This design comes from an exercise in tuning for small area, a short achievable clock period and few clock cycles per item on the open sky130 flow, not from production work. Where RTL was checked, it was by simulation tests only, not by an equivalence proof against the original. Some runs may be left out. An edit can pass the tests and still lose a function that they never use. No functional check of the RTL was part of runs 12 to 20.

--- design/flow/constraint.sdc ---
create_clock -name core_clock -period 6.5 [get_ports {clk}]
set_input_delay 1.3000 -clock core_clock [delete_from_list [all_inputs] [get_ports {clk}]]
set_output_delay 1.3000 -clock core_clock [all_outputs]
set_load 0.01 [all_outputs]
--- design/flow/design.v ---
module SME(clk,reset,chardata,isstring,ispattern,valid,match,match_index);
input clk;
input reset;
input [7:0] chardata;
input isstring;
input ispattern;
output match;
output [4:0] match_index;
output valid;
parameter BYTE = 8 ;
parameter STR_LENGTH = 32 ;
parameter PATTERN_LENGTH = 8 ;
localparam [7:0] HAT = 8'h5E ;  
localparam [7:0] DOLLAR = 8'h24 ;  
localparam [7:0] POINT = 8'h2E ;  
localparam [7:0] STAR = 8'h2A ;  
localparam [7:0] SPACE = 8'h20 ;  
localparam RD_DATA      = 3'b001 ;
localparam STR_MATCHING = 3'b010 ;
localparam DONE         = 3'b100 ;
reg [2:0] l1_curState;
wire state_RD_DATA      = l1_curState[0];
wire state_STR_MATCHING = l1_curState[1];
wire state_DONE         = l1_curState[2];
reg [BYTE-1:0] str_B_rf[0:STR_LENGTH-1];
reg [BYTE-1:0] pattern_B_rf[0:PATTERN_LENGTH-1];
reg [5:0] str_length_cnt;
reg [3:0] pattern_length_cnt;
reg isstring_d, ispattern_d;
reg [5:0] str_frame_ptr;
reg [5:0] str_char_ptr;
reg [3:0] pattern_char_ptr;
reg       star_mode_state;
reg [5:0] star_str_ptr;
reg [3:0] star_pattern_ptr;
reg       match_r;
reg [4:0] match_index_r;
wire [4:0] str_prev_ptr = str_char_ptr[4:0] - 5'd1;
wire [BYTE-1:0] current_str_char     = str_B_rf[str_char_ptr[4:0]];
wire [BYTE-1:0] previous_str_char    = str_B_rf[str_prev_ptr];
wire [BYTE-1:0] current_pattern_char = pattern_B_rf[pattern_char_ptr[2:0]];
wire patternEnd_f = pattern_char_ptr == pattern_length_cnt;
wire strEnd_f     = str_char_ptr >= str_length_cnt;
wire isHat_f    = current_pattern_char == HAT;
wire isDollar_f = current_pattern_char == DOLLAR;
wire isStar_f   = current_pattern_char == STAR;
wire isPoint_f  = current_pattern_char == POINT;
wire hatOk_f    = (str_char_ptr == 6'd0) || (previous_str_char == SPACE);
wire dollarOk_f = strEnd_f || (current_str_char == SPACE);
wire charOk_f   = !strEnd_f && (isPoint_f || current_str_char == current_pattern_char);
wire success_f = patternEnd_f || (isDollar_f && dollarOk_f);
wire advance_f = !patternEnd_f && ((isHat_f && hatOk_f) || isStar_f ||
                 (!isHat_f && !isDollar_f && !isStar_f && charOk_f));
wire [5:0] star_str_nxt = star_str_ptr + 6'd1;
wire [5:0] frame_nxt    = str_frame_ptr + 6'd1;
wire give_up_f = star_mode_state ? (star_str_ptr >= str_length_cnt)
                                 : (frame_nxt >= str_length_cnt);
wire start_f = ispattern_d && !ispattern && !isstring;
always @(posedge clk)
begin: STR_RF
    if(isstring)
        str_B_rf[isstring_d ? str_length_cnt[4:0] : 5'd0] <= chardata;
end
always @(posedge clk)
begin: PATTERN_RF
    if(ispattern)
        pattern_B_rf[ispattern_d ? pattern_length_cnt[2:0] : 3'd0] <= chardata;
end
always @(posedge clk or posedge reset)
begin: LEN_CNT
    if(reset)
    begin
        str_length_cnt     <= 0;
        pattern_length_cnt <= 0;
        isstring_d         <= 0;
        ispattern_d        <= 0;
    end
    else
    begin
        isstring_d  <= isstring;
        ispattern_d <= ispattern;
        if(isstring)
            str_length_cnt <= isstring_d ? str_length_cnt + 6'd1 : 6'd1;
        if(ispattern)
            pattern_length_cnt <= ispattern_d ? pattern_length_cnt + 4'd1 : 4'd1;
    end
end
always @(posedge clk or posedge reset)
begin: MAIN
    if(reset)
    begin
        l1_curState      <= RD_DATA;
        str_frame_ptr    <= 0;
        str_char_ptr     <= 0;
        pattern_char_ptr <= 0;
        star_mode_state  <= 0;
        star_str_ptr     <= 0;
        star_pattern_ptr <= 0;
        match_r          <= 0;
        match_index_r    <= 0;
    end
    else if(state_RD_DATA)
    begin
        str_frame_ptr    <= 0;
        str_char_ptr     <= 0;
        pattern_char_ptr <= 0;
        star_mode_state  <= 0;
        if(start_f)
            l1_curState <= STR_MATCHING;
    end
    else if(state_STR_MATCHING)
    begin
        if(success_f)
        begin
            match_r       <= 1'b1;
            match_index_r <= str_frame_ptr[4:0];
            l1_curState   <= DONE;
        end
        else if(advance_f)
        begin
            pattern_char_ptr <= pattern_char_ptr + 4'd1;
            if(isStar_f)
            begin
                star_mode_state  <= 1'b1;
                star_str_ptr     <= str_char_ptr;
                star_pattern_ptr <= pattern_char_ptr + 4'd1;
            end
            else if(!isHat_f)
                str_char_ptr <= str_char_ptr + 6'd1;
        end
        else if(give_up_f)
        begin
            match_r     <= 1'b0;
            l1_curState <= DONE;
        end
        else if(star_mode_state)
        begin
            star_str_ptr     <= star_str_nxt;
            str_char_ptr     <= star_str_nxt;
            pattern_char_ptr <= star_pattern_ptr;
        end
        else
        begin
            str_frame_ptr    <= frame_nxt;
            str_char_ptr     <= frame_nxt;
            pattern_char_ptr <= 0;
        end
    end
    else
    begin
        l1_curState <= RD_DATA;
    end
end
assign valid       = state_DONE;
assign match       = state_DONE && match_r;
assign match_index = match_index_r;
endmodule
--- design/flow/run.sh ---
#!/bin/bash
# synth_recipe.tcl (not shown) runs the flow's synth.tcl, then flattens the netlist and writes it again
# the make line also repeats each setting of config.mk as NAME=value (left out here)
make -C /OpenROAD-flow-scripts/flow DESIGN_CONFIG=/design/flow/config.mk WORK_HOME=/design/flow/orfs CLKGATE_MAP_FILE= SYNTH_SCRIPT=/design/flow/synth_recipe.tcl finish
--- design/flow/config.mk ---
export PLATFORM = sky130hd
export DESIGN_NAME = SME
export DESIGN_NICKNAME = SME
export VERILOG_FILES = /design/flow/design.v
export SDC_FILE = /design/flow/constraint.sdc
export NUM_CORES = 4
export LEC_CHECK = 0
export CAP_MARGIN = 20
export CORE_MARGIN = 2
export CORE_UTILIZATION = 40
export SLEW_MARGIN = 20
Figure 1. The metal 1 layer (run 1).
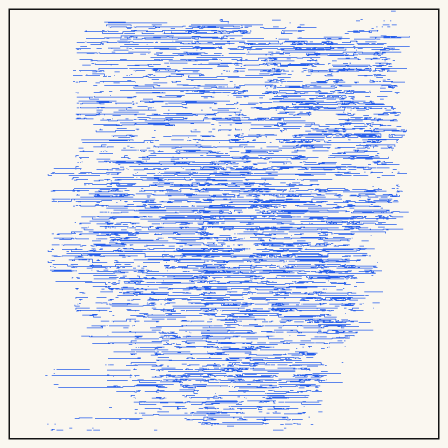
longest straight run	58.9 um
main direction	horizontal
nets with wire on the layer	1252
wire length on this layer	20.5 mm

Figure 2. Met2 routing (run 1).
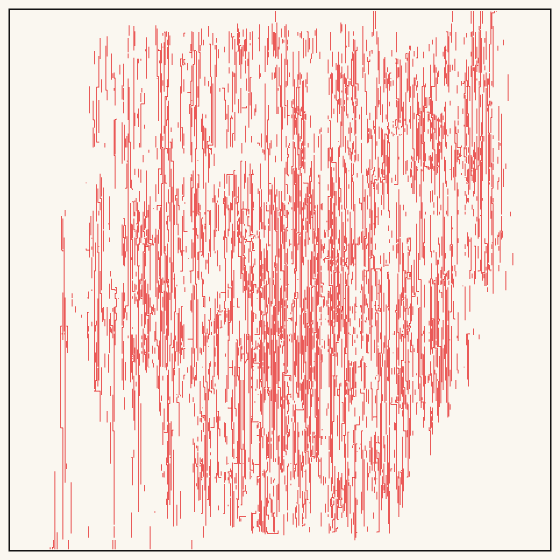
longest straight run	97.2 um
share of all routed wire	45%
Routed WL: 46.48 mm
DR vias: 11210

Figure 3. Signal wires on met3 (run 1).
The bar under the picture is 50 um long.
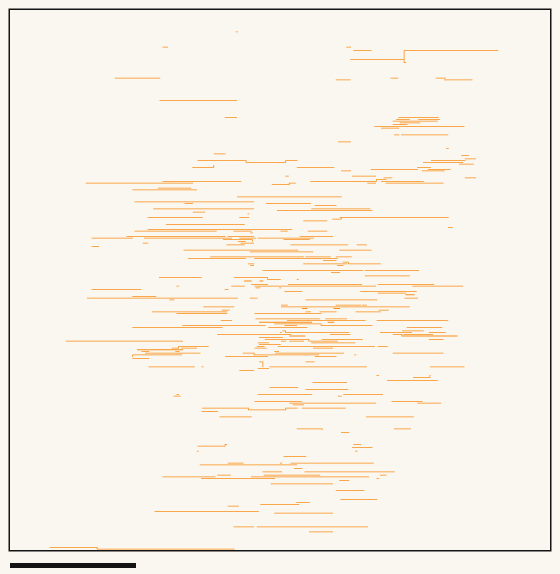
share of all routed wire	8.3%
wire length on this layer	3860 um
longest straight run	59.3 um
main direction	horizontal

Figure 4. Signal routing as the flow saved it (run 1).
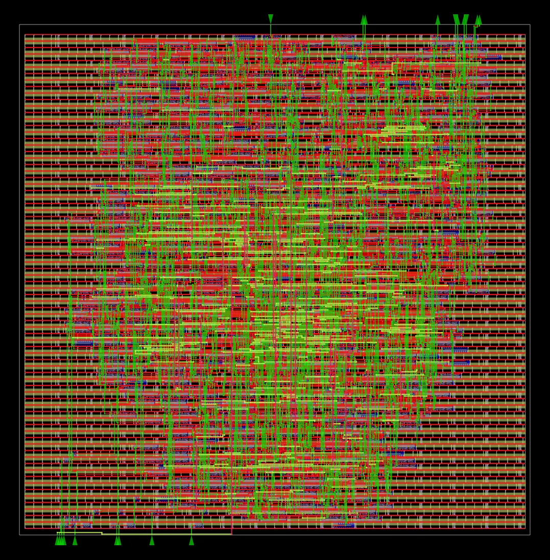
DR WL met3: 3.863 mm
Avg WL per Cell: 24.70 um
WL met2: 21.06 mm
top layer in use: met4
DRT met1 WL: 20.47 mm

==> results.sh, run 1 <==
export IMPL_clock_area_frac=0.06572
export IMPL_whs_path_depth=2
export IMPL_switching_power_mw=1.408
export IMPL_final_setup_skew_ns=0.01941
export IMPL_use_met1=0.3083
export IMPL_drt_iter0_markers=1541
export IMPL_leakage_nw=6.328
export IMPL_track_usage=0.2072
export IMPL_place_ws_ns=1.321
export IMPL_portBuffers=18
export IMPL_seqPwrFrac=0.482
export IMPL_cts_buffer_depth=3
export IMPL_rows=76
export IMPL_syn2layout_area_growth_pct=11.23
export IMPL_synthXorXnorAreaFrac=0.01295
export IMPL_dominant_cells="sequential cells"
export IMPL_path_buf_inv=2
export IMPL_grt_antenna_before_repair=0
export IMPL_synth_ff_type="edfxtp_1"
export IMPL_hold_end="star_pattern_ptr[0]$_DFFE_PP0P_"
export IMPL_nonClkBufAreaFrac=0.01728
export IMPL_r2r_start="str_char_ptr[0]$_DFFE_PP0P_"
export IMPL_seq_cells=368
export IMPL_cp_max_fo=99
export IMPL_status="timing/DRC/antenna clean"
export IMPL_end_kind="flop"
export IMPL_start_util=0.4063
export IMPL_synthAdderAreaFrac=0.01779
export IMPL_irDropWorstVdd_mv=0.1512
export IMPL_synth_area_leaders="edfxtp_1, dfrtp_1, mux4_2"
export IMPL_synthMuxAreaShare=0.1337
export IMPL_detail_route_first_pass_iterations=5
export IMPL_synth_edf_count=320
export IMPL_cpMaxStageDelayCell="o2bb2ai_4"
export IMPL_numCtsBuffers=40
export IMPL_synth_simple_area_share=0.09325
export IMPL_inverters_excl_clock=38
export IMPL_drive_above_1_share=0.1264
export IMPL_power_leader="registers"
export IMPL_finalHoldViolations=0
export IMPL_max_freq_mhz=189.7
export IMPL_grt_pass1_vias=10810
export IMPL_ant_nets=0
export IMPL_nNetsFinal=1303
export IMPL_hpwl_mm=30.94
export IMPL_regArea_sq_um=10820
export IMPL_place_congestion=0.9036
export IMPL_hold_worst_slack_ns=0.4770
Testbench counts for the RTL of run 1, summed over its fixed seeds: cycles 34,524, items 1,114.
--- run 2 (diff from run 1) ---
==> design/flow/design.v (replaced) <==
module SME(clk,reset,chardata,isstring,ispattern,valid,match,match_index);
input clk;
input reset;
input [7:0] chardata;
input isstring;
input ispattern;
output match;
output [4:0] match_index;
output valid;
localparam [6:0] HAT    = 7'h5E ;  
localparam [6:0] DOLLAR = 7'h24 ;  
localparam [6:0] POINT  = 7'h2E ;  
localparam [6:0] STAR   = 7'h2A ;  
localparam [6:0] SPACE  = 7'h20 ;  
reg  [6:0] str_B_rf [0:31];
reg  [5:0] str_length_cnt;
reg        isstring_d, ispattern_d;
reg [32:0] F;
reg  [3:0] m;
reg        star_seen;
reg        valid_r, match_r;
reg  [4:0] match_index_r;
wire [6:0] c = chardata[6:0];
wire c_hat    = c == HAT;
wire c_dollar = c == DOLLAR;
wire c_star   = c == STAR;
wire c_point  = c == POINT;
wire first    = ispattern & ~ispattern_d;
wire [31:0] inS;      
wire [31:0] sp;       
wire [31:0] eq;       
genvar j;
generate
for (j = 0; j < 32; j = j + 1) begin: POS
    assign inS[j] = str_length_cnt > j;
    assign sp[j]  = str_B_rf[j] == SPACE;
    assign eq[j]  = inS[j] & (c_point | str_B_rf[j] == c);
end
endgenerate
wire [32:0] hatmask = {sp, 1'b1};
wire [32:0] dmask   = {1'b1, ~inS | sp};
wire [32:0] pre [0:6];
assign pre[0] = F;
genvar l;
generate
for (l = 0; l < 6; l = l + 1) begin: PRE
    for (j = 0; j < 33; j = j + 1) begin: B
        if ((j >> l) & 1)
            assign pre[l+1][j] = pre[l][j] | pre[l][((j >> l) << l) - 1];
        else
            assign pre[l+1][j] = pre[l][j];
    end
end
endgenerate
reg [4:0] fs;
integer k;
always @(*) begin
    fs = 5'd0;
    for (k = 32; k >= 0; k = k - 1)
        if (F[k]) fs = k[4:0];
end
wire [4:0] fs_idx = fs - {1'b0, m};
always @(posedge clk)
begin: STR_RF
    if(isstring)
        str_B_rf[isstring_d ? str_length_cnt[4:0] : 5'd0] <= c;
end
always @(posedge clk)
begin: LEN_CNT
    if(isstring)
        str_length_cnt <= isstring_d ? str_length_cnt + 6'd1 : 6'd1;
end
always @(posedge clk or posedge reset)
begin: FLAGS
    if(reset)
    begin
        isstring_d  <= 1'b0;
        ispattern_d <= 1'b0;
        valid_r     <= 1'b0;
        match_r     <= 1'b0;
    end
    else
    begin
        isstring_d  <= isstring;
        ispattern_d <= ispattern;
        valid_r     <= ispattern_d & ~ispattern;
        match_r     <= ispattern_d & ~ispattern & (|F);
    end
end
always @(posedge clk)
begin: MATCH
    if(ispattern)
    begin
        if(c_hat)
            F <= hatmask;
        else if(c_star)
            F <= first ? {33{1'b1}} : pre[6];
        else if(c_dollar)
            F <= F & dmask;
        else
            F <= {(first ? 32'hffffffff : F[31:0]) & eq, 1'b0};
        m         <= (first ? 4'd0 : m) + {3'd0, ~c_hat & ~c_star & ~c_dollar};
        star_seen <= (first ? 1'b0 : star_seen) | c_star;
    end
    if(first)
        match_index_r <= 5'd0;
    else if(!star_seen)
        match_index_r <= fs_idx;
end
assign valid       = valid_r;
assign match       = match_r;
assign match_index = match_index_r;
endmodule
Figure 5. The metal 1 layer (run 2).
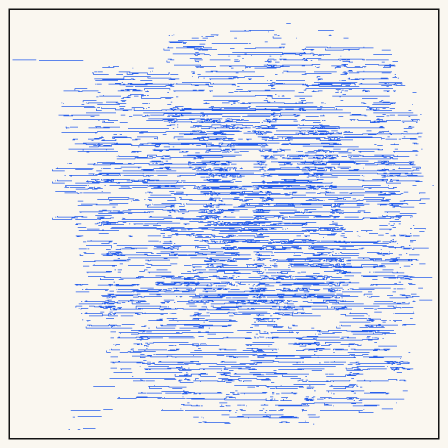
share of all routed wire	44%
main direction	horizontal
longest straight run	81.4 um
wire length on this layer	15800 um

Figure 6. Met2 routing (run 2).
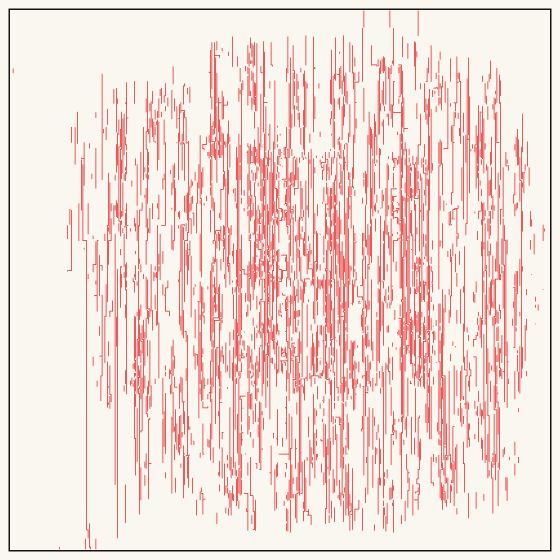
main direction	vertical
share of all routed wire	47%
nets with wire on the layer	1009
wire length on this layer	16800 um
longest straight run	103 um

Figure 7. Signal routing as the flow saved it (run 2).
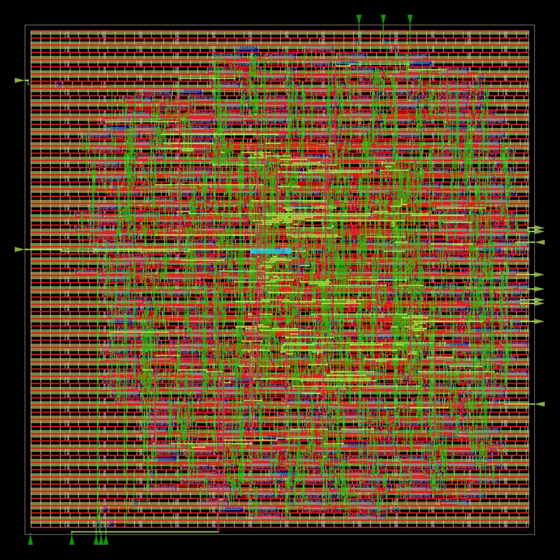
Avg WL per Cell: 21.74 um
Total GRT Usage: 0.1944
Routed WL: 35.69 mm

==> results.sh, run 2 <==
export IMPL_maxUsedRoutingLayer="met5"
export IMPL_seqPwrFrac=0.524
export IMPL_grt_max_degree=44
export IMPL_met1_length_mm=15.78
export IMPL_detail_route_first_pass_iterations=5
export IMPL_synthMuxAreaShare=0.002198
export IMPL_worstPathRequired_ns=6.76
export IMPL_cp_max_fo=30
export IMPL_synthXorXnorAreaFrac=0.1434
export IMPL_cts_buffer_depth=3
export IMPL_regArea_sq_um=8248
export IMPL_ant_nets=0
export IMPL_grt_antenna_before_repair=1
export IMPL_fin_cells=1642
export IMPL_inverters_excl_clock=18
export IMPL_start_util=0.4031
export IMPL_numCtsBuffers=29
export IMPL_grt_pass1_vias=9334
export IMPL_hold_worst_slack_ns=0.4894
export IMPL_place_congestion=0.8793
export IMPL_hpwl_mm=22.65
export IMPL_root_buffer="clkbuf_16"
export IMPL_synth_ff_type="edfxtp_1"
export IMPL_syn2layout_area_growth_pct=9.968
export IMPL_syn_nets=1190
export IMPL_route_met3_wl_mm=2.160
export IMPL_seq_cells=277
export IMPL_switching_power_uw=894.9
export IMPL_fill_cells=3165
export IMPL_finalHoldViolations=0
export IMPL_whs_path_depth=2
export IMPL_place_ws_ns=1.988
export IMPL_max_freq_mhz=249.5
export IMPL_power_leader="registers"
export IMPL_dominant_cells="sequential cells"
export IMPL_clock_area_frac=0.05548
export IMPL_use_met1=0.2686
export IMPL_nNetsFinal=1185
export IMPL_vias=9582
export IMPL_leakage_nw=4.934
export IMPL_met2_length_mm=16.81
export IMPL_irDropWorstVdd_mv=0.1874
export IMPL_multi_input_area_sq_um=5632
export IMPL_hold_end="match_index_r[0]$_SDFFE_PP0N_"
export IMPL_diodes=0
export IMPL_synth_area_leaders="edfxtp_1, xor2_1, xnor2_1"
export IMPL_rrSetupSlack_ns=3.41
export IMPL_path_buf_inv=1
export IMPL_final_setup_skew_ns=0.01694
export IMPL_drt_iter0_markers=1046
export IMPL_synth_edf_count=268
export IMPL_portBuffers=17
export IMPL_netlist_area_sq_um=14230
export IMPL_pg_seq_mw=2.04
export IMPL_cpMaxStageDelayCell="nor3b_2"
export IMPL_status="timing/DRC/antenna clean"
export IMPL_end_kind="flop"
export IMPL_synth_simple_area_share=0.1355
export IMPL_rows=69
Testbench counts for the RTL of run 2, summed over its fixed seeds: cycles 12,373, items 1,114.
--- run 3 (diff from run 2) ---
--- a/design/flow/design.v
+++ b/design/flow/design.v
@@ -16,7 +16,7 @@
 reg  [5:0] str_length_cnt;
 reg        isstring_d, ispattern_d;
 reg [32:0] F;
-reg  [3:0] m;
+reg  [4:0] off;           
 reg        star_seen;
 reg        valid_r, match_r;
 reg  [4:0] match_index_r;
@@ -25,6 +25,7 @@
 wire c_dollar = c == DOLLAR;
 wire c_star   = c == STAR;
 wire c_point  = c == POINT;
+wire c_body   = ~c_hat & ~c_star & ~c_dollar;
 wire first    = ispattern & ~ispattern_d;
 wire [31:0] inS;      
 wire [31:0] sp;       
@@ -32,13 +33,13 @@
 genvar j;
 generate
 for (j = 0; j < 32; j = j + 1) begin: POS
-    assign inS[j] = str_length_cnt > j;
+    assign inS[j] = str_length_cnt > 31 - j;
     assign sp[j]  = str_B_rf[j] == SPACE;
-    assign eq[j]  = inS[j] & (c_point | str_B_rf[j] == c);
+    assign eq[j]  = c_point | str_B_rf[j] == c;
 end
 endgenerate
-wire [32:0] hatmask = {sp, 1'b1};
-wire [32:0] dmask   = {1'b1, ~inS | sp};
+wire [32:0] hatmask = {1'b0, inS & ~{inS[30:0], 1'b0} | inS & {sp[30:0], 1'b0}};
+wire [32:0] dmask   = {1'b1, sp};
 wire [32:0] pre [0:6];
 assign pre[0] = F;
 genvar l;
@@ -59,11 +60,16 @@
     for (k = 32; k >= 0; k = k - 1)
         if (F[k]) fs = k[4:0];
 end
-wire [4:0] fs_idx = fs - {1'b0, m};
+wire [4:0] fs_idx = fs + off;
+integer i;
 always @(posedge clk)
 begin: STR_RF
     if(isstring)
-        str_B_rf[isstring_d ? str_length_cnt[4:0] : 5'd0] <= c;
+    begin
+        for (i = 0; i < 31; i = i + 1)
+            str_B_rf[i] <= str_B_rf[i+1];
+        str_B_rf[31] <= c;
+    end
 end
 always @(posedge clk)
 begin: LEN_CNT
@@ -89,19 +95,16 @@
 end
 always @(posedge clk)
 begin: MATCH
-    if(ispattern)
-    begin
-        if(c_hat)
-            F <= hatmask;
-        else if(c_star)
-            F <= first ? {33{1'b1}} : pre[6];
-        else if(c_dollar)
-            F <= F & dmask;
-        else
-            F <= {(first ? 32'hffffffff : F[31:0]) & eq, 1'b0};
-        m         <= (first ? 4'd0 : m) + {3'd0, ~c_hat & ~c_star & ~c_dollar};
-        star_seen <= (first ? 1'b0 : star_seen) | c_star;
-    end
+    if(c_hat)
+        F <= hatmask;
+    else if(c_star)
+        F <= first ? {1'b1, inS} : pre[6];
+    else if(c_dollar)
+        F <= F & dmask;
+    else
+        F <= {(first ? inS : F[31:0]) & eq, 1'b0};
+    off       <= (first ? str_length_cnt[4:0] : off) - {4'd0, c_body};
+    star_seen <= (first ? 1'b0 : star_seen) | c_star;
     if(first)
         match_index_r <= 5'd0;
     else if(!star_seen)
Figure 8. Signal wires on met3 (run 3).
The bar under the picture is 50 um long.
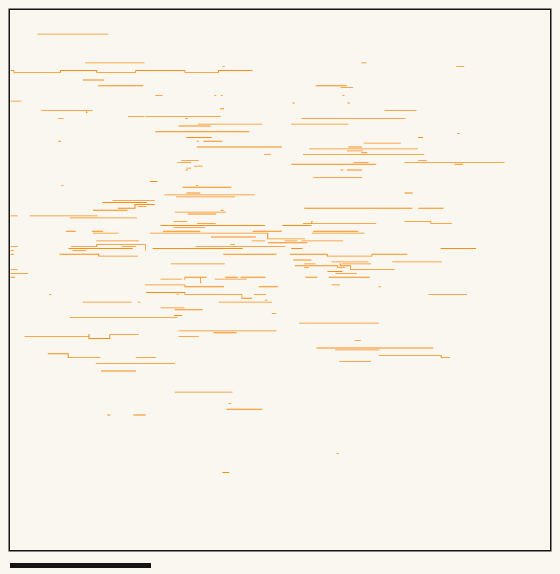
share of all routed wire	6.2%
main direction	horizontal
wire length on this layer	2150 um
met3 Use GR: 0.02869
DR vias: 9788
Routed WL: 34.95 mm

Figure 9. Met2 routing (run 3).
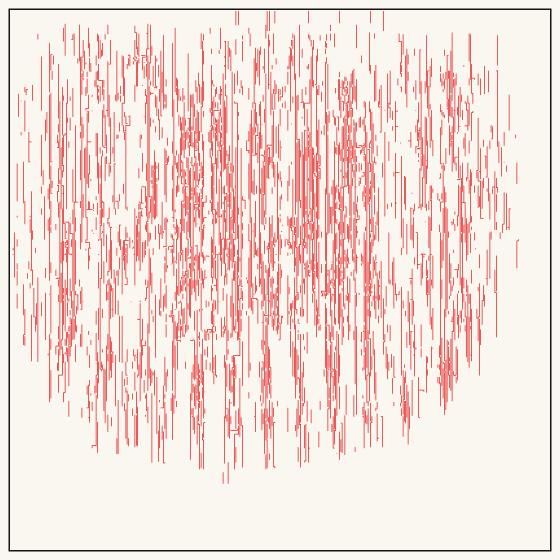
nets with wire on the layer	995
share of all routed wire	45%
wire length on this layer	15700 um
main direction	vertical

Figure 10. Signal routing as the flow saved it (run 3).
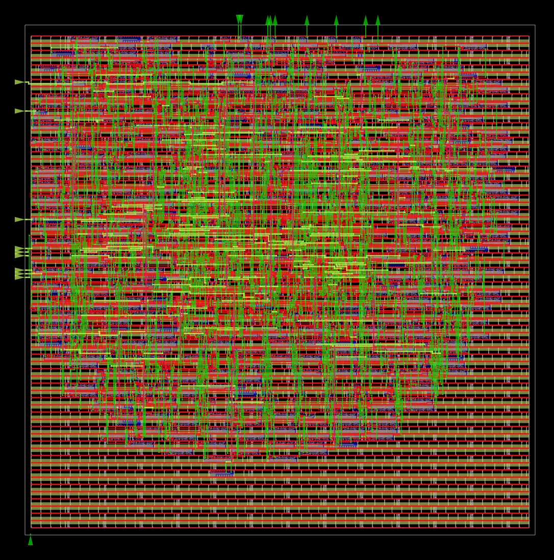
WL met2: 15.67 mm
DR WL met3: 2.154 mm
DRT met1 WL: 16.21 mm
Avg WL per Cell: 20.79 um

==> results.sh, run 3 <==
export IMPL_status="timing/DRC/antenna clean"
export IMPL_synth_ff_type="edfxtp_1"
export IMPL_inverters_excl_clock=17
export IMPL_synthMuxAreaShare=0.002838
export IMPL_regArea_sq_um=7898
export IMPL_portBuffers=17
export IMPL_fin_cells=1681
export IMPL_grt_pass1_vias=9547
export IMPL_worstPathRequired_ns=7.02
export IMPL_syn2layout_area_growth_pct=10.05
export IMPL_grt_antenna_before_repair=0
export IMPL_track_usage=0.1924
export IMPL_end_kind="flop"
export IMPL_use_met1=0.2762
export IMPL_irDropWorstVdd_mv=0.2361
export IMPL_root_buffer="clkbuf_16"
export IMPL_hpwl_mm=22.95
export IMPL_place_congestion=0.8855
export IMPL_cpMaxStageDelayCell="or4b_1"
export IMPL_synth_area_leaders="edfxtp_1, xor2_1, dfxtp_1"
export IMPL_cp_max_fo=12
export IMPL_netlist_area_sq_um=14110
export IMPL_detail_route_first_pass_iterations=5
export IMPL_synth_simple_area_share=0.1371
export IMPL_dominant_cells="sequential cells"
export IMPL_place_ws_ns=2.115
export IMPL_cts_buffer_depth=3
export IMPL_switching_power_mw=1.089
export IMPL_synth_edf_count=231
export IMPL_final_setup_skew_ns=0.02704
export IMPL_hold_end="str_B_rf[20][3]$_DFFE_PP_"
export IMPL_hold_worst_slack_ns=0.4868
export IMPL_diodes=0
export IMPL_multi_input_area_sq_um=5824
export IMPL_path_buf_inv=1
export IMPL_grt_max_degree=128
export IMPL_clock_area_frac=0.05850
Testbench counts for the RTL of run 3, summed over its fixed seeds: cycles 12,373, items 1,114.
--- run 4 (diff from run 3) ---
--- a/design/flow/config.mk
+++ b/design/flow/config.mk
@@ -5,7 +5,9 @@
 export SDC_FILE = /design/flow/constraint.sdc
 export NUM_CORES = 4
 export LEC_CHECK = 0
+export ABC_AREA = 1
 export CAP_MARGIN = 20
 export CORE_MARGIN = 2
 export CORE_UTILIZATION = 40
+export SETUP_SLACK_MARGIN = 3.8
 export SLEW_MARGIN = 20
Figure 11. The metal 1 layer (run 4).
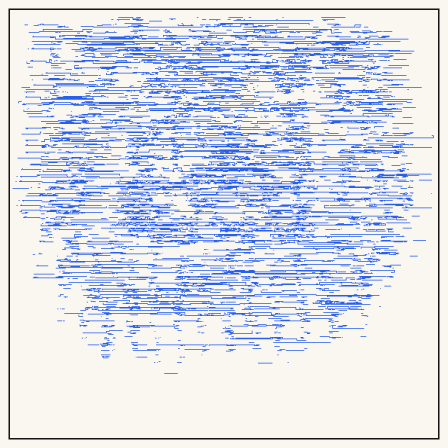
main direction	horizontal
longest straight run	50.6 um
Routed WL: 40.50 mm
DR vias: 11060

Figure 12. Signal routing as the flow saved it (run 4).
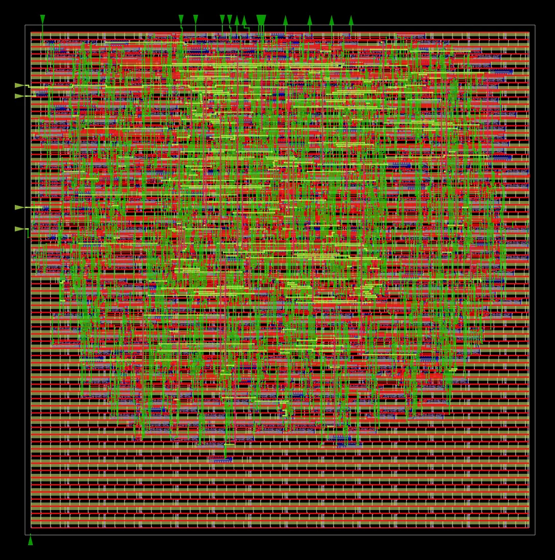
Avg WL per Cell: 20.60 um
DRT met1 WL: 17.68 mm
Total GRT Usage: 0.2085
WL met2: 19.11 mm
DR WL met3: 2.689 mm

Figure 13. Signal wires on met3 (run 4).
The bar under the picture is 50 um long.
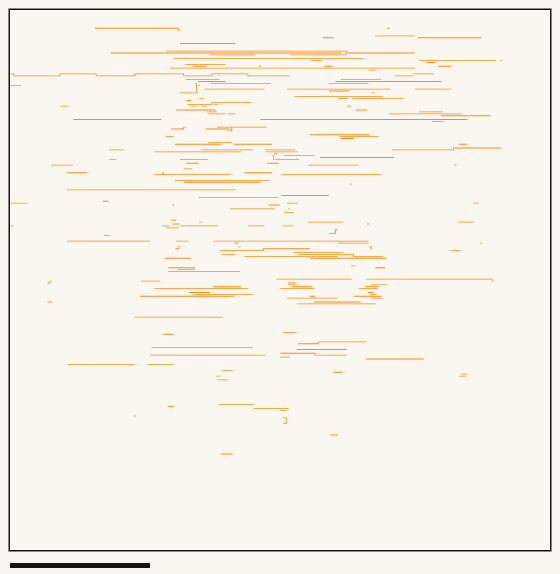
wire length on this layer	2690 um
share of all routed wire	6.6%
main direction	horizontal
longest straight run	87.4 um
nets with wire on the layer	114

==> results.sh, run 4 <==
export IMPL_status="timing/DRC/antenna clean"
export IMPL_cpMaxStageDelayCell="fa_2"
export IMPL_ys_seq_area_frac=0.5516
export IMPL_grt_pass1_wl_mm=61.59
export IMPL_cp_max_fo=2
export IMPL_synth_edf_count=231
export IMPL_hold_end="match_index_r[0]$_SDFFE_PP0N_"
export IMPL_irDropWorstVdd_mv=0.1921
export IMPL_grt_antenna_before_repair=0
export IMPL_regArea_sq_um=7901
export IMPL_grt_max_degree=149
export IMPL_dominant_cells="sequential cells"
export IMPL_diodes=0
export IMPL_path_buf_inv=2
export IMPL_cp_top_family="simple AND/OR/NAND/NOR gates"
export IMPL_place_ws_ns=1.664
export IMPL_hpwl_mm=23.31
export IMPL_final_setup_skew_ns=0.01309
export IMPL_synthMuxAreaShare=0
export IMPL_detail_route_first_pass_iterations=7
export IMPL_synth_area_leaders="edfxtp_1, xnor2_1, dfxtp_1"
export IMPL_met3_usage=0.02999
export IMPL_end_kind="flop"
export IMPL_cts_buffer_depth=3
export IMPL_switching_power_mw=1.124
export IMPL_use_met1=0.2862
export IMPL_maxSlewHeadroom=0.4207
export IMPL_syn2layout_area_growth_pct=18.61
export IMPL_final_core_util=0.4798
export IMPL_grt_pass1_vias=10630
export IMPL_fin_cells=1966
export IMPL_portBuffers=17
export IMPL_hp_start="match_index_r[0]$_SDFFE_PP0N_"
export IMPL_multi_input_area_sq_um=5923
export IMPL_hold_worst_slack_ns=0.4600
export IMPL_synth_simple_area_share=0.1742
export IMPL_worstPathRequired_ns=6.94
export IMPL_route_detailed_drc=0
export IMPL_finalMaxSlewViolations=0
export IMPL_power_frac_clock=0.364
export IMPL_netlist_area_sq_um=14320
export IMPL_clock_area_frac=0.05157
--- run 5 (diff from run 4) ---
--- a/design/flow/config.mk
+++ b/design/flow/config.mk
@@ -5,7 +5,7 @@
 export SDC_FILE = /design/flow/constraint.sdc
 export NUM_CORES = 4
 export LEC_CHECK = 0
-export ABC_AREA = 1
+export ABC_CLOCK_PERIOD_IN_PS = 2700
 export CAP_MARGIN = 20
 export CORE_MARGIN = 2
 export CORE_UTILIZATION = 40
Figure 14. Signal wires on met3 (run 5).
The bar under the picture is 50 um long.
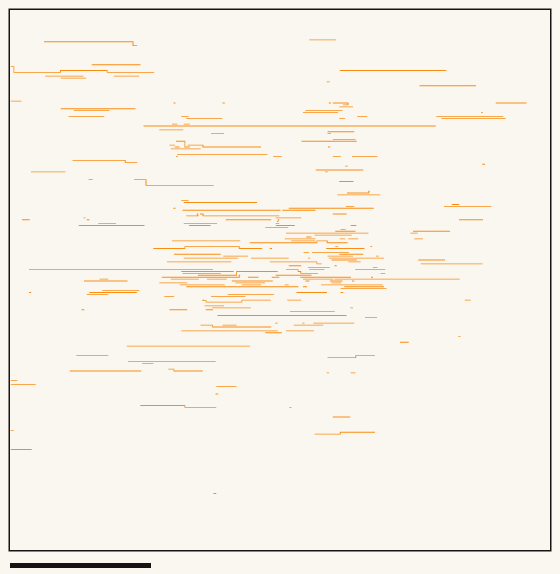
longest straight run	104 um
nets with wire on the layer	120
wire length on this layer	2420 um
main direction	horizontal
met3 Use GR: 0.03198
DR vias: 10200
Routed WL: 37.06 mm

Figure 15. Signal routing as the flow saved it (run 5).
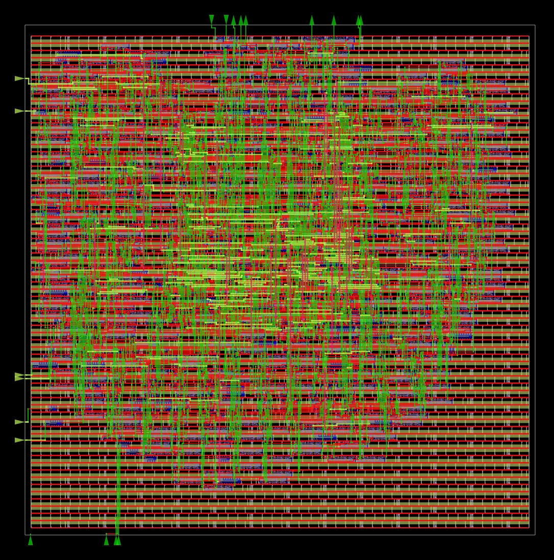
DR WL met3: 2.422 mm
Total GRT Usage: 0.1992
Avg WL per Cell: 21.30 um
WL met2: 17.44 mm

Figure 16. The metal 1 layer (run 5).
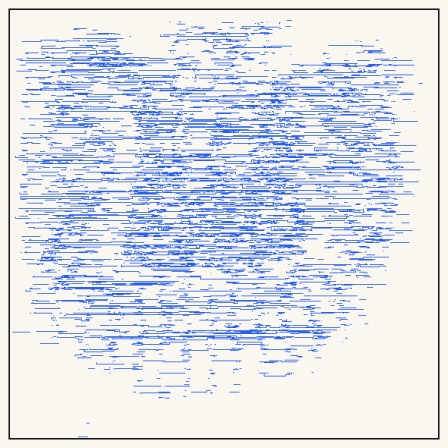
nets with wire on the layer	1229
wire length on this layer	16100 um
share of all routed wire	43%
met1 Track Usage GR: 0.2721

==> results.sh, run 5 <==
export IMPL_portBuffers=17
export IMPL_ys_seq_area_frac=0.5597
export IMPL_met1_length_mm=16.11
export IMPL_cp_max_fo=7
export IMPL_dominant_cells="sequential cells"
export IMPL_worstSkewPairLatency_ns=0.58
export IMPL_largest_reg_flops=224
export IMPL_maxCapViolations=0
export IMPL_switching_power_mw=1.141
export IMPL_grt_max_degree=130
export IMPL_multi_input_area_sq_um=6216
export IMPL_final_core_util=0.4819
export IMPL_syn2layout_area_growth_pct=18.28
export IMPL_power_frac_clock=0.399
export IMPL_synth_edf_count=231
export IMPL_core_area_sq_um=34630
export IMPL_hold_worst_slack_ns=0.4799
export IMPL_cpMaxStageDelayCell="or4b_4"
export IMPL_place_inst=1628
export IMPL_grt_pass1_wl_mm=57.42
export IMPL_path_class="in -> reg"
export IMPL_synthMuxAreaShare=0.002838
export IMPL_viasPerCell=5.863
export IMPL_grt_pass1_vias=9991
export IMPL_hp_start="match_index_r[2]$_SDFFE_PP0N_"
export IMPL_status="timing/DRC/antenna clean"
export IMPL_hpwl_mm=23.14
export IMPL_ant_nets=0
export IMPL_synth_area_leaders="edfxtp_1, xor2_1, dfxtp_1"
export IMPL_synth_simple_area_share=0.1371
export IMPL_placed_area_sq_um=14690
export IMPL_diodes=0
export IMPL_regArea_sq_um=7914
export IMPL_irDropWorstVdd_mv=0.2318
export IMPL_worstPathRequired_ns=6.99
export IMPL_final_setup_skew_ns=0.02203
export IMPL_fin_cells=1740
export IMPL_hold_end="match_index_r[2]$_SDFFE_PP0N_"
export IMPL_cts_sinks=278
export IMPL_detail_route_first_pass_iterations=5
export IMPL_maxSlewHeadroom=0.3938
export IMPL_grt_antenna_before_repair=0
export IMPL_clock_area_frac=0.06478
export IMPL_netlist_area_sq_um=14110
export IMPL_path_buf_inv=4
export IMPL_route_detailed_drc=0
--- run 6 (diff from run 5) ---
--- a/design/flow/config.mk
+++ b/design/flow/config.mk
@@ -9,5 +9,7 @@
 export CAP_MARGIN = 20
 export CORE_MARGIN = 2
 export CORE_UTILIZATION = 40
+export CTS_CLUSTER_DIAMETER = 80
+export CTS_CLUSTER_SIZE = 30
 export SETUP_SLACK_MARGIN = 3.8
 export SLEW_MARGIN = 20
Figure 17. The metal 1 layer (run 6).
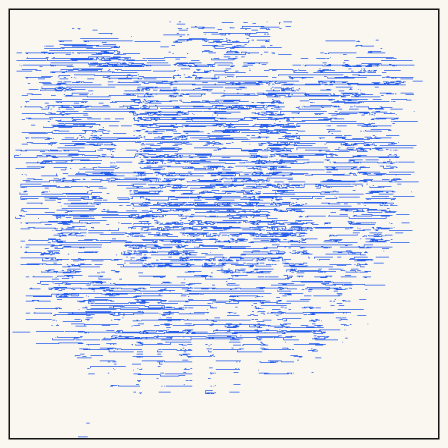
longest straight run	55.0 um
wire length on this layer	16200 um
share of all routed wire	44%
nets with wire on the layer	1200
main direction	horizontal

Figure 18. Signal wires on met3 (run 6).
The bar under the picture is 50 um long.
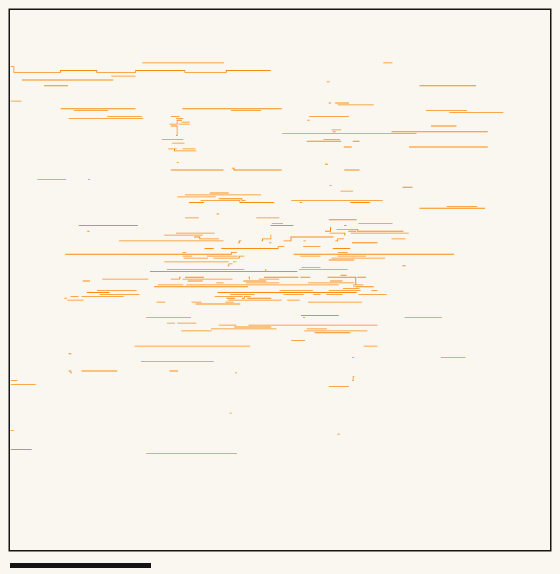
share of all routed wire	6.1%
longest straight run	58.9 um
main direction	horizontal
wire length on this layer	2260 um
nets with wire on the layer	115
Routed WL: 36.84 mm
met3 Use GR: 0.02467
DR vias: 10040

Figure 19. Met4 routing (run 6).
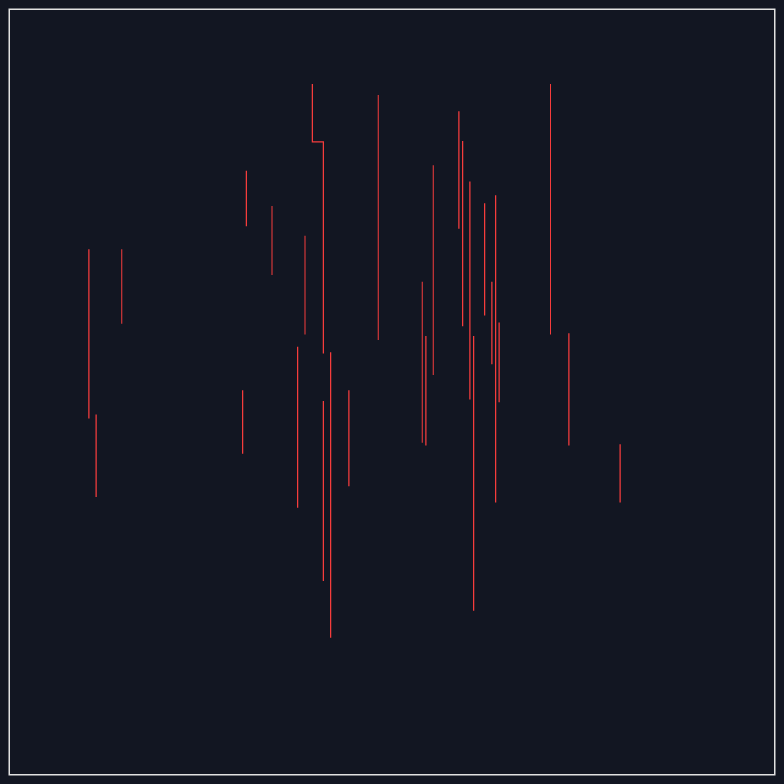
wire length on this layer	1030 um
nets with wire on the layer	21
longest straight run	76.8 um
share of all routed wire	2.8%
main direction	vertical

==> results.sh, run 6 <==
export IMPL_synth_area_leaders="edfxtp_1, xor2_1, dfxtp_1"
export IMPL_path_buf_inv=5
export IMPL_synth_most_common_cell="edfxtp_1"
export IMPL_status="timing/DRC/antenna clean"
export IMPL_grt_pass1_wl_mm=57.05
export IMPL_synth_simple_area_share=0.1371
export IMPL_cp_depth=11
export IMPL_final_setup_skew_ns=0.04058
export IMPL_met1_length_mm=16.19
export IMPL_diodes=0
export IMPL_cpMaxStageDelayCell="or4b_4"
export IMPL_multi_input_area_sq_um=6246
export IMPL_fin_cells=1698
export IMPL_ys_seq_area_frac=0.5597
export IMPL_syn2layout_area_growth_pct=14.17
export IMPL_cts_sinks=278
export IMPL_portBuffers=17
export IMPL_grt_max_degree=130
export IMPL_grt_pass1_vias=9854
export IMPL_dominant_cells="sequential cells"
export IMPL_power_frac_clock=0.291
export IMPL_detail_route_first_pass_iterations=5
export IMPL_switching_power_mw=1.060
export IMPL_hold_worst_slack_ns=0.4901
export IMPL_met2_length_mm=17.36
export IMPL_regArea_sq_um=7918
export IMPL_synthMuxAreaShare=0.002838
export IMPL_synth_edf_count=231
export IMPL_path_class="in -> reg"
export IMPL_track_usage=0.1979
export IMPL_route_met3_wl_mm=2.258
export IMPL_irDropWorstVdd_mv=0.2707
export IMPL_hp_start="str_B_rf[16][5]$_DFFE_PP_"
export IMPL_hold_end="str_B_rf[15][5]$_DFFE_PP_"
export IMPL_final_core_util=0.4652
export IMPL_layout_common_cells="edfxtp_1, xor2_1, xnor2_1"
export IMPL_place_inst=1628
export IMPL_viasPerCell=5.914
export IMPL_largest_reg_flops=224
export IMPL_grt_antenna_before_repair=0
export IMPL_core_area_sq_um=34630
export IMPL_maxCapViolations=0
export IMPL_worstSkewPairLatency_ns=0.53
export IMPL_use_met1=0.2778
export IMPL_rrSetupSlack_ns=3.84
--- run 7 (diff from run 6) ---
--- a/design/flow/config.mk
+++ b/design/flow/config.mk
@@ -11,5 +11,5 @@
 export CORE_UTILIZATION = 40
 export CTS_CLUSTER_DIAMETER = 80
 export CTS_CLUSTER_SIZE = 30
-export SETUP_SLACK_MARGIN = 3.8
+export SETUP_SLACK_MARGIN = 4.0
 export SLEW_MARGIN = 20
Figure 20. Signal routing as the flow saved it (run 7).
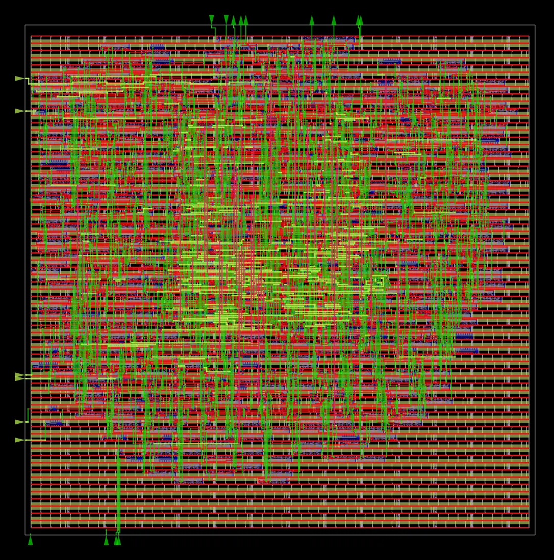
DR vias: 10390
Routed WL: 38.45 mm
WL met2: 17.89 mm
DRT met1 WL: 16.61 mm

Figure 21. Signal wires on met3 (run 7).
The bar under the picture is 50 um long.
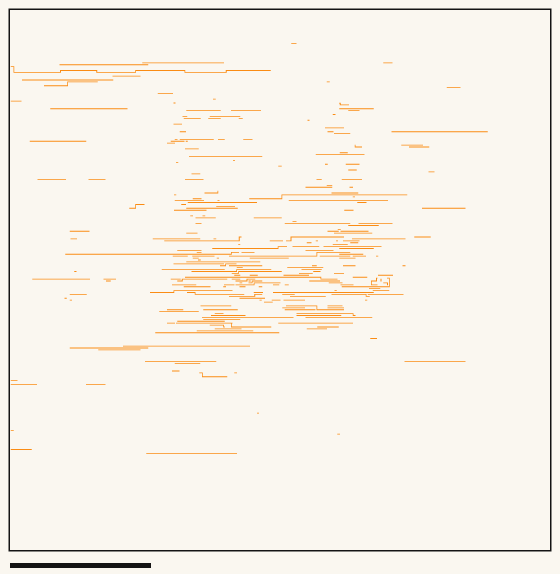
share of all routed wire	6.3%
longest straight run	58.9 um
wire length on this layer	2420 um
nets with wire on the layer	138
met3 Use GR: 0.02649

Figure 22. Met2 routing (run 7).
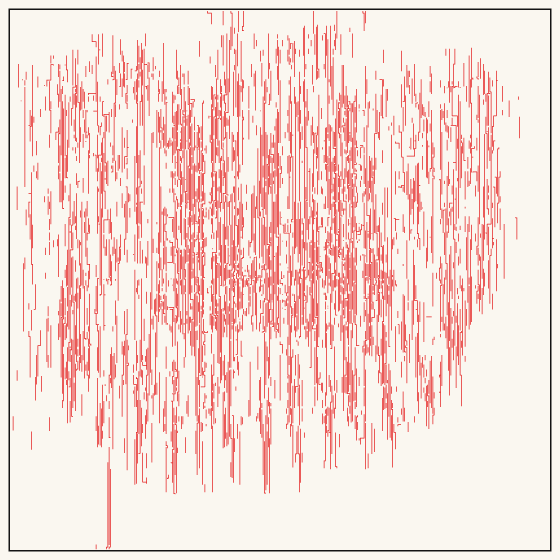
nets with wire on the layer	1106
wire length on this layer	17900 um
met2 Track Usage GR: 0.3377

==> results.sh, run 7 <==
export IMPL_status="timing/DRC/antenna clean"
export IMPL_multi_input_area_sq_um=6603
export IMPL_final_core_util=0.4898
export IMPL_whs_path_depth=2
export IMPL_cpMaxStageDelayCell="or4b_4"
export IMPL_grt_antenna_before_repair=0
export IMPL_synth_simple_area_share=0.1371
export IMPL_die_area_sq_um=36790
export IMPL_largest_reg_flops=224
export IMPL_use_met1=0.2886
export IMPL_fin_cells=1731
export IMPL_place_inst=1628
export IMPL_layout_common_cells="edfxtp_1, xor2_1, xnor2_1"
export IMPL_synth_edf_count=231
export IMPL_dominant_cells="sequential cells"
export IMPL_synthMuxAreaShare=0.002838
export IMPL_switching_power_mw=1.091
export IMPL_portBuffers=17
export IMPL_hold_end="match_index_r[2]$_SDFFE_PP0N_"
export IMPL_route_met3_wl_mm=2.420
export IMPL_syn2layout_area_growth_pct=20.21
export IMPL_core_area_sq_um=34630
export IMPL_synth_most_common_cell="edfxtp_1"
export IMPL_path_buf_inv=5
export IMPL_io_pins=19
export IMPL_path_class="in -> reg"
export IMPL_drt_iter0_markers=942
export IMPL_cp_depth=11
export IMPL_worstSkewPairLatency_ns=0.54
export IMPL_ys_seq_area_frac=0.5597
export IMPL_irDropWorstVdd_mv=0.2727
export IMPL_hpwl_mm=23.14
export IMPL_power_frac_clock=0.288
export IMPL_grt_max_degree=130
export IMPL_diodes=0
export IMPL_rrSetupSlack_ns=3.86
export IMPL_rows=68
export IMPL_maxCapViolations=0
export IMPL_synth_area_leaders="edfxtp_1, xor2_1, dfxtp_1"
export IMPL_detail_route_first_pass_iterations=6
export IMPL_track_usage=0.2085
export IMPL_regArea_sq_um=7928
export IMPL_hp_start="match_index_r[2]$_SDFFE_PP0N_"
--- run 8 (diff from run 7) ---
--- a/design/flow/config.mk
+++ b/design/flow/config.mk
@@ -11,5 +11,5 @@
 export CORE_UTILIZATION = 40
 export CTS_CLUSTER_DIAMETER = 80
 export CTS_CLUSTER_SIZE = 30
-export SETUP_SLACK_MARGIN = 4.0
+export SETUP_SLACK_MARGIN = 3.6
 export SLEW_MARGIN = 20
Figure 23. Met4 routing (run 8).
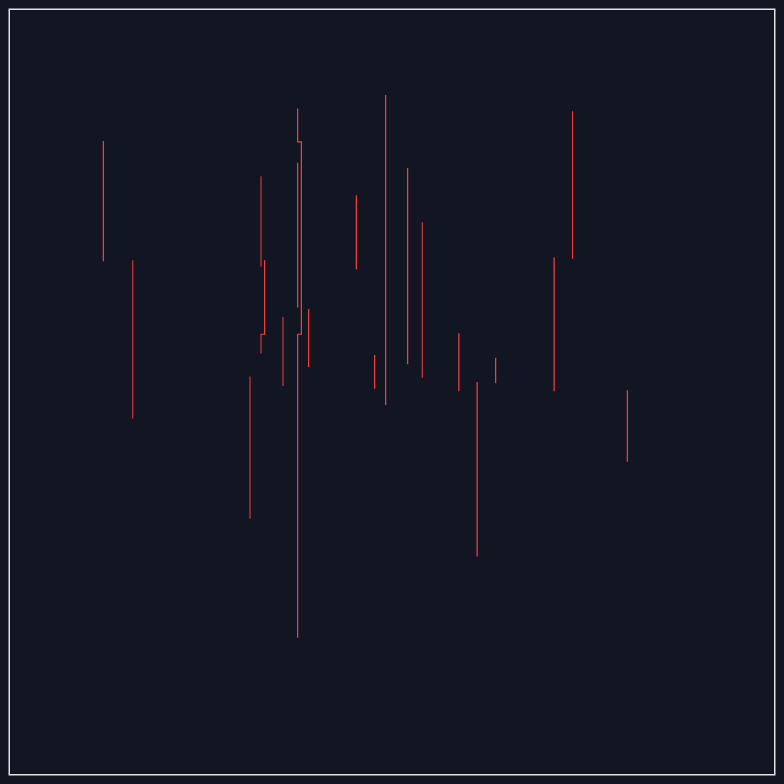
share of all routed wire	2.0%
main direction	vertical
longest straight run	77.5 um
wire length on this layer	696 um
nets with wire on the layer	14

Figure 24. Met2 routing (run 8).
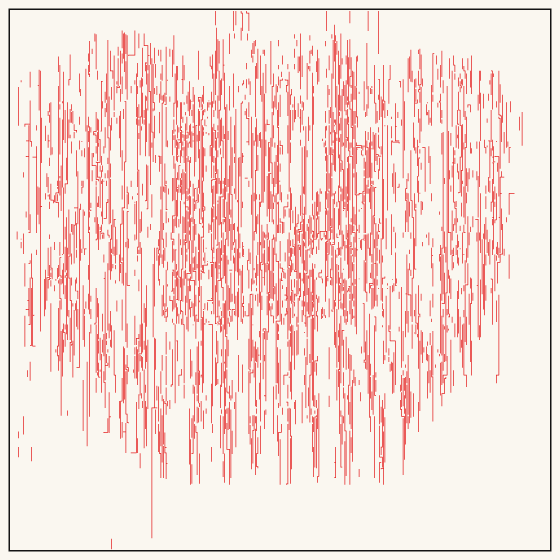
main direction	vertical
longest straight run	92.5 um
wire length on this layer	16700 um

Figure 25. Signal wires on met3 (run 8).
The bar under the picture is 50 um long.
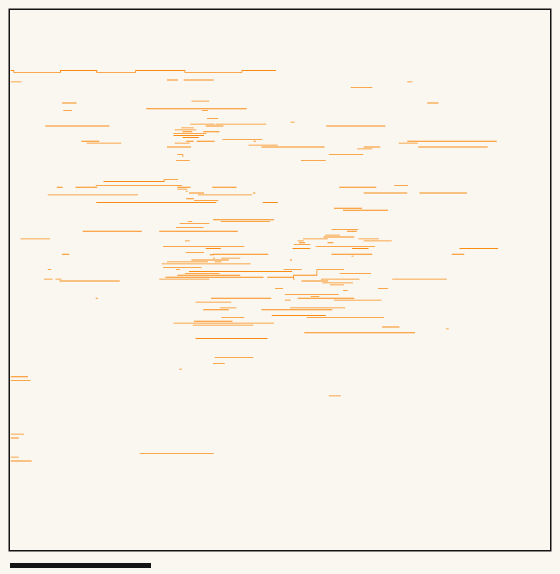
wire length on this layer	1840 um
nets with wire on the layer	106
main direction	horizontal
share of all routed wire	5.3%
longest straight run	42.3 um

==> results.sh, run 8 <==
export IMPL_status="timing/DRC/antenna clean"
export IMPL_rows=68
export IMPL_grt_max_degree=122
export IMPL_grt_antenna_before_repair=0
export IMPL_place_inst=1627
export IMPL_fin_cells=1674
export IMPL_cp_depth=7
export IMPL_cpMaxStageDelayCell="or4b_4"
export IMPL_route_met3_wl_mm=1.840
export IMPL_die_area_sq_um=36790
export IMPL_final_core_util=0.4474
export IMPL_io_pins=19
export IMPL_track_usage=0.1916
export IMPL_portBuffers=17
export IMPL_synth_most_common_cell="edfxtp_1"
export IMPL_core_area_sq_um=34630
export IMPL_met3_usage=0.02521
export IMPL_use_met1=0.2641
export IMPL_synth_edf_count=231
export IMPL_diodes=0
export IMPL_met1_length_mm=15.69
export IMPL_hpwl_mm=23.14
export IMPL_detail_route_first_pass_iterations=5
export IMPL_path_class="in -> reg"
export IMPL_synth_area_leaders="edfxtp_1, xor2_1, dfxtp_1"
export IMPL_wirelength_mm=34.93
export IMPL_vias=9786
export IMPL_worstSkewPairLatency_ns=0.54
export IMPL_whs_path_depth=0
export IMPL_gr_usage_met2=0.3199
export IMPL_hold_end="str_B_rf[16][5]$_DFFE_PP_"
export IMPL_rrSetupSlack_ns=3.69
export IMPL_regArea_sq_um=7901
export IMPL_multi_input_area_sq_um=5963
export IMPL_syn2layout_area_growth_pct=9.808
export IMPL_drt_iter0_markers=794
export IMPL_maxCapViolations=0
export IMPL_hp_start="str_B_rf[17][5]$_DFFE_PP_"
export IMPL_layout_common_cells="edfxtp_1, xor2_1, xnor2_1"
export IMPL_ys_seq_area_frac=0.5597
--- run 9 (diff from run 8) ---
==> design/flow/flow/run.sh (new file) <==
#!/bin/bash
# The standard layout (standard.sh), with timing repair free to resize a
# gate to a cell of another footprint: the platform sets MATCH_CELL_FOOTPRINT=1,
# which limits resizing to cells of the same size.  make's full output goes to
# standard.log; the ORFS tools' own logs stay under orfs/logs.
set -euo pipefail
bash standard.sh MATCH_CELL_FOOTPRINT=0 finish > standard.log 2>&1
==> design/flow/standard.sh (new file) <==
#!/bin/bash
# synth_recipe.tcl (not shown) runs the flow's synth.tcl, then flattens the netlist and writes it again
# the make line also repeats each setting of config.mk as NAME=value (left out here)
make -C /OpenROAD-flow-scripts/flow DESIGN_CONFIG=/design/flow/config.mk WORK_HOME=/design/flow/orfs CLKGATE_MAP_FILE= SYNTH_SCRIPT=/design/flow/synth_recipe.tcl "${@:-finish}"
--- a/design/flow/config.mk
+++ b/design/flow/config.mk
@@ -11,5 +11,5 @@
 export CORE_UTILIZATION = 40
 export CTS_CLUSTER_DIAMETER = 80
 export CTS_CLUSTER_SIZE = 30
-export SETUP_SLACK_MARGIN = 3.6
+export SETUP_SLACK_MARGIN = 3.8
 export SLEW_MARGIN = 20
removed: design/flow/run.sh
Figure 26. The metal 1 layer (run 9).
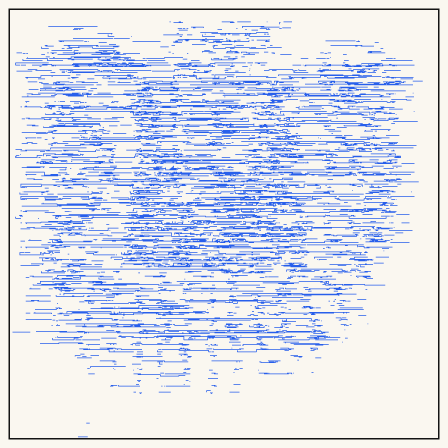
wire length on this layer	16200 um
nets with wire on the layer	1203
main direction	horizontal

Figure 27. Met2 routing (run 9).
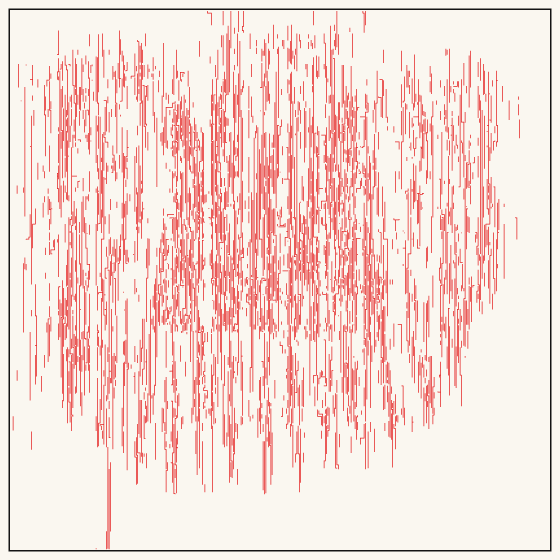
share of all routed wire	47%
wire length on this layer	17100 um

Figure 28. Signal wires on met3 (run 9).
The bar under the picture is 50 um long.
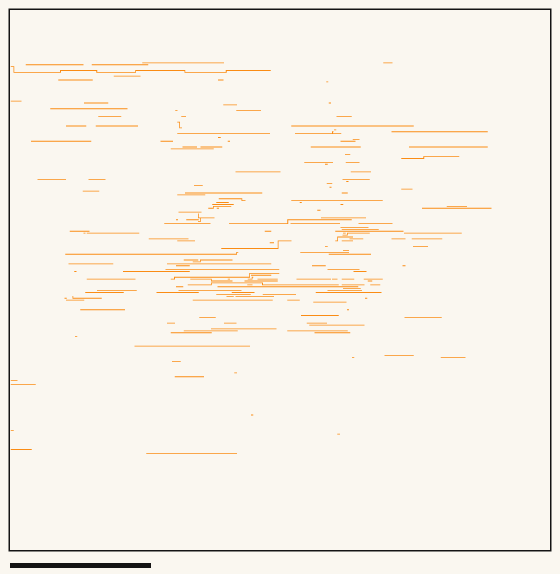
main direction	horizontal
nets with wire on the layer	102
longest straight run	60.7 um
share of all routed wire	5.7%
met3 Use GR: 0.02613
Routed WL: 36.69 mm
DR vias: 10020

==> results.sh, run 9 <==
export IMPL_status="timing/DRC/antenna clean"
export IMPL_portBuffers=17
export IMPL_whs_path_depth=2
export IMPL_rrSetupSlack_ns=3.87
export IMPL_io_pins=19
export IMPL_synth_area_leaders="edfxtp_1, xor2_1, dfxtp_1"
export IMPL_nClkBuffers=18
export IMPL_fill_cells=3095
export IMPL_gr_usage_met2=0.3248
export IMPL_inverters_excl_clock=17
export IMPL_path_class="in -> reg"
export IMPL_syn2layout_area_growth_pct=14.78
export IMPL_endpoint="F[6]$_DFF_P_"
export IMPL_final_setup_skew_ns=0.03702
export IMPL_rr_worst_depth=10
export IMPL_cp_depth=10
export IMPL_dominant_cells="sequential cells"
export IMPL_drt_iter0_markers=825
export IMPL_ys_seq_area_frac=0.5597
export IMPL_regArea_sq_um=7923
export IMPL_hold_end="match_index_r[2]$_SDFFE_PP0N_"
export IMPL_maxCapViolations=0
export IMPL_detail_route_first_pass_iterations=6
export IMPL_route_met3_wl_mm=2.074
export IMPL_grt_max_degree=130
export IMPL_hpwl_mm=23.14
export IMPL_irDropWorstVdd_mv=0.2705
export IMPL_met1_length_mm=16.24
export IMPL_final_core_util=0.4677
export IMPL_grt_antenna_before_repair=0
export IMPL_layout_common_cells="edfxtp_1, xor2_1, xnor2_1"
export IMPL_synth_edf_count=231
export IMPL_rows=68
export IMPL_cpMaxStageDelayCell="or4b_4"
export IMPL_path_buf_inv=5
export IMPL_synth_most_common_cell="edfxtp_1"
export IMPL_die_area_sq_um=36790
export IMPL_finalHoldViolations=0
export IMPL_crit_path_frequent_cell="buf_12"
export IMPL_root_buffer="clkbuf_16"
export IMPL_use_met1=0.2798
export IMPL_multi_input_area_sq_um=6292
export IMPL_worstSkewPairLatency_ns=0.53
export IMPL_yosysTopAreaCell="edfxtp_1"
export IMPL_intPower_mw=2.800
export IMPL_core_area_sq_um=34630
export IMPL_fin_cells=1700
export IMPL_clock_area_frac=0.03137
export IMPL_r2r_start="F[28]$_DFF_P_"
export IMPL_max_freq_mhz=364.7
export IMPL_synthAdderAreaFrac=0.01029
export IMPL_place_inst=1628
export IMPL_diodes=0
--- run 10 (diff from run 9) ---
--- a/design/flow/config.mk
+++ b/design/flow/config.mk
@@ -11,5 +11,5 @@
 export CORE_UTILIZATION = 40
 export CTS_CLUSTER_DIAMETER = 80
 export CTS_CLUSTER_SIZE = 30
-export SETUP_SLACK_MARGIN = 3.8
+export SETUP_SLACK_MARGIN = 4.0
 export SLEW_MARGIN = 20
Figure 29. Signal routing as the flow saved it (run 10).
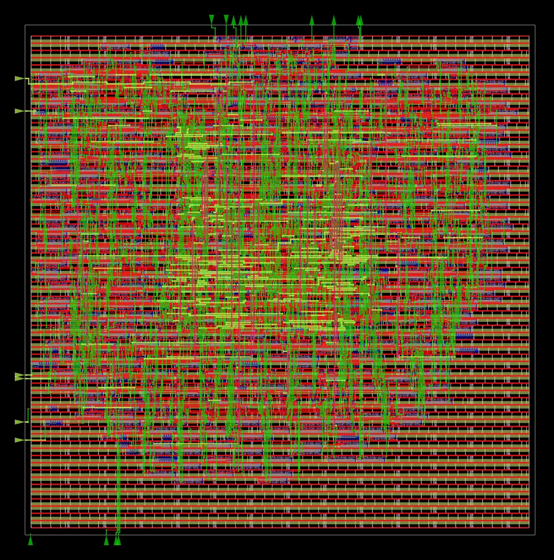
DR vias: 10310
WL met2: 17.83 mm
Routed WL: 38.35 mm

Figure 30. The metal 1 layer (run 10).
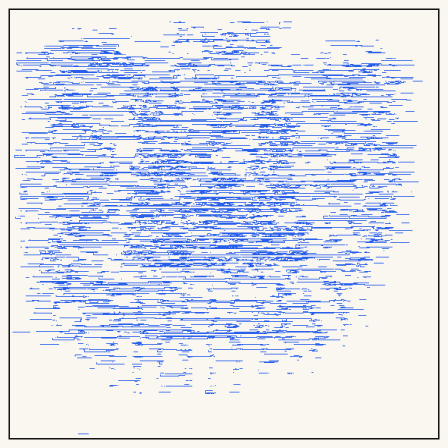
longest straight run	69.9 um
nets with wire on the layer	1223
share of all routed wire	44%
main direction	horizontal
wire length on this layer	16700 um
met1 Track Usage GR: 0.2836

Figure 31. Signal wires on met3 (run 10).
The bar under the picture is 50 um long.
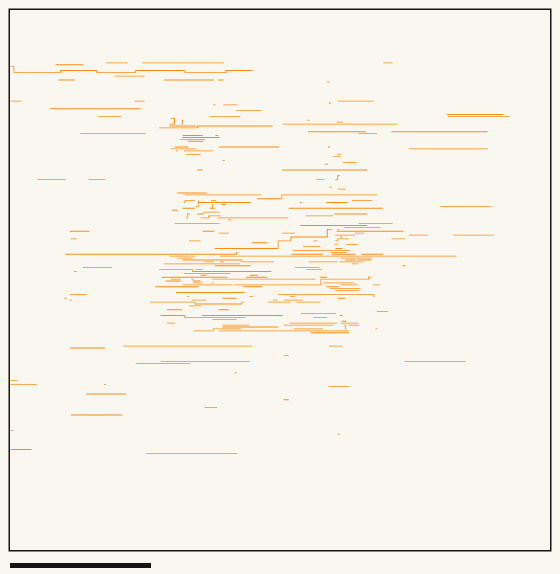
main direction	horizontal
wire length on this layer	2390 um
nets with wire on the layer	122
met3 Use GR: 0.03051

==> results.sh, run 10 <==
export IMPL_max_freq_mhz=357.8
export IMPL_drt_iter0_markers=911
export IMPL_dominant_cells="sequential cells"
export IMPL_regArea_sq_um=7920
export IMPL_status="timing/DRC/antenna clean"
export IMPL_multi_input_area_sq_um=6590
export IMPL_route_met3_wl_mm=2.390
export IMPL_root_buffer="clkbuf_16"
export IMPL_diodes=0
export IMPL_rrSetupSlack_ns=3.88
export IMPL_path_buf_inv=5
export IMPL_io_pins=19
export IMPL_grt_antenna_before_repair=0
export IMPL_path_class="in -> reg"
export IMPL_cpMaxStageDelayCell="or4b_4"
export IMPL_endpoint="F[12]$_DFF_P_"
export IMPL_worstSkewPairLatency_ns=0.53
export IMPL_portBuffers=17
export IMPL_irDropWorstVdd_mv=0.2697
export IMPL_whs_path_depth=0
export IMPL_layout_common_cells="edfxtp_1, xor2_1, xnor2_1"
export IMPL_inverters_excl_clock=17
export IMPL_finalHoldViolations=0
export IMPL_place_inst=1628
export IMPL_maxCapViolations=0
export IMPL_synth_area_leaders="edfxtp_1, xor2_1, dfxtp_1"
export IMPL_detail_route_first_pass_iterations=6
export IMPL_intPower_mw=2.830
export IMPL_ys_seq_area_frac=0.5597
export IMPL_rows=68
export IMPL_final_setup_skew_ns=0.03428
export IMPL_synth_edf_count=231
export IMPL_final_core_util=0.4877
export IMPL_hold_end="str_B_rf[15][5]$_DFFE_PP_"
export IMPL_fin_cells=1727
--- run 11 (diff from run 10) ---
--- a/design/flow/config.mk
+++ b/design/flow/config.mk
@@ -11,5 +11,5 @@
 export CORE_UTILIZATION = 40
 export CTS_CLUSTER_DIAMETER = 80
 export CTS_CLUSTER_SIZE = 30
-export SETUP_SLACK_MARGIN = 4.0
+export SETUP_SLACK_MARGIN = 4.2
 export SLEW_MARGIN = 20
Figure 32. The metal 1 layer (run 11).
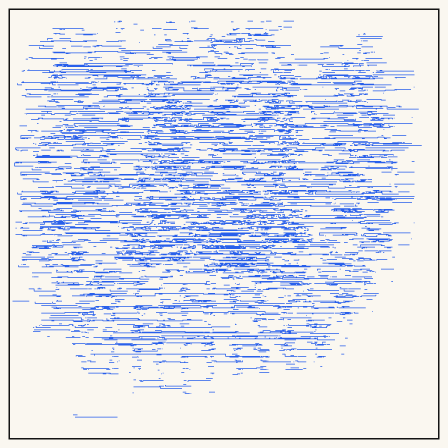
wire length on this layer	16400 um
nets with wire on the layer	1231
longest straight run	68.5 um
main direction	horizontal
DR vias: 10210
met1 Track Usage GR: 0.2803
Routed WL: 37.70 mm

Figure 33. Signal wires on met3 (run 11).
The bar under the picture is 50 um long.
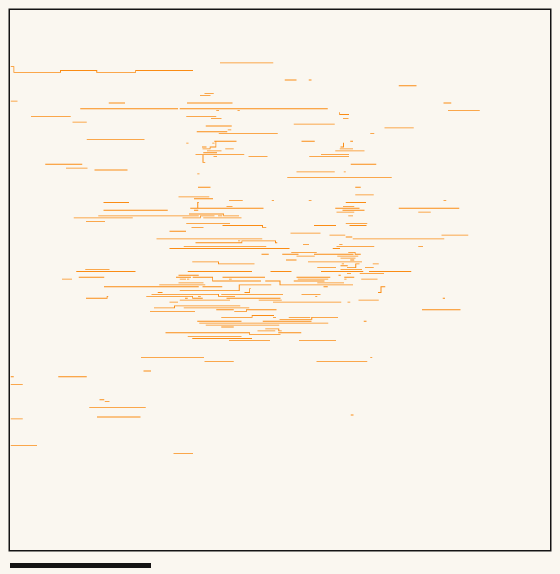
nets with wire on the layer	115
main direction	horizontal
longest straight run	52.2 um
met3 Use GR: 0.02357

Figure 34. Met4 routing (run 11).
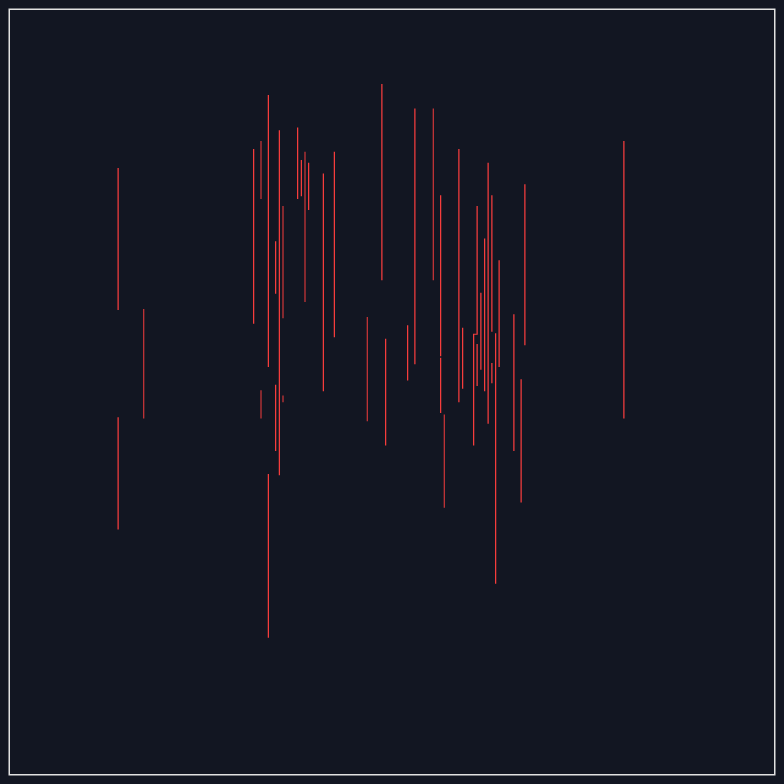
wire length on this layer	1460 um
share of all routed wire	3.9%
main direction	vertical

==> results.sh, run 11 <==
export IMPL_status="timing/DRC/antenna clean"
export IMPL_route_met3_wl_mm=2.252
export IMPL_power_frac_comb=0.156
export IMPL_grt_pass1_wl_mm=58.01
export IMPL_synth_edf_count=231
export IMPL_cp_top_family="simple AND/OR/NAND/NOR gates"
export IMPL_final_core_util=0.4901
export IMPL_fin_cells=1734
export IMPL_regArea_sq_um=7934
export IMPL_layout_common_cells="edfxtp_1, xor2_1, xnor2_1"
export IMPL_postCtsSetupBuffers=48
export IMPL_worstSkewPairLatency_ns=0.53
export IMPL_ys_types=73
export IMPL_inverters_excl_clock=17
export IMPL_grt_antenna_before_repair=0
export IMPL_buffers=111
export IMPL_diodes=0
export IMPL_drt_iter0_markers=922
export IMPL_hold_end="match_index_r[2]$_SDFFE_PP0N_"
export IMPL_taps=455
export IMPL_syn2layout_area_growth_pct=20.29
export IMPL_endpoint="F[28]$_DFF_P_"
export IMPL_dominant_cells="sequential cells"
export IMPL_place_inst=1628
export IMPL_r2r_start="F[26]$_DFF_P_"
export IMPL_cpMaxStageDelayCell="or4b_4"
export IMPL_max_freq_mhz=372.5
export IMPL_rrSetupSlack_ns=3.96
export IMPL_ys_seq_area_frac=0.5597
export IMPL_syn_avg_cell_area_sq_um=11.63
export IMPL_hp_class="reg -> reg"
export IMPL_multi_input_area_sq_um=6610
export IMPL_cts_tree="yes"
export IMPL_portBuffers=17
export IMPL_fin_crit_sh=0.4130
export IMPL_ant_nets=0
export IMPL_hold_worst_slack_ns=0.4888
export IMPL_final_setup_skew_ns=0.02024
export IMPL_synth_area_leaders="edfxtp_1, xor2_1, dfxtp_1"
export IMPL_rows=68
export IMPL_p_comb_uw=614
export IMPL_route_detailed_drc=0
export IMPL_placed_area_sq_um=14690
export IMPL_synth_compound_area_frac=0.1158
export IMPL_io_pins=19
export IMPL_start_util=0.4075
export IMPL_path_class="in -> reg"
export IMPL_synth_top_family_by_area="XOR/XNOR gates"
export IMPL_whs_path_depth=2
export IMPL_detail_route_first_pass_iterations=7
export IMPL_finalHoldViolations=0
export IMPL_p_clk_mw=1.14
export IMPL_maxSlewHeadroom=0.4454
export IMPL_seq_cells=278
export IMPL_path_buf_inv=5
export IMPL_root_buffer="clkbuf_16"
export IMPL_finalMaxSlewViolations=0
export IMPL_maxCapViolations=0
export IMPL_intPower_mw=2.844
export IMPL_met2_length_mm=17.61
--- run 12 (diff from run 11) ---
--- a/design/flow/design.v
+++ b/design/flow/design.v
@@ -15,7 +15,7 @@
 reg  [6:0] str_B_rf [0:31];
 reg  [5:0] str_length_cnt;
 reg        isstring_d, ispattern_d;
-reg [32:0] F;
+reg [33:0] F;
 reg  [4:0] off;           
 reg        star_seen;
 reg        valid_r, match_r;
@@ -25,23 +25,21 @@
 wire c_dollar = c == DOLLAR;
 wire c_star   = c == STAR;
 wire c_point  = c == POINT;
-wire c_body   = ~c_hat & ~c_star & ~c_dollar;
+wire c_body   = ~c_hat & ~c_star;
 wire first    = ispattern & ~ispattern_d;
+wire [6:0] cc = (c_hat | c_dollar) ? SPACE : c;
 wire [31:0] inS;      
-wire [31:0] sp;       
 wire [31:0] eq;       
 genvar j;
 generate
 for (j = 0; j < 32; j = j + 1) begin: POS
     assign inS[j] = str_length_cnt > 31 - j;
-    assign sp[j]  = str_B_rf[j] == SPACE;
-    assign eq[j]  = c_point | str_B_rf[j] == c;
+    assign eq[j]  = c_point | str_B_rf[j] == cc;
 end
 endgenerate
-wire [32:0] hatmask = {1'b0, inS & ~{inS[30:0], 1'b0} | inS & {sp[30:0], 1'b0}};
-wire [32:0] dmask   = {1'b1, sp};
+wire [32:0] start = {1'b0, inS & ~{inS[30:0], 1'b0}};
 wire [32:0] pre [0:6];
-assign pre[0] = F;
+assign pre[0] = F[32:0];
 genvar l;
 generate
 for (l = 0; l < 6; l = l + 1) begin: PRE
@@ -57,7 +55,7 @@
 integer k;
 always @(*) begin
     fs = 5'd0;
-    for (k = 32; k >= 0; k = k - 1)
+    for (k = 33; k >= 0; k = k - 1)
         if (F[k]) fs = k[4:0];
 end
 wire [4:0] fs_idx = fs + off;
@@ -95,14 +93,11 @@
 end
 always @(posedge clk)
 begin: MATCH
-    if(c_hat)
-        F <= hatmask;
-    else if(c_star)
-        F <= first ? {1'b1, inS} : pre[6];
-    else if(c_dollar)
-        F <= F & dmask;
+    if(c_star)
+        F <= first ? {2'b01, inS} : {1'b0, pre[6]};
     else
-        F <= {(first ? inS : F[31:0]) & eq, 1'b0};
+        F <= {(first ? 1'b0 : F[32]) & c_dollar,
+              (first ? inS : F[31:0]) & eq, 1'b0} | {1'b0, start & {33{c_hat}}};
     off       <= (first ? str_length_cnt[4:0] : off) - {4'd0, c_body};
     star_seen <= (first ? 1'b0 : star_seen) | c_star;
     if(first)
==> design/flow/run.sh (new file) <==
#!/bin/bash
# synth_recipe.tcl (not shown) runs the flow's synth.tcl, then flattens the netlist and writes it again
# the make line also repeats each setting of config.mk as NAME=value (left out here)
make -C /OpenROAD-flow-scripts/flow DESIGN_CONFIG=/design/flow/config.mk WORK_HOME=/design/flow/orfs CLKGATE_MAP_FILE= SYNTH_SCRIPT=/design/flow/synth_recipe.tcl finish
==> design/flow/config.mk (replaced) <==
export PLATFORM = sky130hd
export DESIGN_NAME = SME
export DESIGN_NICKNAME = SME
export VERILOG_FILES = /design/flow/design.v
export SDC_FILE = /design/flow/constraint.sdc
export NUM_CORES = 4
export LEC_CHECK = 0
export ABC_CLOCK_PERIOD_IN_PS = 1500
export CAP_MARGIN = 20
export CORE_MARGIN = 2
export CORE_UTILIZATION = 40
export SETUP_SLACK_MARGIN = 4.2
export SLEW_MARGIN = 20
removed: design/flow/flow/run.sh
removed: design/flow/standard.sh
Figure 35. Met4 routing (run 12).
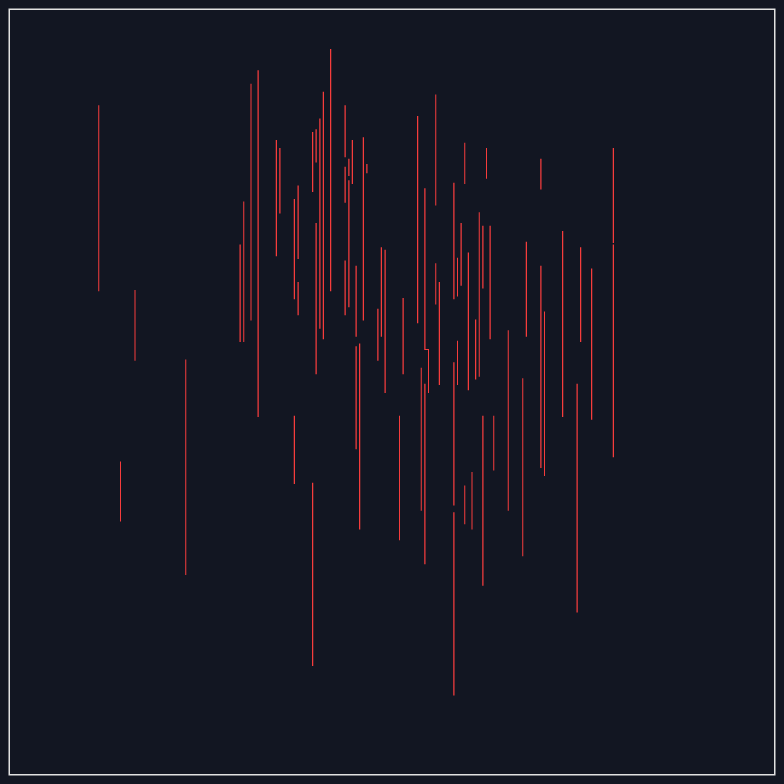
share of all routed wire	4.5%
wire length on this layer	2170 um
nets with wire on the layer	55
longest straight run	87.7 um
main direction	vertical
DR vias: 12070
Routed WL: 48.57 mm

Figure 36. Signal routing as the flow saved it (run 12).
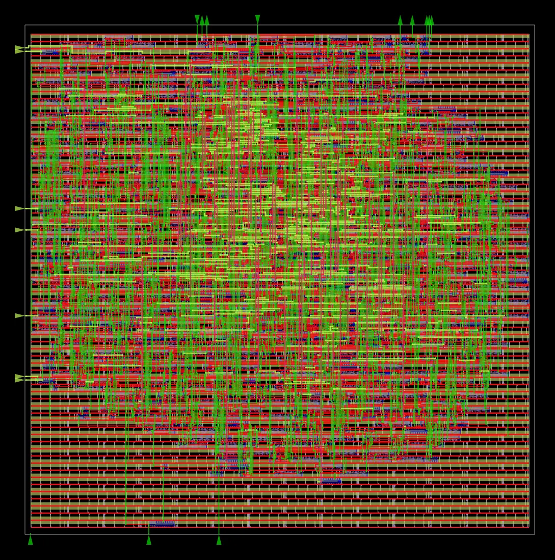
Avg WL per Cell: 25.01 um
DR WL met3: 4.139 mm
Total GRT Usage: 0.2437
DRT met1 WL: 19.33 mm

Figure 37. Signal wires on met3 (run 12).
The bar under the picture is 50 um long.
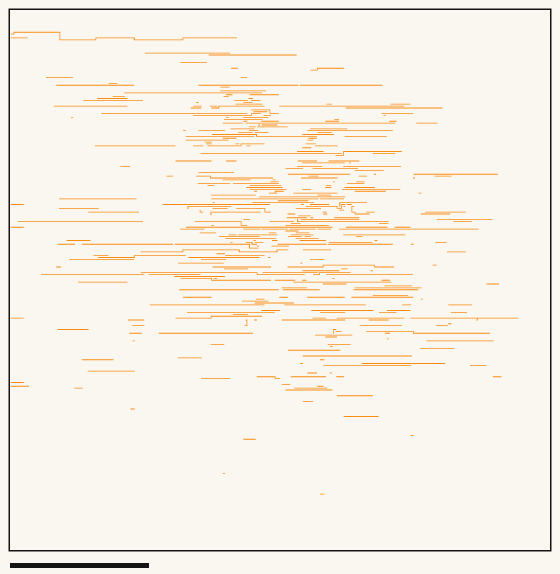
share of all routed wire	8.5%
nets with wire on the layer	200

==> results.sh, run 12 <==
export IMPL_p_clk_mw=1.81
export IMPL_r2r_start="F[10]$_DFF_P_"
export IMPL_use_met1=0.3259
export IMPL_portBuffers=17
export IMPL_p_comb_uw=755
export IMPL_fin_crit_sh=0.4304
export IMPL_fin_cells=1942
export IMPL_placed_area_sq_um=15220
export IMPL_ant_nets=0
export IMPL_multi_input_area_sq_um=7495
export IMPL_maxSlewHeadroom=0.4459
export IMPL_postCtsSetupBuffers=96
export IMPL_grt_antenna_before_repair=0
export IMPL_route_detailed_drc=0
export IMPL_status="timing/DRC/antenna clean"
export IMPL_start_util=0.4059
export IMPL_ys_seq_area_frac=0.5484
export IMPL_power_frac_comb=0.159
export IMPL_synth_compound_area_frac=0.1736
export IMPL_detail_route_first_pass_iterations=5
export IMPL_whs_path_depth=0
export IMPL_finalMaxSlewViolations=0
export IMPL_rows=69
export IMPL_root_buffer="clkbuf_16"
export IMPL_met3_usage=0.04644
export IMPL_cp_top_family="simple AND/OR/NAND/NOR gates"
--- run 13 (diff from run 12) ---
==> design/flow/config.mk (replaced) <==
export PLATFORM = sky130hd
export DESIGN_NAME = SME
export DESIGN_NICKNAME = SME
export VERILOG_FILES = /design/flow/design.v
export SDC_FILE = /design/flow/constraint.sdc
export NUM_CORES = 4
export LEC_CHECK = 0
export ABC_CLOCK_PERIOD_IN_PS = 2700
export CAP_MARGIN = 20
export CORE_MARGIN = 2
export CORE_UTILIZATION = 40
export SETUP_SLACK_MARGIN = 3.8
export SLEW_MARGIN = 20
Figure 38. Signal wires on met3 (run 13).
The bar under the picture is 50 um long.
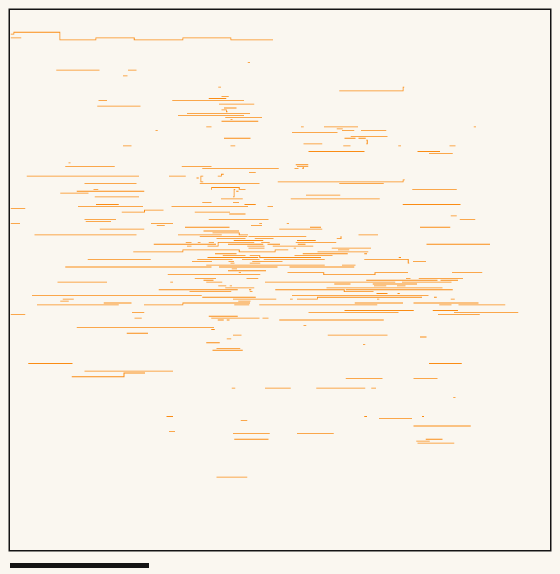
nets with wire on the layer	158
share of all routed wire	7.2%
main direction	horizontal
longest straight run	60.7 um

Figure 39. Signal routing as the flow saved it (run 13).
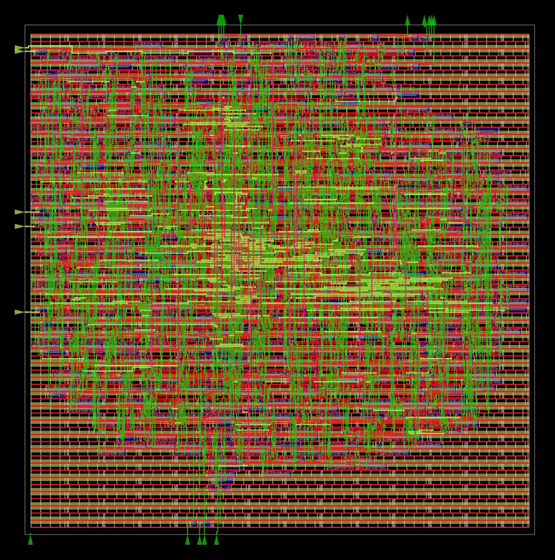
WL met2: 20.70 mm
Total GRT Usage: 0.2206
DRT met1 WL: 18.44 mm

Figure 40. Met2 routing (run 13).
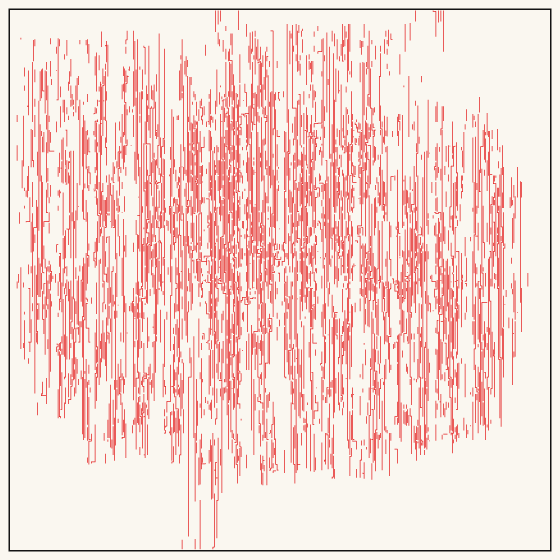
nets with wire on the layer	1210
wire length on this layer	20.7 mm
longest straight run	70.0 um
main direction	vertical
share of all routed wire	47%
met2 Track Usage GR: 0.3642
Routed WL: 43.60 mm
DR vias: 11340

==> results.sh, run 13 <==
export IMPL_maxSlewHeadroom=0.2321
export IMPL_status="timing/DRC/antenna clean"
export IMPL_synth_edf_count=231
export IMPL_path_class="in -> reg"
export IMPL_cp_top_family="simple AND/OR/NAND/NOR gates"
export IMPL_p_clk_mw=1.68
export IMPL_syn_nets=1335
export IMPL_io_pins=19
export IMPL_finalHoldViolations=0
export IMPL_fin_cells=1892
export IMPL_rows=69
export IMPL_route_met3_wl_mm=3.126
export IMPL_multi_input_area_sq_um=6804
export IMPL_whs_path_depth=0
export IMPL_ys_seq_area_frac=0.5484
export IMPL_mostFrequentLayoutCell="edfxtp_1"
export IMPL_r2r_start="F[23]$_DFF_P_"
export IMPL_detail_route_first_pass_iterations=7
export IMPL_met3_usage=0.04035
export IMPL_end_kind="flop"
export IMPL_root_buffer="clkbuf_16"
export IMPL_postCtsSetupBuffers=36
export IMPL_cts_sinks=279
export IMPL_core_area_sq_um=35570
export IMPL_hold_end="str_B_rf[27][3]$_DFFE_PP_"
export IMPL_maxCapViolations=0
export IMPL_ant_nets=0
export IMPL_diodes=0
export IMPL_cpMaxStageDelayCell="and4bb_4"
export IMPL_start_util=0.4059
export IMPL_fin_crit_sh=0.4292
export IMPL_rrSetupSlack_ns=3.71
export IMPL_synth_most_common_cell="edfxtp_1"
export IMPL_grt_pass1_vias=10690
export IMPL_intPower_mw=3.299
export IMPL_placed_area_sq_um=15240
export IMPL_grt_antenna_before_repair=0
export IMPL_synth_simple_area_share=0.1365
export IMPL_synth_ff_type="edfxtp_1"
export IMPL_power_frac_clock=0.374
export IMPL_place_congestion=0.9207
export IMPL_ys_types=80
export IMPL_p_comb_uw=637
export IMPL_power_frac_comb=0.142
export IMPL_wl_per_cell_um=23.04
export IMPL_nonClkBufAreaFrac=0.08656
export IMPL_largest_reg_flops=224
export IMPL_portBuffers=17
export IMPL_finalMaxSlewViolations=0
export IMPL_route_detailed_drc=0
export IMPL_synth_compound_area_frac=0.1736
export IMPL_use_met1=0.2980
--- run 14 (diff from run 13) ---
--- a/design/flow/config.mk
+++ b/design/flow/config.mk
@@ -5,7 +5,7 @@
 export SDC_FILE = /design/flow/constraint.sdc
 export NUM_CORES = 4
 export LEC_CHECK = 0
-export ABC_CLOCK_PERIOD_IN_PS = 2700
+export ABC_AREA = 1
 export CAP_MARGIN = 20
 export CORE_MARGIN = 2
 export CORE_UTILIZATION = 40
Figure 41. Signal wires on met3 (run 14).
The bar under the picture is 50 um long.
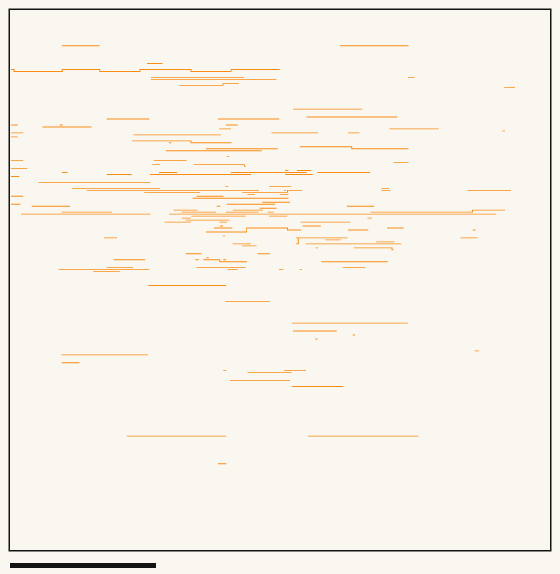
wire length on this layer	1910 um
longest straight run	112 um

Figure 42. Met2 routing (run 14).
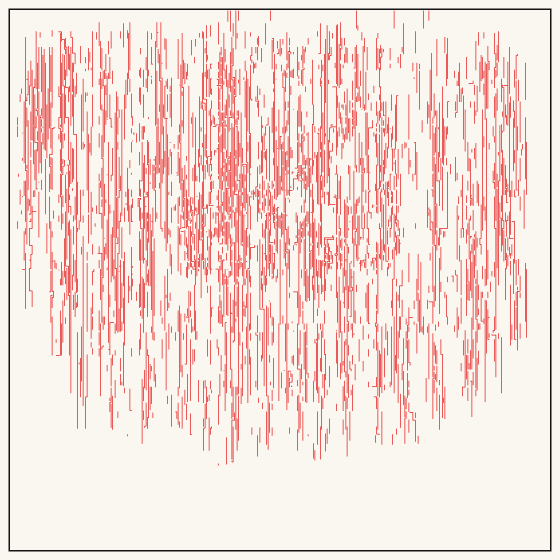
share of all routed wire	48%
main direction	vertical
wire length on this layer	15800 um
longest straight run	68.7 um
nets with wire on the layer	1130
DR vias: 9006
met2 Track Usage GR: 0.3225
Routed WL: 32.87 mm

Figure 43. The metal 1 layer (run 14).
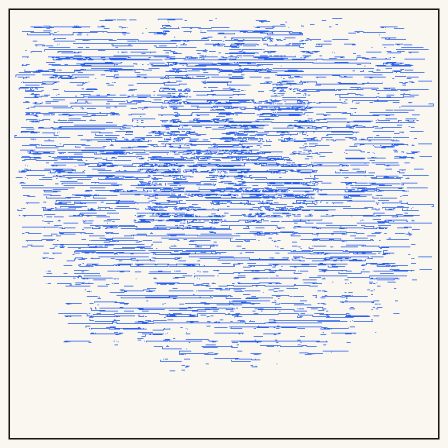
wire length on this layer	14500 um
share of all routed wire	44%
longest straight run	47.8 um
nets with wire on the layer	1198
main direction	horizontal

==> results.sh, run 14 <==
export IMPL_status="timing/DRC/antenna clean"
export IMPL_p_comb_uw=597
export IMPL_placed_area_sq_um=13840
export IMPL_start_util=0.4052
export IMPL_fin_crit_sh=0.5126
export IMPL_grt_antenna_before_repair=0
export IMPL_synth_ff_type="edfxtp_1"
export IMPL_rows=66
export IMPL_syn_nets=1166
export IMPL_met3_usage=0.02654
export IMPL_mostFrequentLayoutCell="edfxtp_1"
export IMPL_cts_sinks=279
export IMPL_met1_length_mm=14.45
export IMPL_cpMaxStageDelayCell="fa_2"
export IMPL_fin_cells=1706
export IMPL_synth_most_common_cell="edfxtp_1"
export IMPL_finalMaxSlewViolations=0
export IMPL_synth_simple_area_share=0.09914
export IMPL_diodes=0
export IMPL_maxSlewHeadroom=0.4246
export IMPL_multi_input_area_sq_um=5265
export IMPL_maxCapViolations=0
export IMPL_finalHoldViolations=0
export IMPL_wl_per_cell_um=19.27
export IMPL_grt_pass1_vias=8938
export IMPL_detail_route_first_pass_iterations=7
export IMPL_ant_nets=0
export IMPL_root_buffer="clkbuf_16"
export IMPL_p_clk_mw=1.72
export IMPL_hold_end="str_B_rf[18][0]$_DFFE_PP_"
export IMPL_cp_top_family="simple AND/OR/NAND/NOR gates"
export IMPL_core_area_sq_um=32450
export IMPL_synth_compound_area_frac=0.09305
export IMPL_place_congestion=0.9086
export IMPL_r2r_start="F[32]$_DFF_P_"
export IMPL_rrSetupSlack_ns=3.17
export IMPL_postCtsSetupBuffers=47
export IMPL_power_frac_clock=0.385
export IMPL_largest_reg_flops=224
export IMPL_portBuffers=17
--- run 15 (diff from run 14) ---
--- a/design/flow/design.v
+++ b/design/flow/design.v
@@ -25,19 +25,19 @@
 wire c_dollar = c == DOLLAR;
 wire c_star   = c == STAR;
 wire c_point  = c == POINT;
-wire c_body   = ~c_hat & ~c_star;
 wire first    = ispattern & ~ispattern_d;
-wire [6:0] cc = (c_hat | c_dollar) ? SPACE : c;
 wire [31:0] inS;      
+wire [31:0] sp;       
 wire [31:0] eq;       
 genvar j;
 generate
 for (j = 0; j < 32; j = j + 1) begin: POS
     assign inS[j] = str_length_cnt > 31 - j;
-    assign eq[j]  = c_point | str_B_rf[j] == cc;
+    assign sp[j]  = str_B_rf[j] == SPACE;
+    assign eq[j]  = c_point | str_B_rf[j] == c;
 end
 endgenerate
-wire [32:0] start = {1'b0, inS & ~{inS[30:0], 1'b0}};
+wire [31:0] start = inS & ~{inS[30:0], 1'b0};
 wire [32:0] pre [0:6];
 assign pre[0] = F[32:0];
 genvar l;
@@ -51,6 +51,10 @@
     end
 end
 endgenerate
+wire [33:0] F_hat  = {2'b00, inS & sp, 1'b0} | {2'b00, start};
+wire [33:0] F_dol  = {F[32], F[31:0] & sp, 1'b0};
+wire [33:0] F_star = first ? {2'b01, inS} : {1'b0, pre[6]};
+wire [33:0] F_lit  = {1'b0, (first ? inS : F[31:0]) & eq, 1'b0};
 reg [4:0] fs;
 integer k;
 always @(*) begin
@@ -59,6 +63,10 @@
         if (F[k]) fs = k[4:0];
 end
 wire [4:0] fs_idx = fs + off;
+wire [4:0] len5   = str_length_cnt[4:0];
+wire [4:0] len_m1 = len5 - 5'd1;
+wire [4:0] off_m1 = off - 5'd1;
+wire       c_cnt  = ~c_hat & ~c_star;
 integer i;
 always @(posedge clk)
 begin: STR_RF
@@ -93,12 +101,8 @@
 end
 always @(posedge clk)
 begin: MATCH
-    if(c_star)
-        F <= first ? {2'b01, inS} : {1'b0, pre[6]};
-    else
-        F <= {(first ? 1'b0 : F[32]) & c_dollar,
-              (first ? inS : F[31:0]) & eq, 1'b0} | {1'b0, start & {33{c_hat}}};
-    off       <= (first ? str_length_cnt[4:0] : off) - {4'd0, c_body};
+    F <= c_hat ? F_hat : c_dollar ? F_dol : c_star ? F_star : F_lit;
+    off <= first ? (c_cnt ? len_m1 : len5) : (c_cnt ? off_m1 : off);
     star_seen <= (first ? 1'b0 : star_seen) | c_star;
     if(first)
         match_index_r <= 5'd0;
--- a/design/flow/config.mk
+++ b/design/flow/config.mk
@@ -5,7 +5,7 @@
 export SDC_FILE = /design/flow/constraint.sdc
 export NUM_CORES = 4
 export LEC_CHECK = 0
-export ABC_AREA = 1
+export ABC_CLOCK_PERIOD_IN_PS = 2700
 export CAP_MARGIN = 20
 export CORE_MARGIN = 2
 export CORE_UTILIZATION = 40
Figure 44. The metal 1 layer (run 15).
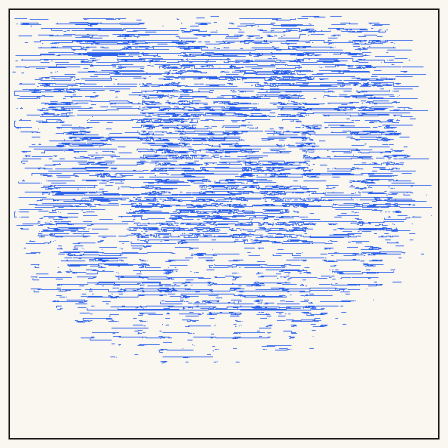
share of all routed wire	44%
nets with wire on the layer	1186
longest straight run	62.3 um
Routed WL: 37.08 mm
met1 Track Usage GR: 0.2812
DR vias: 10180

Figure 45. Met2 routing (run 15).
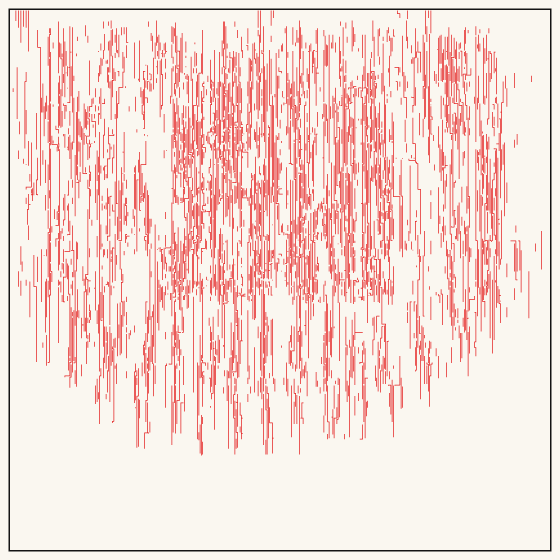
nets with wire on the layer	1049
wire length on this layer	16800 um

Figure 46. Signal wires on met3 (run 15).
The bar under the picture is 50 um long.
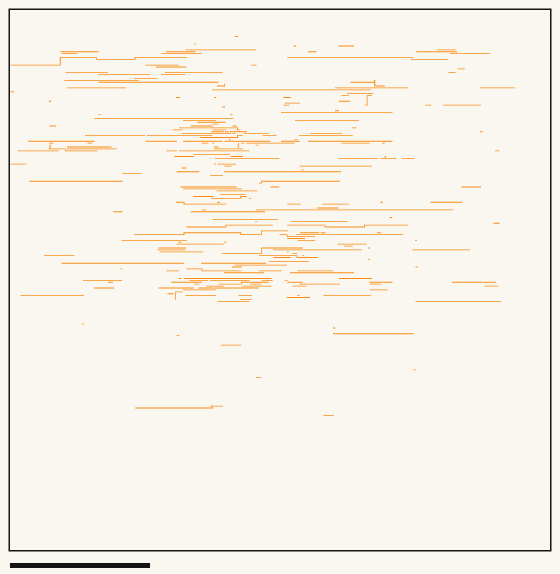
longest straight run	70.2 um
wire length on this layer	2700 um
main direction	horizontal
share of all routed wire	7.3%
nets with wire on the layer	117

==> results.sh, run 15 <==
export IMPL_syn_nets=1224
export IMPL_maxSlewHeadroom=0.2956
export IMPL_hold_end="str_B_rf[11][3]$_DFFE_PP_"
export IMPL_status="timing/DRC/antenna clean"
export IMPL_grt_antenna_before_repair=1
export IMPL_synth_most_common_cell="edfxtp_1"
export IMPL_synth_compound_area_frac=0.1188
export IMPL_root_buffer="clkbuf_16"
export IMPL_largest_reg_flops=224
export IMPL_rrSetupSlack_ns=3.64
export IMPL_diodes=0
export IMPL_cpMaxStageDelayCell="o311a_1"
export IMPL_core_area_sq_um=35310
export IMPL_finalMaxSlewViolations=0
export IMPL_r2r_start="F[28]$_DFF_P_"
export IMPL_met3_usage=0.03364
export IMPL_ant_nets=0
export IMPL_portBuffers=17
export IMPL_detail_route_first_pass_iterations=5
export IMPL_postCtsSetupBuffers=16
export IMPL_wl_per_cell_um=21.79
export IMPL_place_congestion=0.9041
export IMPL_met1_length_mm=16.44
export IMPL_gr_usage_met2=0.3135
export IMPL_cts_sinks=279
--- run 16 (diff from run 15) ---
==> design/flow/config.mk (replaced) <==
export PLATFORM = sky130hd
export DESIGN_NAME = SME
export DESIGN_NICKNAME = SME
export VERILOG_FILES = /design/flow/design.v
export SDC_FILE = /design/flow/constraint.sdc
export NUM_CORES = 4
export LEC_CHECK = 0
export ABC_CLOCK_PERIOD_IN_PS = 2000
export CAP_MARGIN = 20
export CORE_MARGIN = 2
export CORE_UTILIZATION = 40
export SETUP_SLACK_MARGIN = 4.1
export SLEW_MARGIN = 20
Figure 47. Signal wires on met3 (run 16).
The bar under the picture is 50 um long.
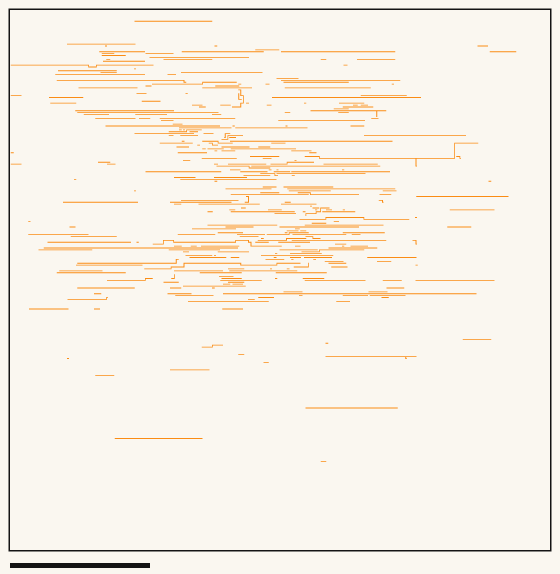
longest straight run	90.2 um
main direction	horizontal
share of all routed wire	8.8%

Figure 48. Met2 routing (run 16).
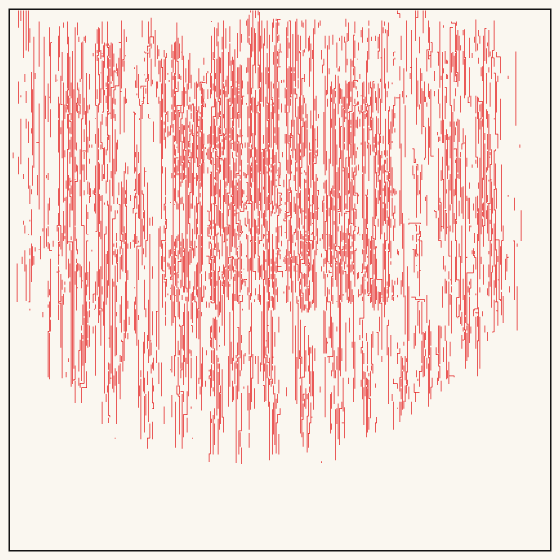
share of all routed wire	45%
longest straight run	99.6 um
nets with wire on the layer	1149
main direction	vertical
wire length on this layer	19100 um

Figure 49. Signal routing as the flow saved it (run 16).
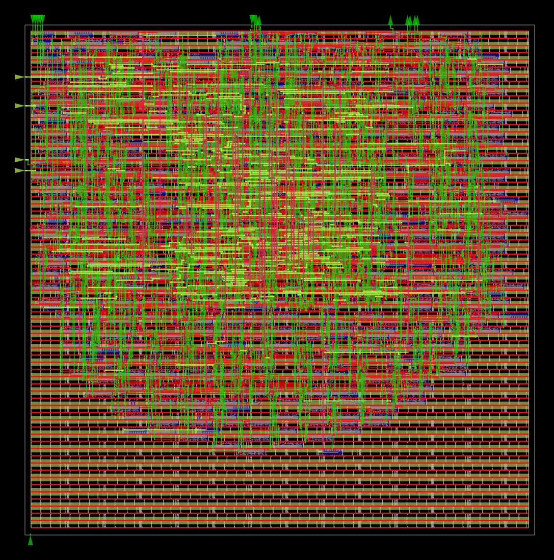
WL met2: 19.13 mm
Routed WL: 42.27 mm
Avg WL per Cell: 23.71 um
Total GRT Usage: 0.2092

==> results.sh, run 16 <==
export IMPL_status="timing/DRC/antenna clean"
export IMPL_finalMaxSlewViolations=0
export IMPL_cts_sinks=279
export IMPL_netlist_area_sq_um=14240
export IMPL_fin_ws_ns=3.617
export IMPL_ant_nets=0
export IMPL_rrSetupSlack_ns=3.62
export IMPL_core_area_sq_um=35310
export IMPL_grt_antenna_before_repair=0
export IMPL_gr_usage_met2=0.3260
export IMPL_whs_path_depth=2
export IMPL_r2r_start="F[32]$_DFF_P_"
export IMPL_die_w_um=192.7
export IMPL_diodes=0
export IMPL_use_met1=0.2885
export IMPL_reg2reg_to="match_index_r[2]$_SDFFE_PP0N_"
export IMPL_hold_end="match_index_r[2]$_SDFFE_PP0N_"
export IMPL_cpMaxStageDelayCell="a221oi_2"
export IMPL_maxSlewHeadroom=0.4443
export IMPL_syn_nets=1224
export IMPL_largest_reg_flops=224
export IMPL_synth_compound_area_frac=0.1188
export IMPL_end_kind="flop"
export IMPL_synth_most_common_cell="edfxtp_1"
export IMPL_detail_route_first_pass_iterations=5
export IMPL_p_clk_mw=1.85
export IMPL_vias=10820
export IMPL_met1_length_mm=17.66
export IMPL_cp_start_kind="flop"
export IMPL_root_buffer="clkbuf_16"
--- run 17 (diff from run 16) ---
--- a/design/flow/design.v
+++ b/design/flow/design.v
@@ -15,7 +15,7 @@
 reg  [6:0] str_B_rf [0:31];
 reg  [5:0] str_length_cnt;
 reg        isstring_d, ispattern_d;
-reg [33:0] F;
+reg [32:0] F;
 reg  [4:0] off;           
 reg        star_seen;
 reg        valid_r, match_r;
@@ -25,6 +25,11 @@
 wire c_dollar = c == DOLLAR;
 wire c_star   = c == STAR;
 wire c_point  = c == POINT;
+wire c_hat_u    = c[5:0] == HAT[5:0];
+wire c_dollar_u = {c[6], c[4:0]} == {DOLLAR[6], DOLLAR[4:0]};
+wire c_star_u   = {c[6], c[4:0]} == {STAR[6], STAR[4:0]};
+wire c_point_u  = {c[6], c[4:0]} == {POINT[6], POINT[4:0]};
+wire c_body   = ~c_hat & ~c_star & ~c_dollar;
 wire first    = ispattern & ~ispattern_d;
 wire [31:0] inS;      
 wire [31:0] sp;       
@@ -34,12 +39,13 @@
 for (j = 0; j < 32; j = j + 1) begin: POS
     assign inS[j] = str_length_cnt > 31 - j;
     assign sp[j]  = str_B_rf[j] == SPACE;
-    assign eq[j]  = c_point | str_B_rf[j] == c;
+    assign eq[j]  = (j < 16 ? c_point : c_point_u) | str_B_rf[j] == c;
 end
 endgenerate
-wire [31:0] start = inS & ~{inS[30:0], 1'b0};
+wire [32:0] hatmask = {1'b0, inS & ~{inS[30:0], 1'b0} | inS & {sp[30:0], 1'b0}};
+wire [32:0] dmask   = {1'b1, sp};
 wire [32:0] pre [0:6];
-assign pre[0] = F[32:0];
+assign pre[0] = F;
 genvar l;
 generate
 for (l = 0; l < 6; l = l + 1) begin: PRE
@@ -51,22 +57,14 @@
     end
 end
 endgenerate
-wire [33:0] F_hat  = {2'b00, inS & sp, 1'b0} | {2'b00, start};
-wire [33:0] F_dol  = {F[32], F[31:0] & sp, 1'b0};
-wire [33:0] F_star = first ? {2'b01, inS} : {1'b0, pre[6]};
-wire [33:0] F_lit  = {1'b0, (first ? inS : F[31:0]) & eq, 1'b0};
 reg [4:0] fs;
 integer k;
 always @(*) begin
     fs = 5'd0;
-    for (k = 33; k >= 0; k = k - 1)
+    for (k = 32; k >= 0; k = k - 1)
         if (F[k]) fs = k[4:0];
 end
 wire [4:0] fs_idx = fs + off;
-wire [4:0] len5   = str_length_cnt[4:0];
-wire [4:0] len_m1 = len5 - 5'd1;
-wire [4:0] off_m1 = off - 5'd1;
-wire       c_cnt  = ~c_hat & ~c_star;
 integer i;
 always @(posedge clk)
 begin: STR_RF
@@ -101,8 +99,23 @@
 end
 always @(posedge clk)
 begin: MATCH
-    F <= c_hat ? F_hat : c_dollar ? F_dol : c_star ? F_star : F_lit;
-    off <= first ? (c_cnt ? len_m1 : len5) : (c_cnt ? off_m1 : off);
+    if(c_hat)
+        F[15:0] <= hatmask[15:0];
+    else if(c_star)
+        F[15:0] <= first ? inS[15:0] : pre[6][15:0];
+    else if(c_dollar)
+        F[15:0] <= F[15:0] & dmask[15:0];
+    else
+        F[15:0] <= {(first ? inS[14:0] : F[14:0]) & eq[14:0], 1'b0};
+    if(c_hat_u)
+        F[32:16] <= hatmask[32:16];
+    else if(c_star_u)
+        F[32:16] <= first ? {1'b1, inS[31:16]} : pre[6][32:16];
+    else if(c_dollar_u)
+        F[32:16] <= F[32:16] & dmask[32:16];
+    else
+        F[32:16] <= (first ? inS[31:15] : F[31:15]) & eq[31:15];
+    off       <= (first ? str_length_cnt[4:0] : off) - {4'd0, c_body};
     star_seen <= (first ? 1'b0 : star_seen) | c_star;
     if(first)
         match_index_r <= 5'd0;
==> design/flow/config.mk (replaced) <==
export PLATFORM = sky130hd
export DESIGN_NAME = SME
export DESIGN_NICKNAME = SME
export VERILOG_FILES = /design/flow/design.v
export SDC_FILE = /design/flow/constraint.sdc
export NUM_CORES = 4
export LEC_CHECK = 0
export ABC_CLOCK_PERIOD_IN_PS = 2700
export CAP_MARGIN = 20
export CORE_MARGIN = 2
export CORE_UTILIZATION = 40
export CTS_CLUSTER_DIAMETER = 80
export CTS_CLUSTER_SIZE = 30
export SETUP_SLACK_MARGIN = 3.8
export SLEW_MARGIN = 20
Figure 50. Met2 routing (run 17).
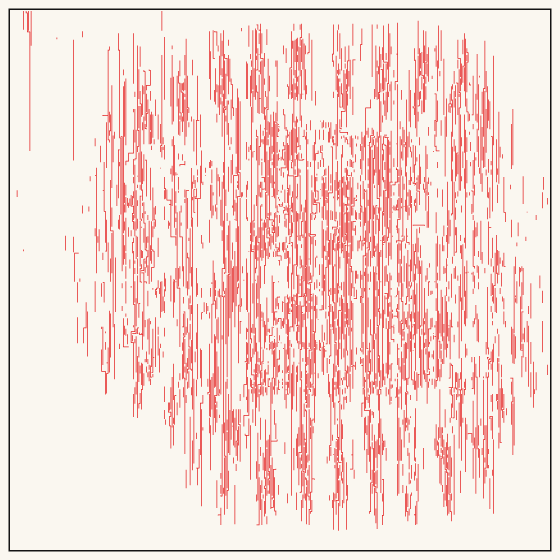
wire length on this layer	18200 um
nets with wire on the layer	1135
main direction	vertical
DR vias: 10810
met2 Track Usage GR: 0.3187
Routed WL: 40.91 mm

Figure 51. Signal wires on met3 (run 17).
The bar under the picture is 50 um long.
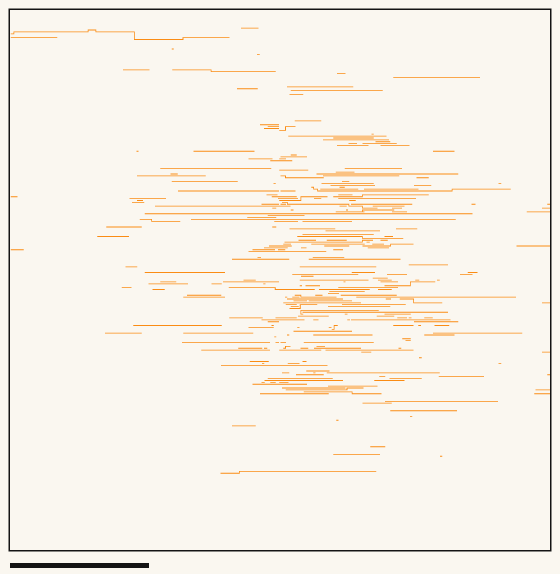
share of all routed wire	8.6%
longest straight run	117 um
wire length on this layer	3520 um
main direction	horizontal
nets with wire on the layer	164
met3 Use GR: 0.03757

Figure 52. Met4 routing (run 17).
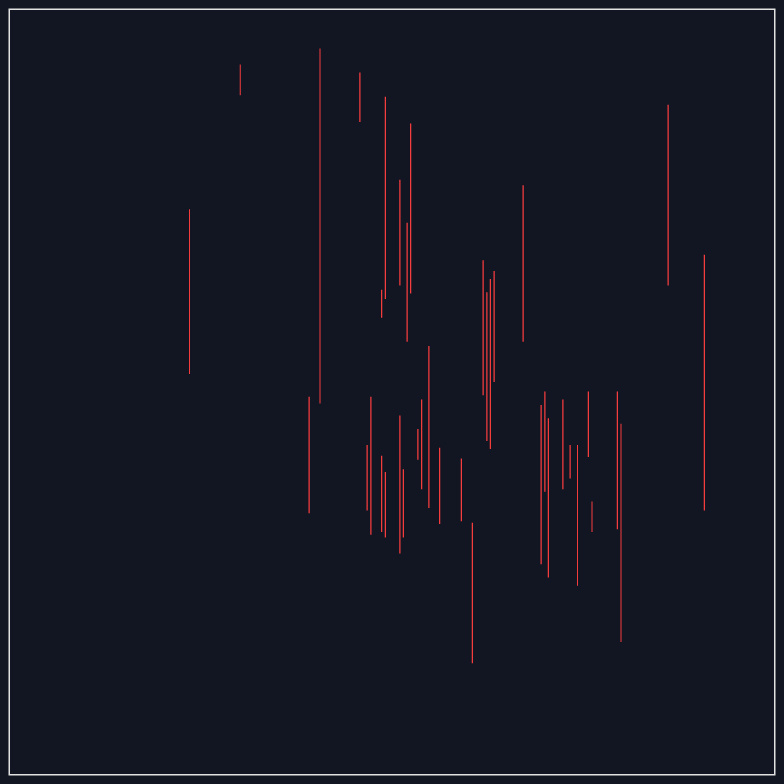
longest straight run	89.8 um
nets with wire on the layer	31

==> results.sh, run 17 <==
export IMPL_hold_end="str_B_rf[5][3]$_DFFE_PP_"
export IMPL_die_w_um=193.8
export IMPL_reg2reg_to="match_index_r[4]$_SDFFE_PP0N_"
export IMPL_r2r_start="F[30]$_DFF_P_"
export IMPL_hp_start="str_B_rf[6][3]$_DFFE_PP_"
export IMPL_met2_length_mm=18.17
export IMPL_core_area_sq_um=35570
export IMPL_detail_route_first_pass_iterations=7
export IMPL_finalMaxSlewViolations=0
export IMPL_cp_start_kind="flop"
export IMPL_cts_sinks=278
export IMPL_use_met1=0.3059
export IMPL_cpMaxStageDelayCell="dfxtp_2"
export IMPL_largest_reg_flops=224
export IMPL_nNetsFinal=1318
export IMPL_track_usage=0.2092
export IMPL_wl_per_cell_um=23.15
export IMPL_end_kind="flop"
export IMPL_met1_length_mm=18.02
export IMPL_maxSlewHeadroom=0.3934
export IMPL_syn_nets=1294
export IMPL_ant_nets=0
export IMPL_whs_path_depth=0
export IMPL_synth_compound_area_frac=0.1335
export IMPL_p_clk_mw=1.31
export IMPL_diodes=0
export IMPL_rrSetupSlack_ns=3.79
export IMPL_status="timing/DRC/antenna clean"
export IMPL_root_buffer="clkbuf_16"
--- run 18 (diff from run 17) ---
--- a/design/flow/design.v
+++ b/design/flow/design.v
@@ -17,6 +17,7 @@
 reg        isstring_d, ispattern_d;
 reg [32:0] F;
 reg  [4:0] off;           
+reg        dol_d;         
 reg        star_seen;
 reg        valid_r, match_r;
 reg  [4:0] match_index_r;
@@ -29,7 +30,6 @@
 wire c_dollar_u = {c[6], c[4:0]} == {DOLLAR[6], DOLLAR[4:0]};
 wire c_star_u   = {c[6], c[4:0]} == {STAR[6], STAR[4:0]};
 wire c_point_u  = {c[6], c[4:0]} == {POINT[6], POINT[4:0]};
-wire c_body   = ~c_hat & ~c_star & ~c_dollar;
 wire first    = ispattern & ~ispattern_d;
 wire [31:0] inS;      
 wire [31:0] sp;       
@@ -64,7 +64,7 @@
     for (k = 32; k >= 0; k = k - 1)
         if (F[k]) fs = k[4:0];
 end
-wire [4:0] fs_idx = fs + off;
+wire [4:0] fs_idx = fs + off + {4'd0, dol_d};
 integer i;
 always @(posedge clk)
 begin: STR_RF
@@ -115,7 +115,8 @@
         F[32:16] <= F[32:16] & dmask[32:16];
     else
         F[32:16] <= (first ? inS[31:15] : F[31:15]) & eq[31:15];
-    off       <= (first ? str_length_cnt[4:0] : off) - {4'd0, c_body};
+    off       <= first ? (c_hat ? str_length_cnt[4:0] : str_length_cnt[4:0] - 5'd1) : off - 5'd1;
+    dol_d     <= c_dollar;
     star_seen <= (first ? 1'b0 : star_seen) | c_star;
     if(first)
         match_index_r <= 5'd0;
Figure 53. Met2 routing (run 18).
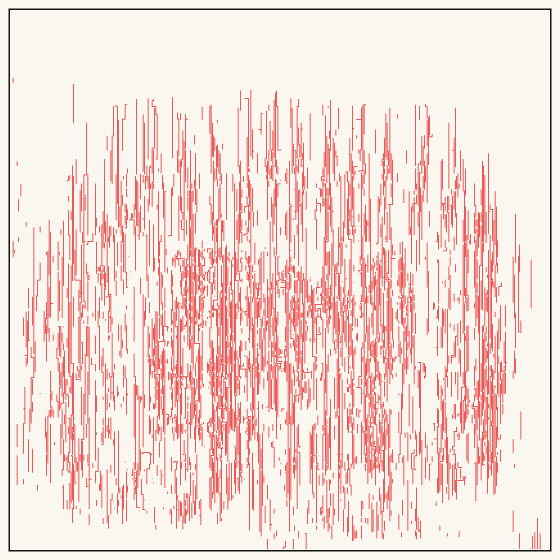
share of all routed wire	46%
longest straight run	58.8 um
met2 Track Usage GR: 0.3119
Routed WL: 38.62 mm
DR vias: 10390

Figure 54. Signal routing as the flow saved it (run 18).
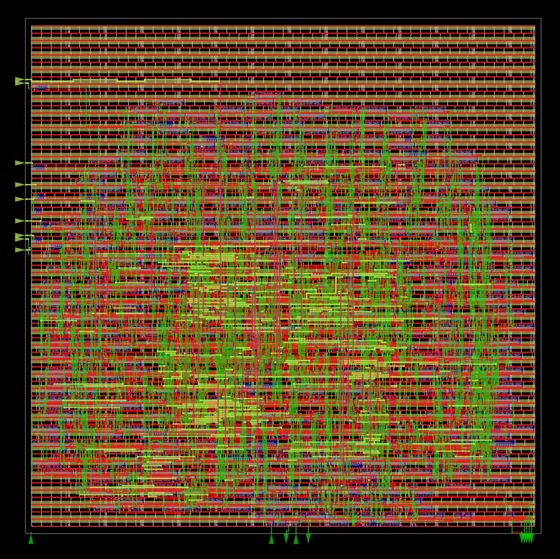
DRT met1 WL: 16.68 mm
Avg WL per Cell: 22.61 um
WL met2: 17.71 mm
Total GRT Usage: 0.1959

Figure 55. The metal 1 layer (run 18).
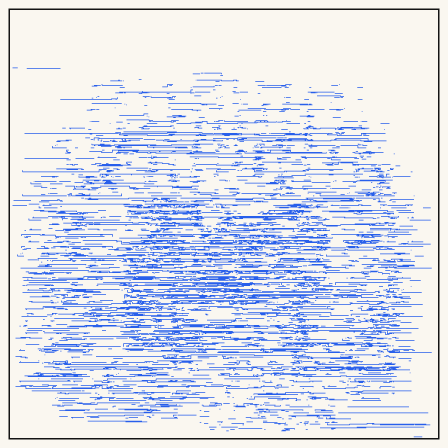
main direction	horizontal
wire length on this layer	16700 um
met1 Track Usage GR: 0.2778

==> results.sh, run 18 <==
export IMPL_synth_top_family_by_area="XOR/XNOR gates"
export IMPL_buffers=52
export IMPL_root_buffer="clkbuf_16"
export IMPL_whs_path_depth=0
export IMPL_synth_compound_area_frac=0.1272
export IMPL_detail_route_first_pass_iterations=6
export IMPL_nonClkBufAreaFrac=0.03915
export IMPL_max_stage_delay_ns=0.37
export IMPL_met3_usage=0.02946
export IMPL_rr_worst_depth=13
export IMPL_syn_nets=1264
export IMPL_ant_nets=0
export IMPL_worstSkewPairLatency_ns=0.52
export IMPL_cpMaxStageDelayCell="dfxtp_2"
export IMPL_status="timing/DRC/antenna clean"
export IMPL_regArea_sq_um=7943
export IMPL_p_clk_mw=1.14
export IMPL_r2r_start="F[26]$_DFF_P_"
export IMPL_end_kind="flop"
export IMPL_synthAdderAreaFrac=0.009778
export IMPL_maxSlewHeadroom=0.3523
export IMPL_largest_reg_flops=224
export IMPL_swShare=0.2733
export IMPL_taps=461
export IMPL_nNetsFinal=1261
export IMPL_diodes=0
export IMPL_endpoint="match_index_r[4]$_SDFFE_PP0N_"
export IMPL_portBuffers=17
export IMPL_finalMaxSlewViolations=0
export IMPL_cp_start_kind="flop"
export IMPL_hp_start="str_B_rf[20][5]$_DFFE_PP_"
export IMPL_hold_end="str_B_rf[19][5]$_DFFE_PP_"
export IMPL_seq_cells=279
export IMPL_leakage_nw=5.320
export IMPL_max_freq_mhz=358.1
--- run 19 (diff from run 18) ---
==> design/flow/flow/run.sh (new file) <==
#!/bin/bash
# The standard layout (standard.sh), with timing repair free to resize a
# gate to a cell of another footprint: the platform sets MATCH_CELL_FOOTPRINT=1,
# which limits resizing to cells of the same size.  make's full output goes to
# standard.log; the ORFS tools' own logs stay under orfs/logs.
set -euo pipefail
bash standard.sh MATCH_CELL_FOOTPRINT=0 finish > standard.log 2>&1
==> design/flow/standard.sh (new file) <==
#!/bin/bash
# synth_recipe.tcl (not shown) runs the flow's synth.tcl, then flattens the netlist and writes it again
# the make line also repeats each setting of config.mk as NAME=value (left out here)
make -C /OpenROAD-flow-scripts/flow DESIGN_CONFIG=/design/flow/config.mk WORK_HOME=/design/flow/orfs CLKGATE_MAP_FILE= SYNTH_SCRIPT=/design/flow/synth_recipe.tcl "${@:-finish}"
--- a/design/flow/config.mk
+++ b/design/flow/config.mk
@@ -11,5 +11,5 @@
 export CORE_UTILIZATION = 40
 export CTS_CLUSTER_DIAMETER = 80
 export CTS_CLUSTER_SIZE = 30
-export SETUP_SLACK_MARGIN = 3.8
+export SETUP_SLACK_MARGIN = 4.0
 export SLEW_MARGIN = 20
removed: design/flow/run.sh
Figure 56. Signal wires on met3 (run 19).
The bar under the picture is 50 um long.
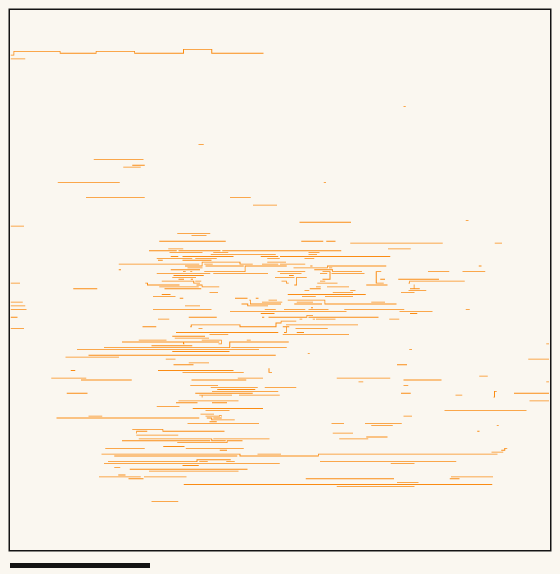
nets with wire on the layer	168
longest straight run	110 um
share of all routed wire	8.4%
main direction	horizontal
Routed WL: 40.07 mm
met3 Use GR: 0.03295
DR vias: 10670

Figure 57. Met4 routing (run 19).
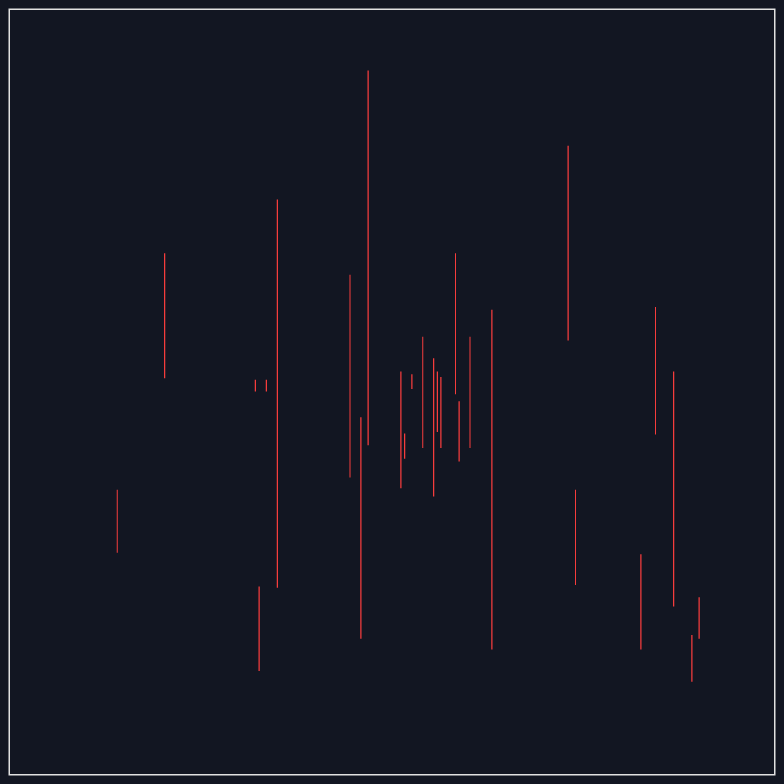
nets with wire on the layer	23
share of all routed wire	2.2%
longest straight run	97.9 um
main direction	vertical

Figure 58. Met2 routing (run 19).
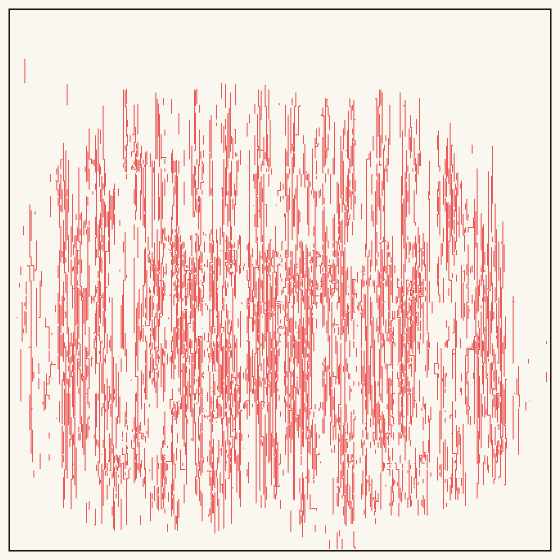
nets with wire on the layer	1107
wire length on this layer	18400 um
longest straight run	61.7 um
main direction	vertical
share of all routed wire	46%
met2 Track Usage GR: 0.3153

==> results.sh, run 19 <==
export IMPL_switching_power_mw=1.106
export IMPL_maxUsedRoutingLayer="met4"
export IMPL_grt_antenna_before_repair=0
export IMPL_fill_cells=3183
export IMPL_r2r_start="F[25]$_DFF_P_"
export IMPL_met2_length_mm=18.40
export IMPL_path_class="reg -> reg"
export IMPL_swShare=0.2766
export IMPL_seq_cells=279
export IMPL_maxSlewHeadroom=0.4709
export IMPL_hold_end="str_B_rf[23][2]$_DFFE_PP_"
export IMPL_largest_reg_flops=224
export IMPL_path_clk_slew_ns=0.11
export IMPL_max_stage_delay_ns=0.40
export IMPL_p_clk_mw=1.15
export IMPL_syn_nets=1264
export IMPL_taps=461
export IMPL_synthAdderAreaFrac=0.009778
export IMPL_nonClkBufAreaFrac=0.07407
export IMPL_cp_start_kind="flop"
export IMPL_syn2layout_area_growth_pct=18.10
export IMPL_nNetsFinal=1317
export IMPL_diodes=0
export IMPL_buffers=108
export IMPL_endpoint="match_index_r[4]$_SDFFE_PP0N_"
export IMPL_ant_nets=0
export IMPL_ys_types=74
export IMPL_final_area_sq_um=16930
export IMPL_max_freq_mhz=349.3
export IMPL_drt_iter0_markers=1234
export IMPL_use_met1=0.2883
export IMPL_reg2reg_to="match_index_r[4]$_SDFFE_PP0N_"
export IMPL_end_kind="flop"
export IMPL_root_buffer="clkbuf_16"
export IMPL_detail_route_first_pass_iterations=5
export IMPL_finalMaxSlewViolations=0
export IMPL_whs_path_depth=0
export IMPL_place_congestion=0.9191
export IMPL_yosys_warnings=2
export IMPL_track_usage=0.1999
export IMPL_cpMaxStageDelayCell="a2111oi_4"
export IMPL_synth_compound_area_frac=0.1272
export IMPL_hold_worst_slack_ns=0.4851
export IMPL_hp_start="str_B_rf[24][2]$_DFFE_PP_"
export IMPL_portBuffers=17
export IMPL_status="timing/DRC/antenna clean"
export IMPL_regArea_sq_um=7945
export IMPL_leakage_nw=5.838
export IMPL_ctsResizeCount=112
export IMPL_dominant_cells="sequential cells"
export IMPL_synth_ff_type="edfxtp_1"
export IMPL_worstSkewPairLatency_ns=0.52
export IMPL_wl_per_cell_um=22.72
export IMPL_synth_top_family_by_area="XOR/XNOR gates"
export IMPL_cts_sinks=279
export IMPL_synth_area_leaders="edfxtp_1, xor2_1, xnor2_1"
export IMPL_cp_depth=11
export IMPL_setup_viol=0
export IMPL_hpwl_mm=24.43
export IMPL_rr_worst_depth=11
--- run 20 (diff from run 19) ---
--- a/design/flow/config.mk
+++ b/design/flow/config.mk
@@ -11,5 +11,5 @@
 export CORE_UTILIZATION = 40
 export CTS_CLUSTER_DIAMETER = 80
 export CTS_CLUSTER_SIZE = 30
-export SETUP_SLACK_MARGIN = 4.0
+export SETUP_SLACK_MARGIN = 4.2
 export SLEW_MARGIN = 20
Figure 59. Met2 routing (run 20).
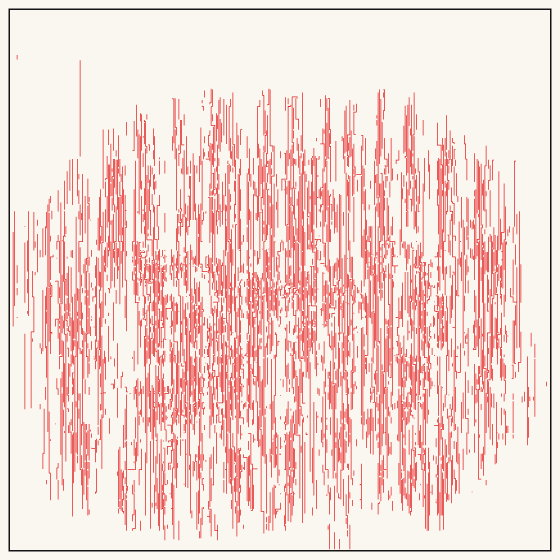
nets with wire on the layer	1248
main direction	vertical

Figure 60. Signal routing as the flow saved it (run 20).
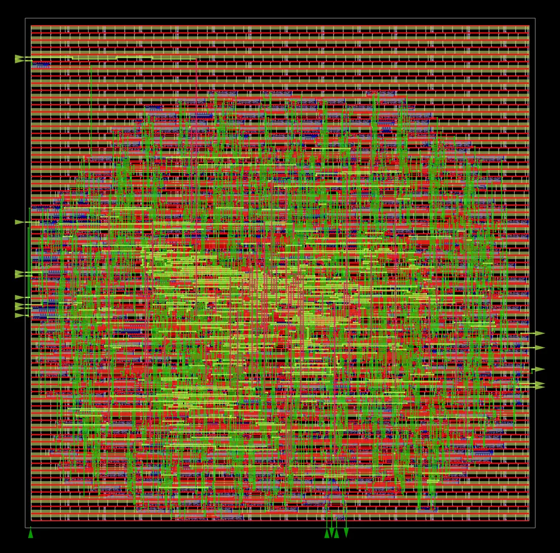
DRT met1 WL: 19.03 mm
Avg WL per Cell: 24.60 um
DR WL met3: 4.012 mm

Figure 61. Signal wires on met3 (run 20).
The bar under the picture is 50 um long.
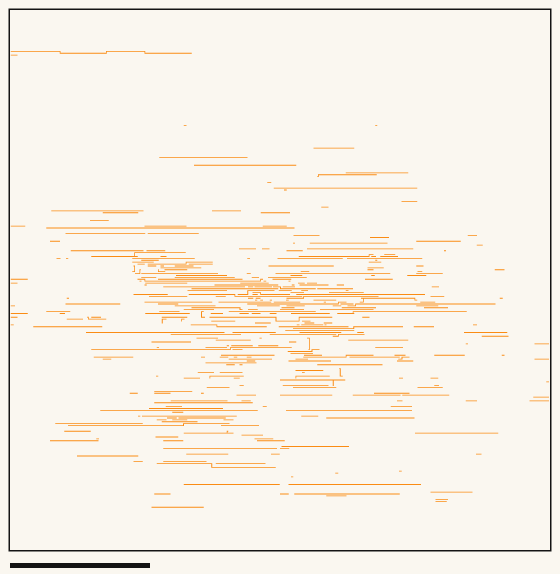
main direction	horizontal
share of all routed wire	8.8%
wire length on this layer	4010 um
longest straight run	88.6 um
met3 Use GR: 0.03260
DR vias: 11430

==> results.sh, run 20 <==
export IMPL_hold_end="str_B_rf[17][0]$_DFFE_PP_"
export IMPL_detail_route_first_pass_iterations=6
export IMPL_maxUsedRoutingLayer="met4"
export IMPL_rr_worst_depth=12
export IMPL_ys_types=74
export IMPL_cpMaxStageDelayCell="dfxtp_4"
export IMPL_root_buffer="clkbuf_16"
export IMPL_final_area_sq_um=18310
export IMPL_hpwl_mm=24.81
export IMPL_whs_path_depth=0
export IMPL_power_frac_comb=0.196
export IMPL_r2r_start="F[19]$_DFF_P_"
export IMPL_synth_area_leaders="edfxtp_1, xor2_1, xnor2_1"
export IMPL_p_total_mw=4.068
export IMPL_fill_cells=3016
export IMPL_seq_cells=279
export IMPL_yosys_warnings=2
export IMPL_grt_antenna_before_repair=1
export IMPL_nNetsFinal=1405
export IMPL_synthAdderAreaFrac=0.009778
export IMPL_diodes=0
export IMPL_place_congestion=0.8837
export IMPL_ctsResizeCount=227
export IMPL_gr_usage_met2=0.3697
export IMPL_status="timing/DRC/antenna clean"
export IMPL_synth_compound_area_frac=0.1272
export IMPL_hold_worst_slack_ns=0.4874
export IMPL_h_tree_depth=1
export IMPL_max_freq_mhz=344.9
export IMPL_syn_nets=1264
export IMPL_use_met1=0.3294
export IMPL_reg2reg_to="match_index_r[4]$_SDFFE_PP0N_"
export IMPL_path_class="reg -> reg"
export IMPL_track_usage=0.2316
export IMPL_setup_viol=0
export IMPL_synth_ff_type="edfxtp_1"
export IMPL_met2_length_mm=20.99
export IMPL_endpoint="match_index_r[4]$_SDFFE_PP0N_"
export IMPL_drt_iter0_markers=1468
export IMPL_taps=461
export IMPL_finalMaxSlewViolations=0
export IMPL_grt_pass1_wl_mm=67.39
export IMPL_buffers=194
export IMPL_worstSkewPairLatency_ns=0.53
export IMPL_swShare=0.2884
export IMPL_cp_depth=12
export IMPL_place_ws_ns=2.514
export IMPL_cts_sinks=279
export IMPL_ant_nets=0
export IMPL_cp_start_kind="flop"
export IMPL_leakage_nw=6.419
export IMPL_regArea_sq_um=7948
export IMPL_max_stage_delay_ns=0.39
export IMPL_switching_power_mw=1.173

-- afterwards: timing with drivers on the ports --
The results above use ideal ports. As a check the final layouts listed here were re-extracted and re-timed, cells and wires unchanged. Step 1, drivers: a clkbuf_16 drives clk and a buf_2 each remaining input, both assumed. Step 2 also shifts input and output timing later by t, the mid clock arrival at the registers, as if the neighbouring blocks saw the same clock. Three values: no drivers, after step 1, after step 2; two values: the first two.
| run | t, ns | slack for setup (ns) | clock arrival spread, ns |
|---|---|---|---|
| run 1 | 0.596 | 1.228 / 1.228 / 1.228 | 0.023 / 0.024 |
| run 2 | 0.598 | 2.491 / 2.520 / 1.922 | 0.021 / 0.020 |
| run 3 | 0.625 | 2.612 / 2.642 / 2.017 | 0.028 / 0.028 |
| run 4 | 0.597 | 3.129 / 3.129 / 3.129 | 0.013 / 0.013 |
| run 5 | 0.616 | 3.792 / 3.787 / 3.171 | 0.026 / 0.026 |
| run 6 | 0.565 | 3.755 / 3.747 / 3.182 | 0.044 / 0.045 |
| run 7 | 0.569 | 3.723 / 3.720 / 3.151 | 0.041 / 0.041 |
| run 8 | 0.572 | 3.635 / 3.657 / 3.085 | 0.042 / 0.042 |
| run 9 | 0.564 | 3.758 / 3.751 / 3.187 | 0.040 / 0.041 |
| run 10 | 0.564 | 3.705 / 3.705 / 3.141 | 0.038 / 0.038 |
| run 11 | 0.571 | 3.815 / 3.822 / 3.251 | 0.023 / 0.023 |
| run 12 | 0.623 | 3.702 / 3.679 / 3.056 | 0.014 / 0.014 |
| run 13 | 0.623 | 3.710 / 3.713 / 3.105 | 0.021 / 0.020 |
| run 14 | 0.615 | 3.168 / 3.168 / 2.740 | 0.015 / 0.015 |
| run 15 | 0.613 | 3.644 / 3.644 / 3.219 | 0.021 / 0.020 |
| run 16 | 0.623 | 3.617 / 3.617 / 3.342 | 0.016 / 0.016 |
| run 17 | 0.582 | 3.792 / 3.792 / 3.225 | 0.028 / 0.028 |
| run 18 | 0.559 | 3.708 / 3.708 / 3.206 | 0.026 / 0.026 |
| run 19 | 0.562 | 3.637 / 3.637 / 3.472 | 0.022 / 0.023 |
| run 20 | 0.567 | 3.601 / 3.601 / 3.408 | 0.028 / 0.028 |
After both steps every run listed still meets setup and hold. The setup slack of run 12, which loses most, moves by -0.023 ns with the drivers and by -0.646 ns with both steps.
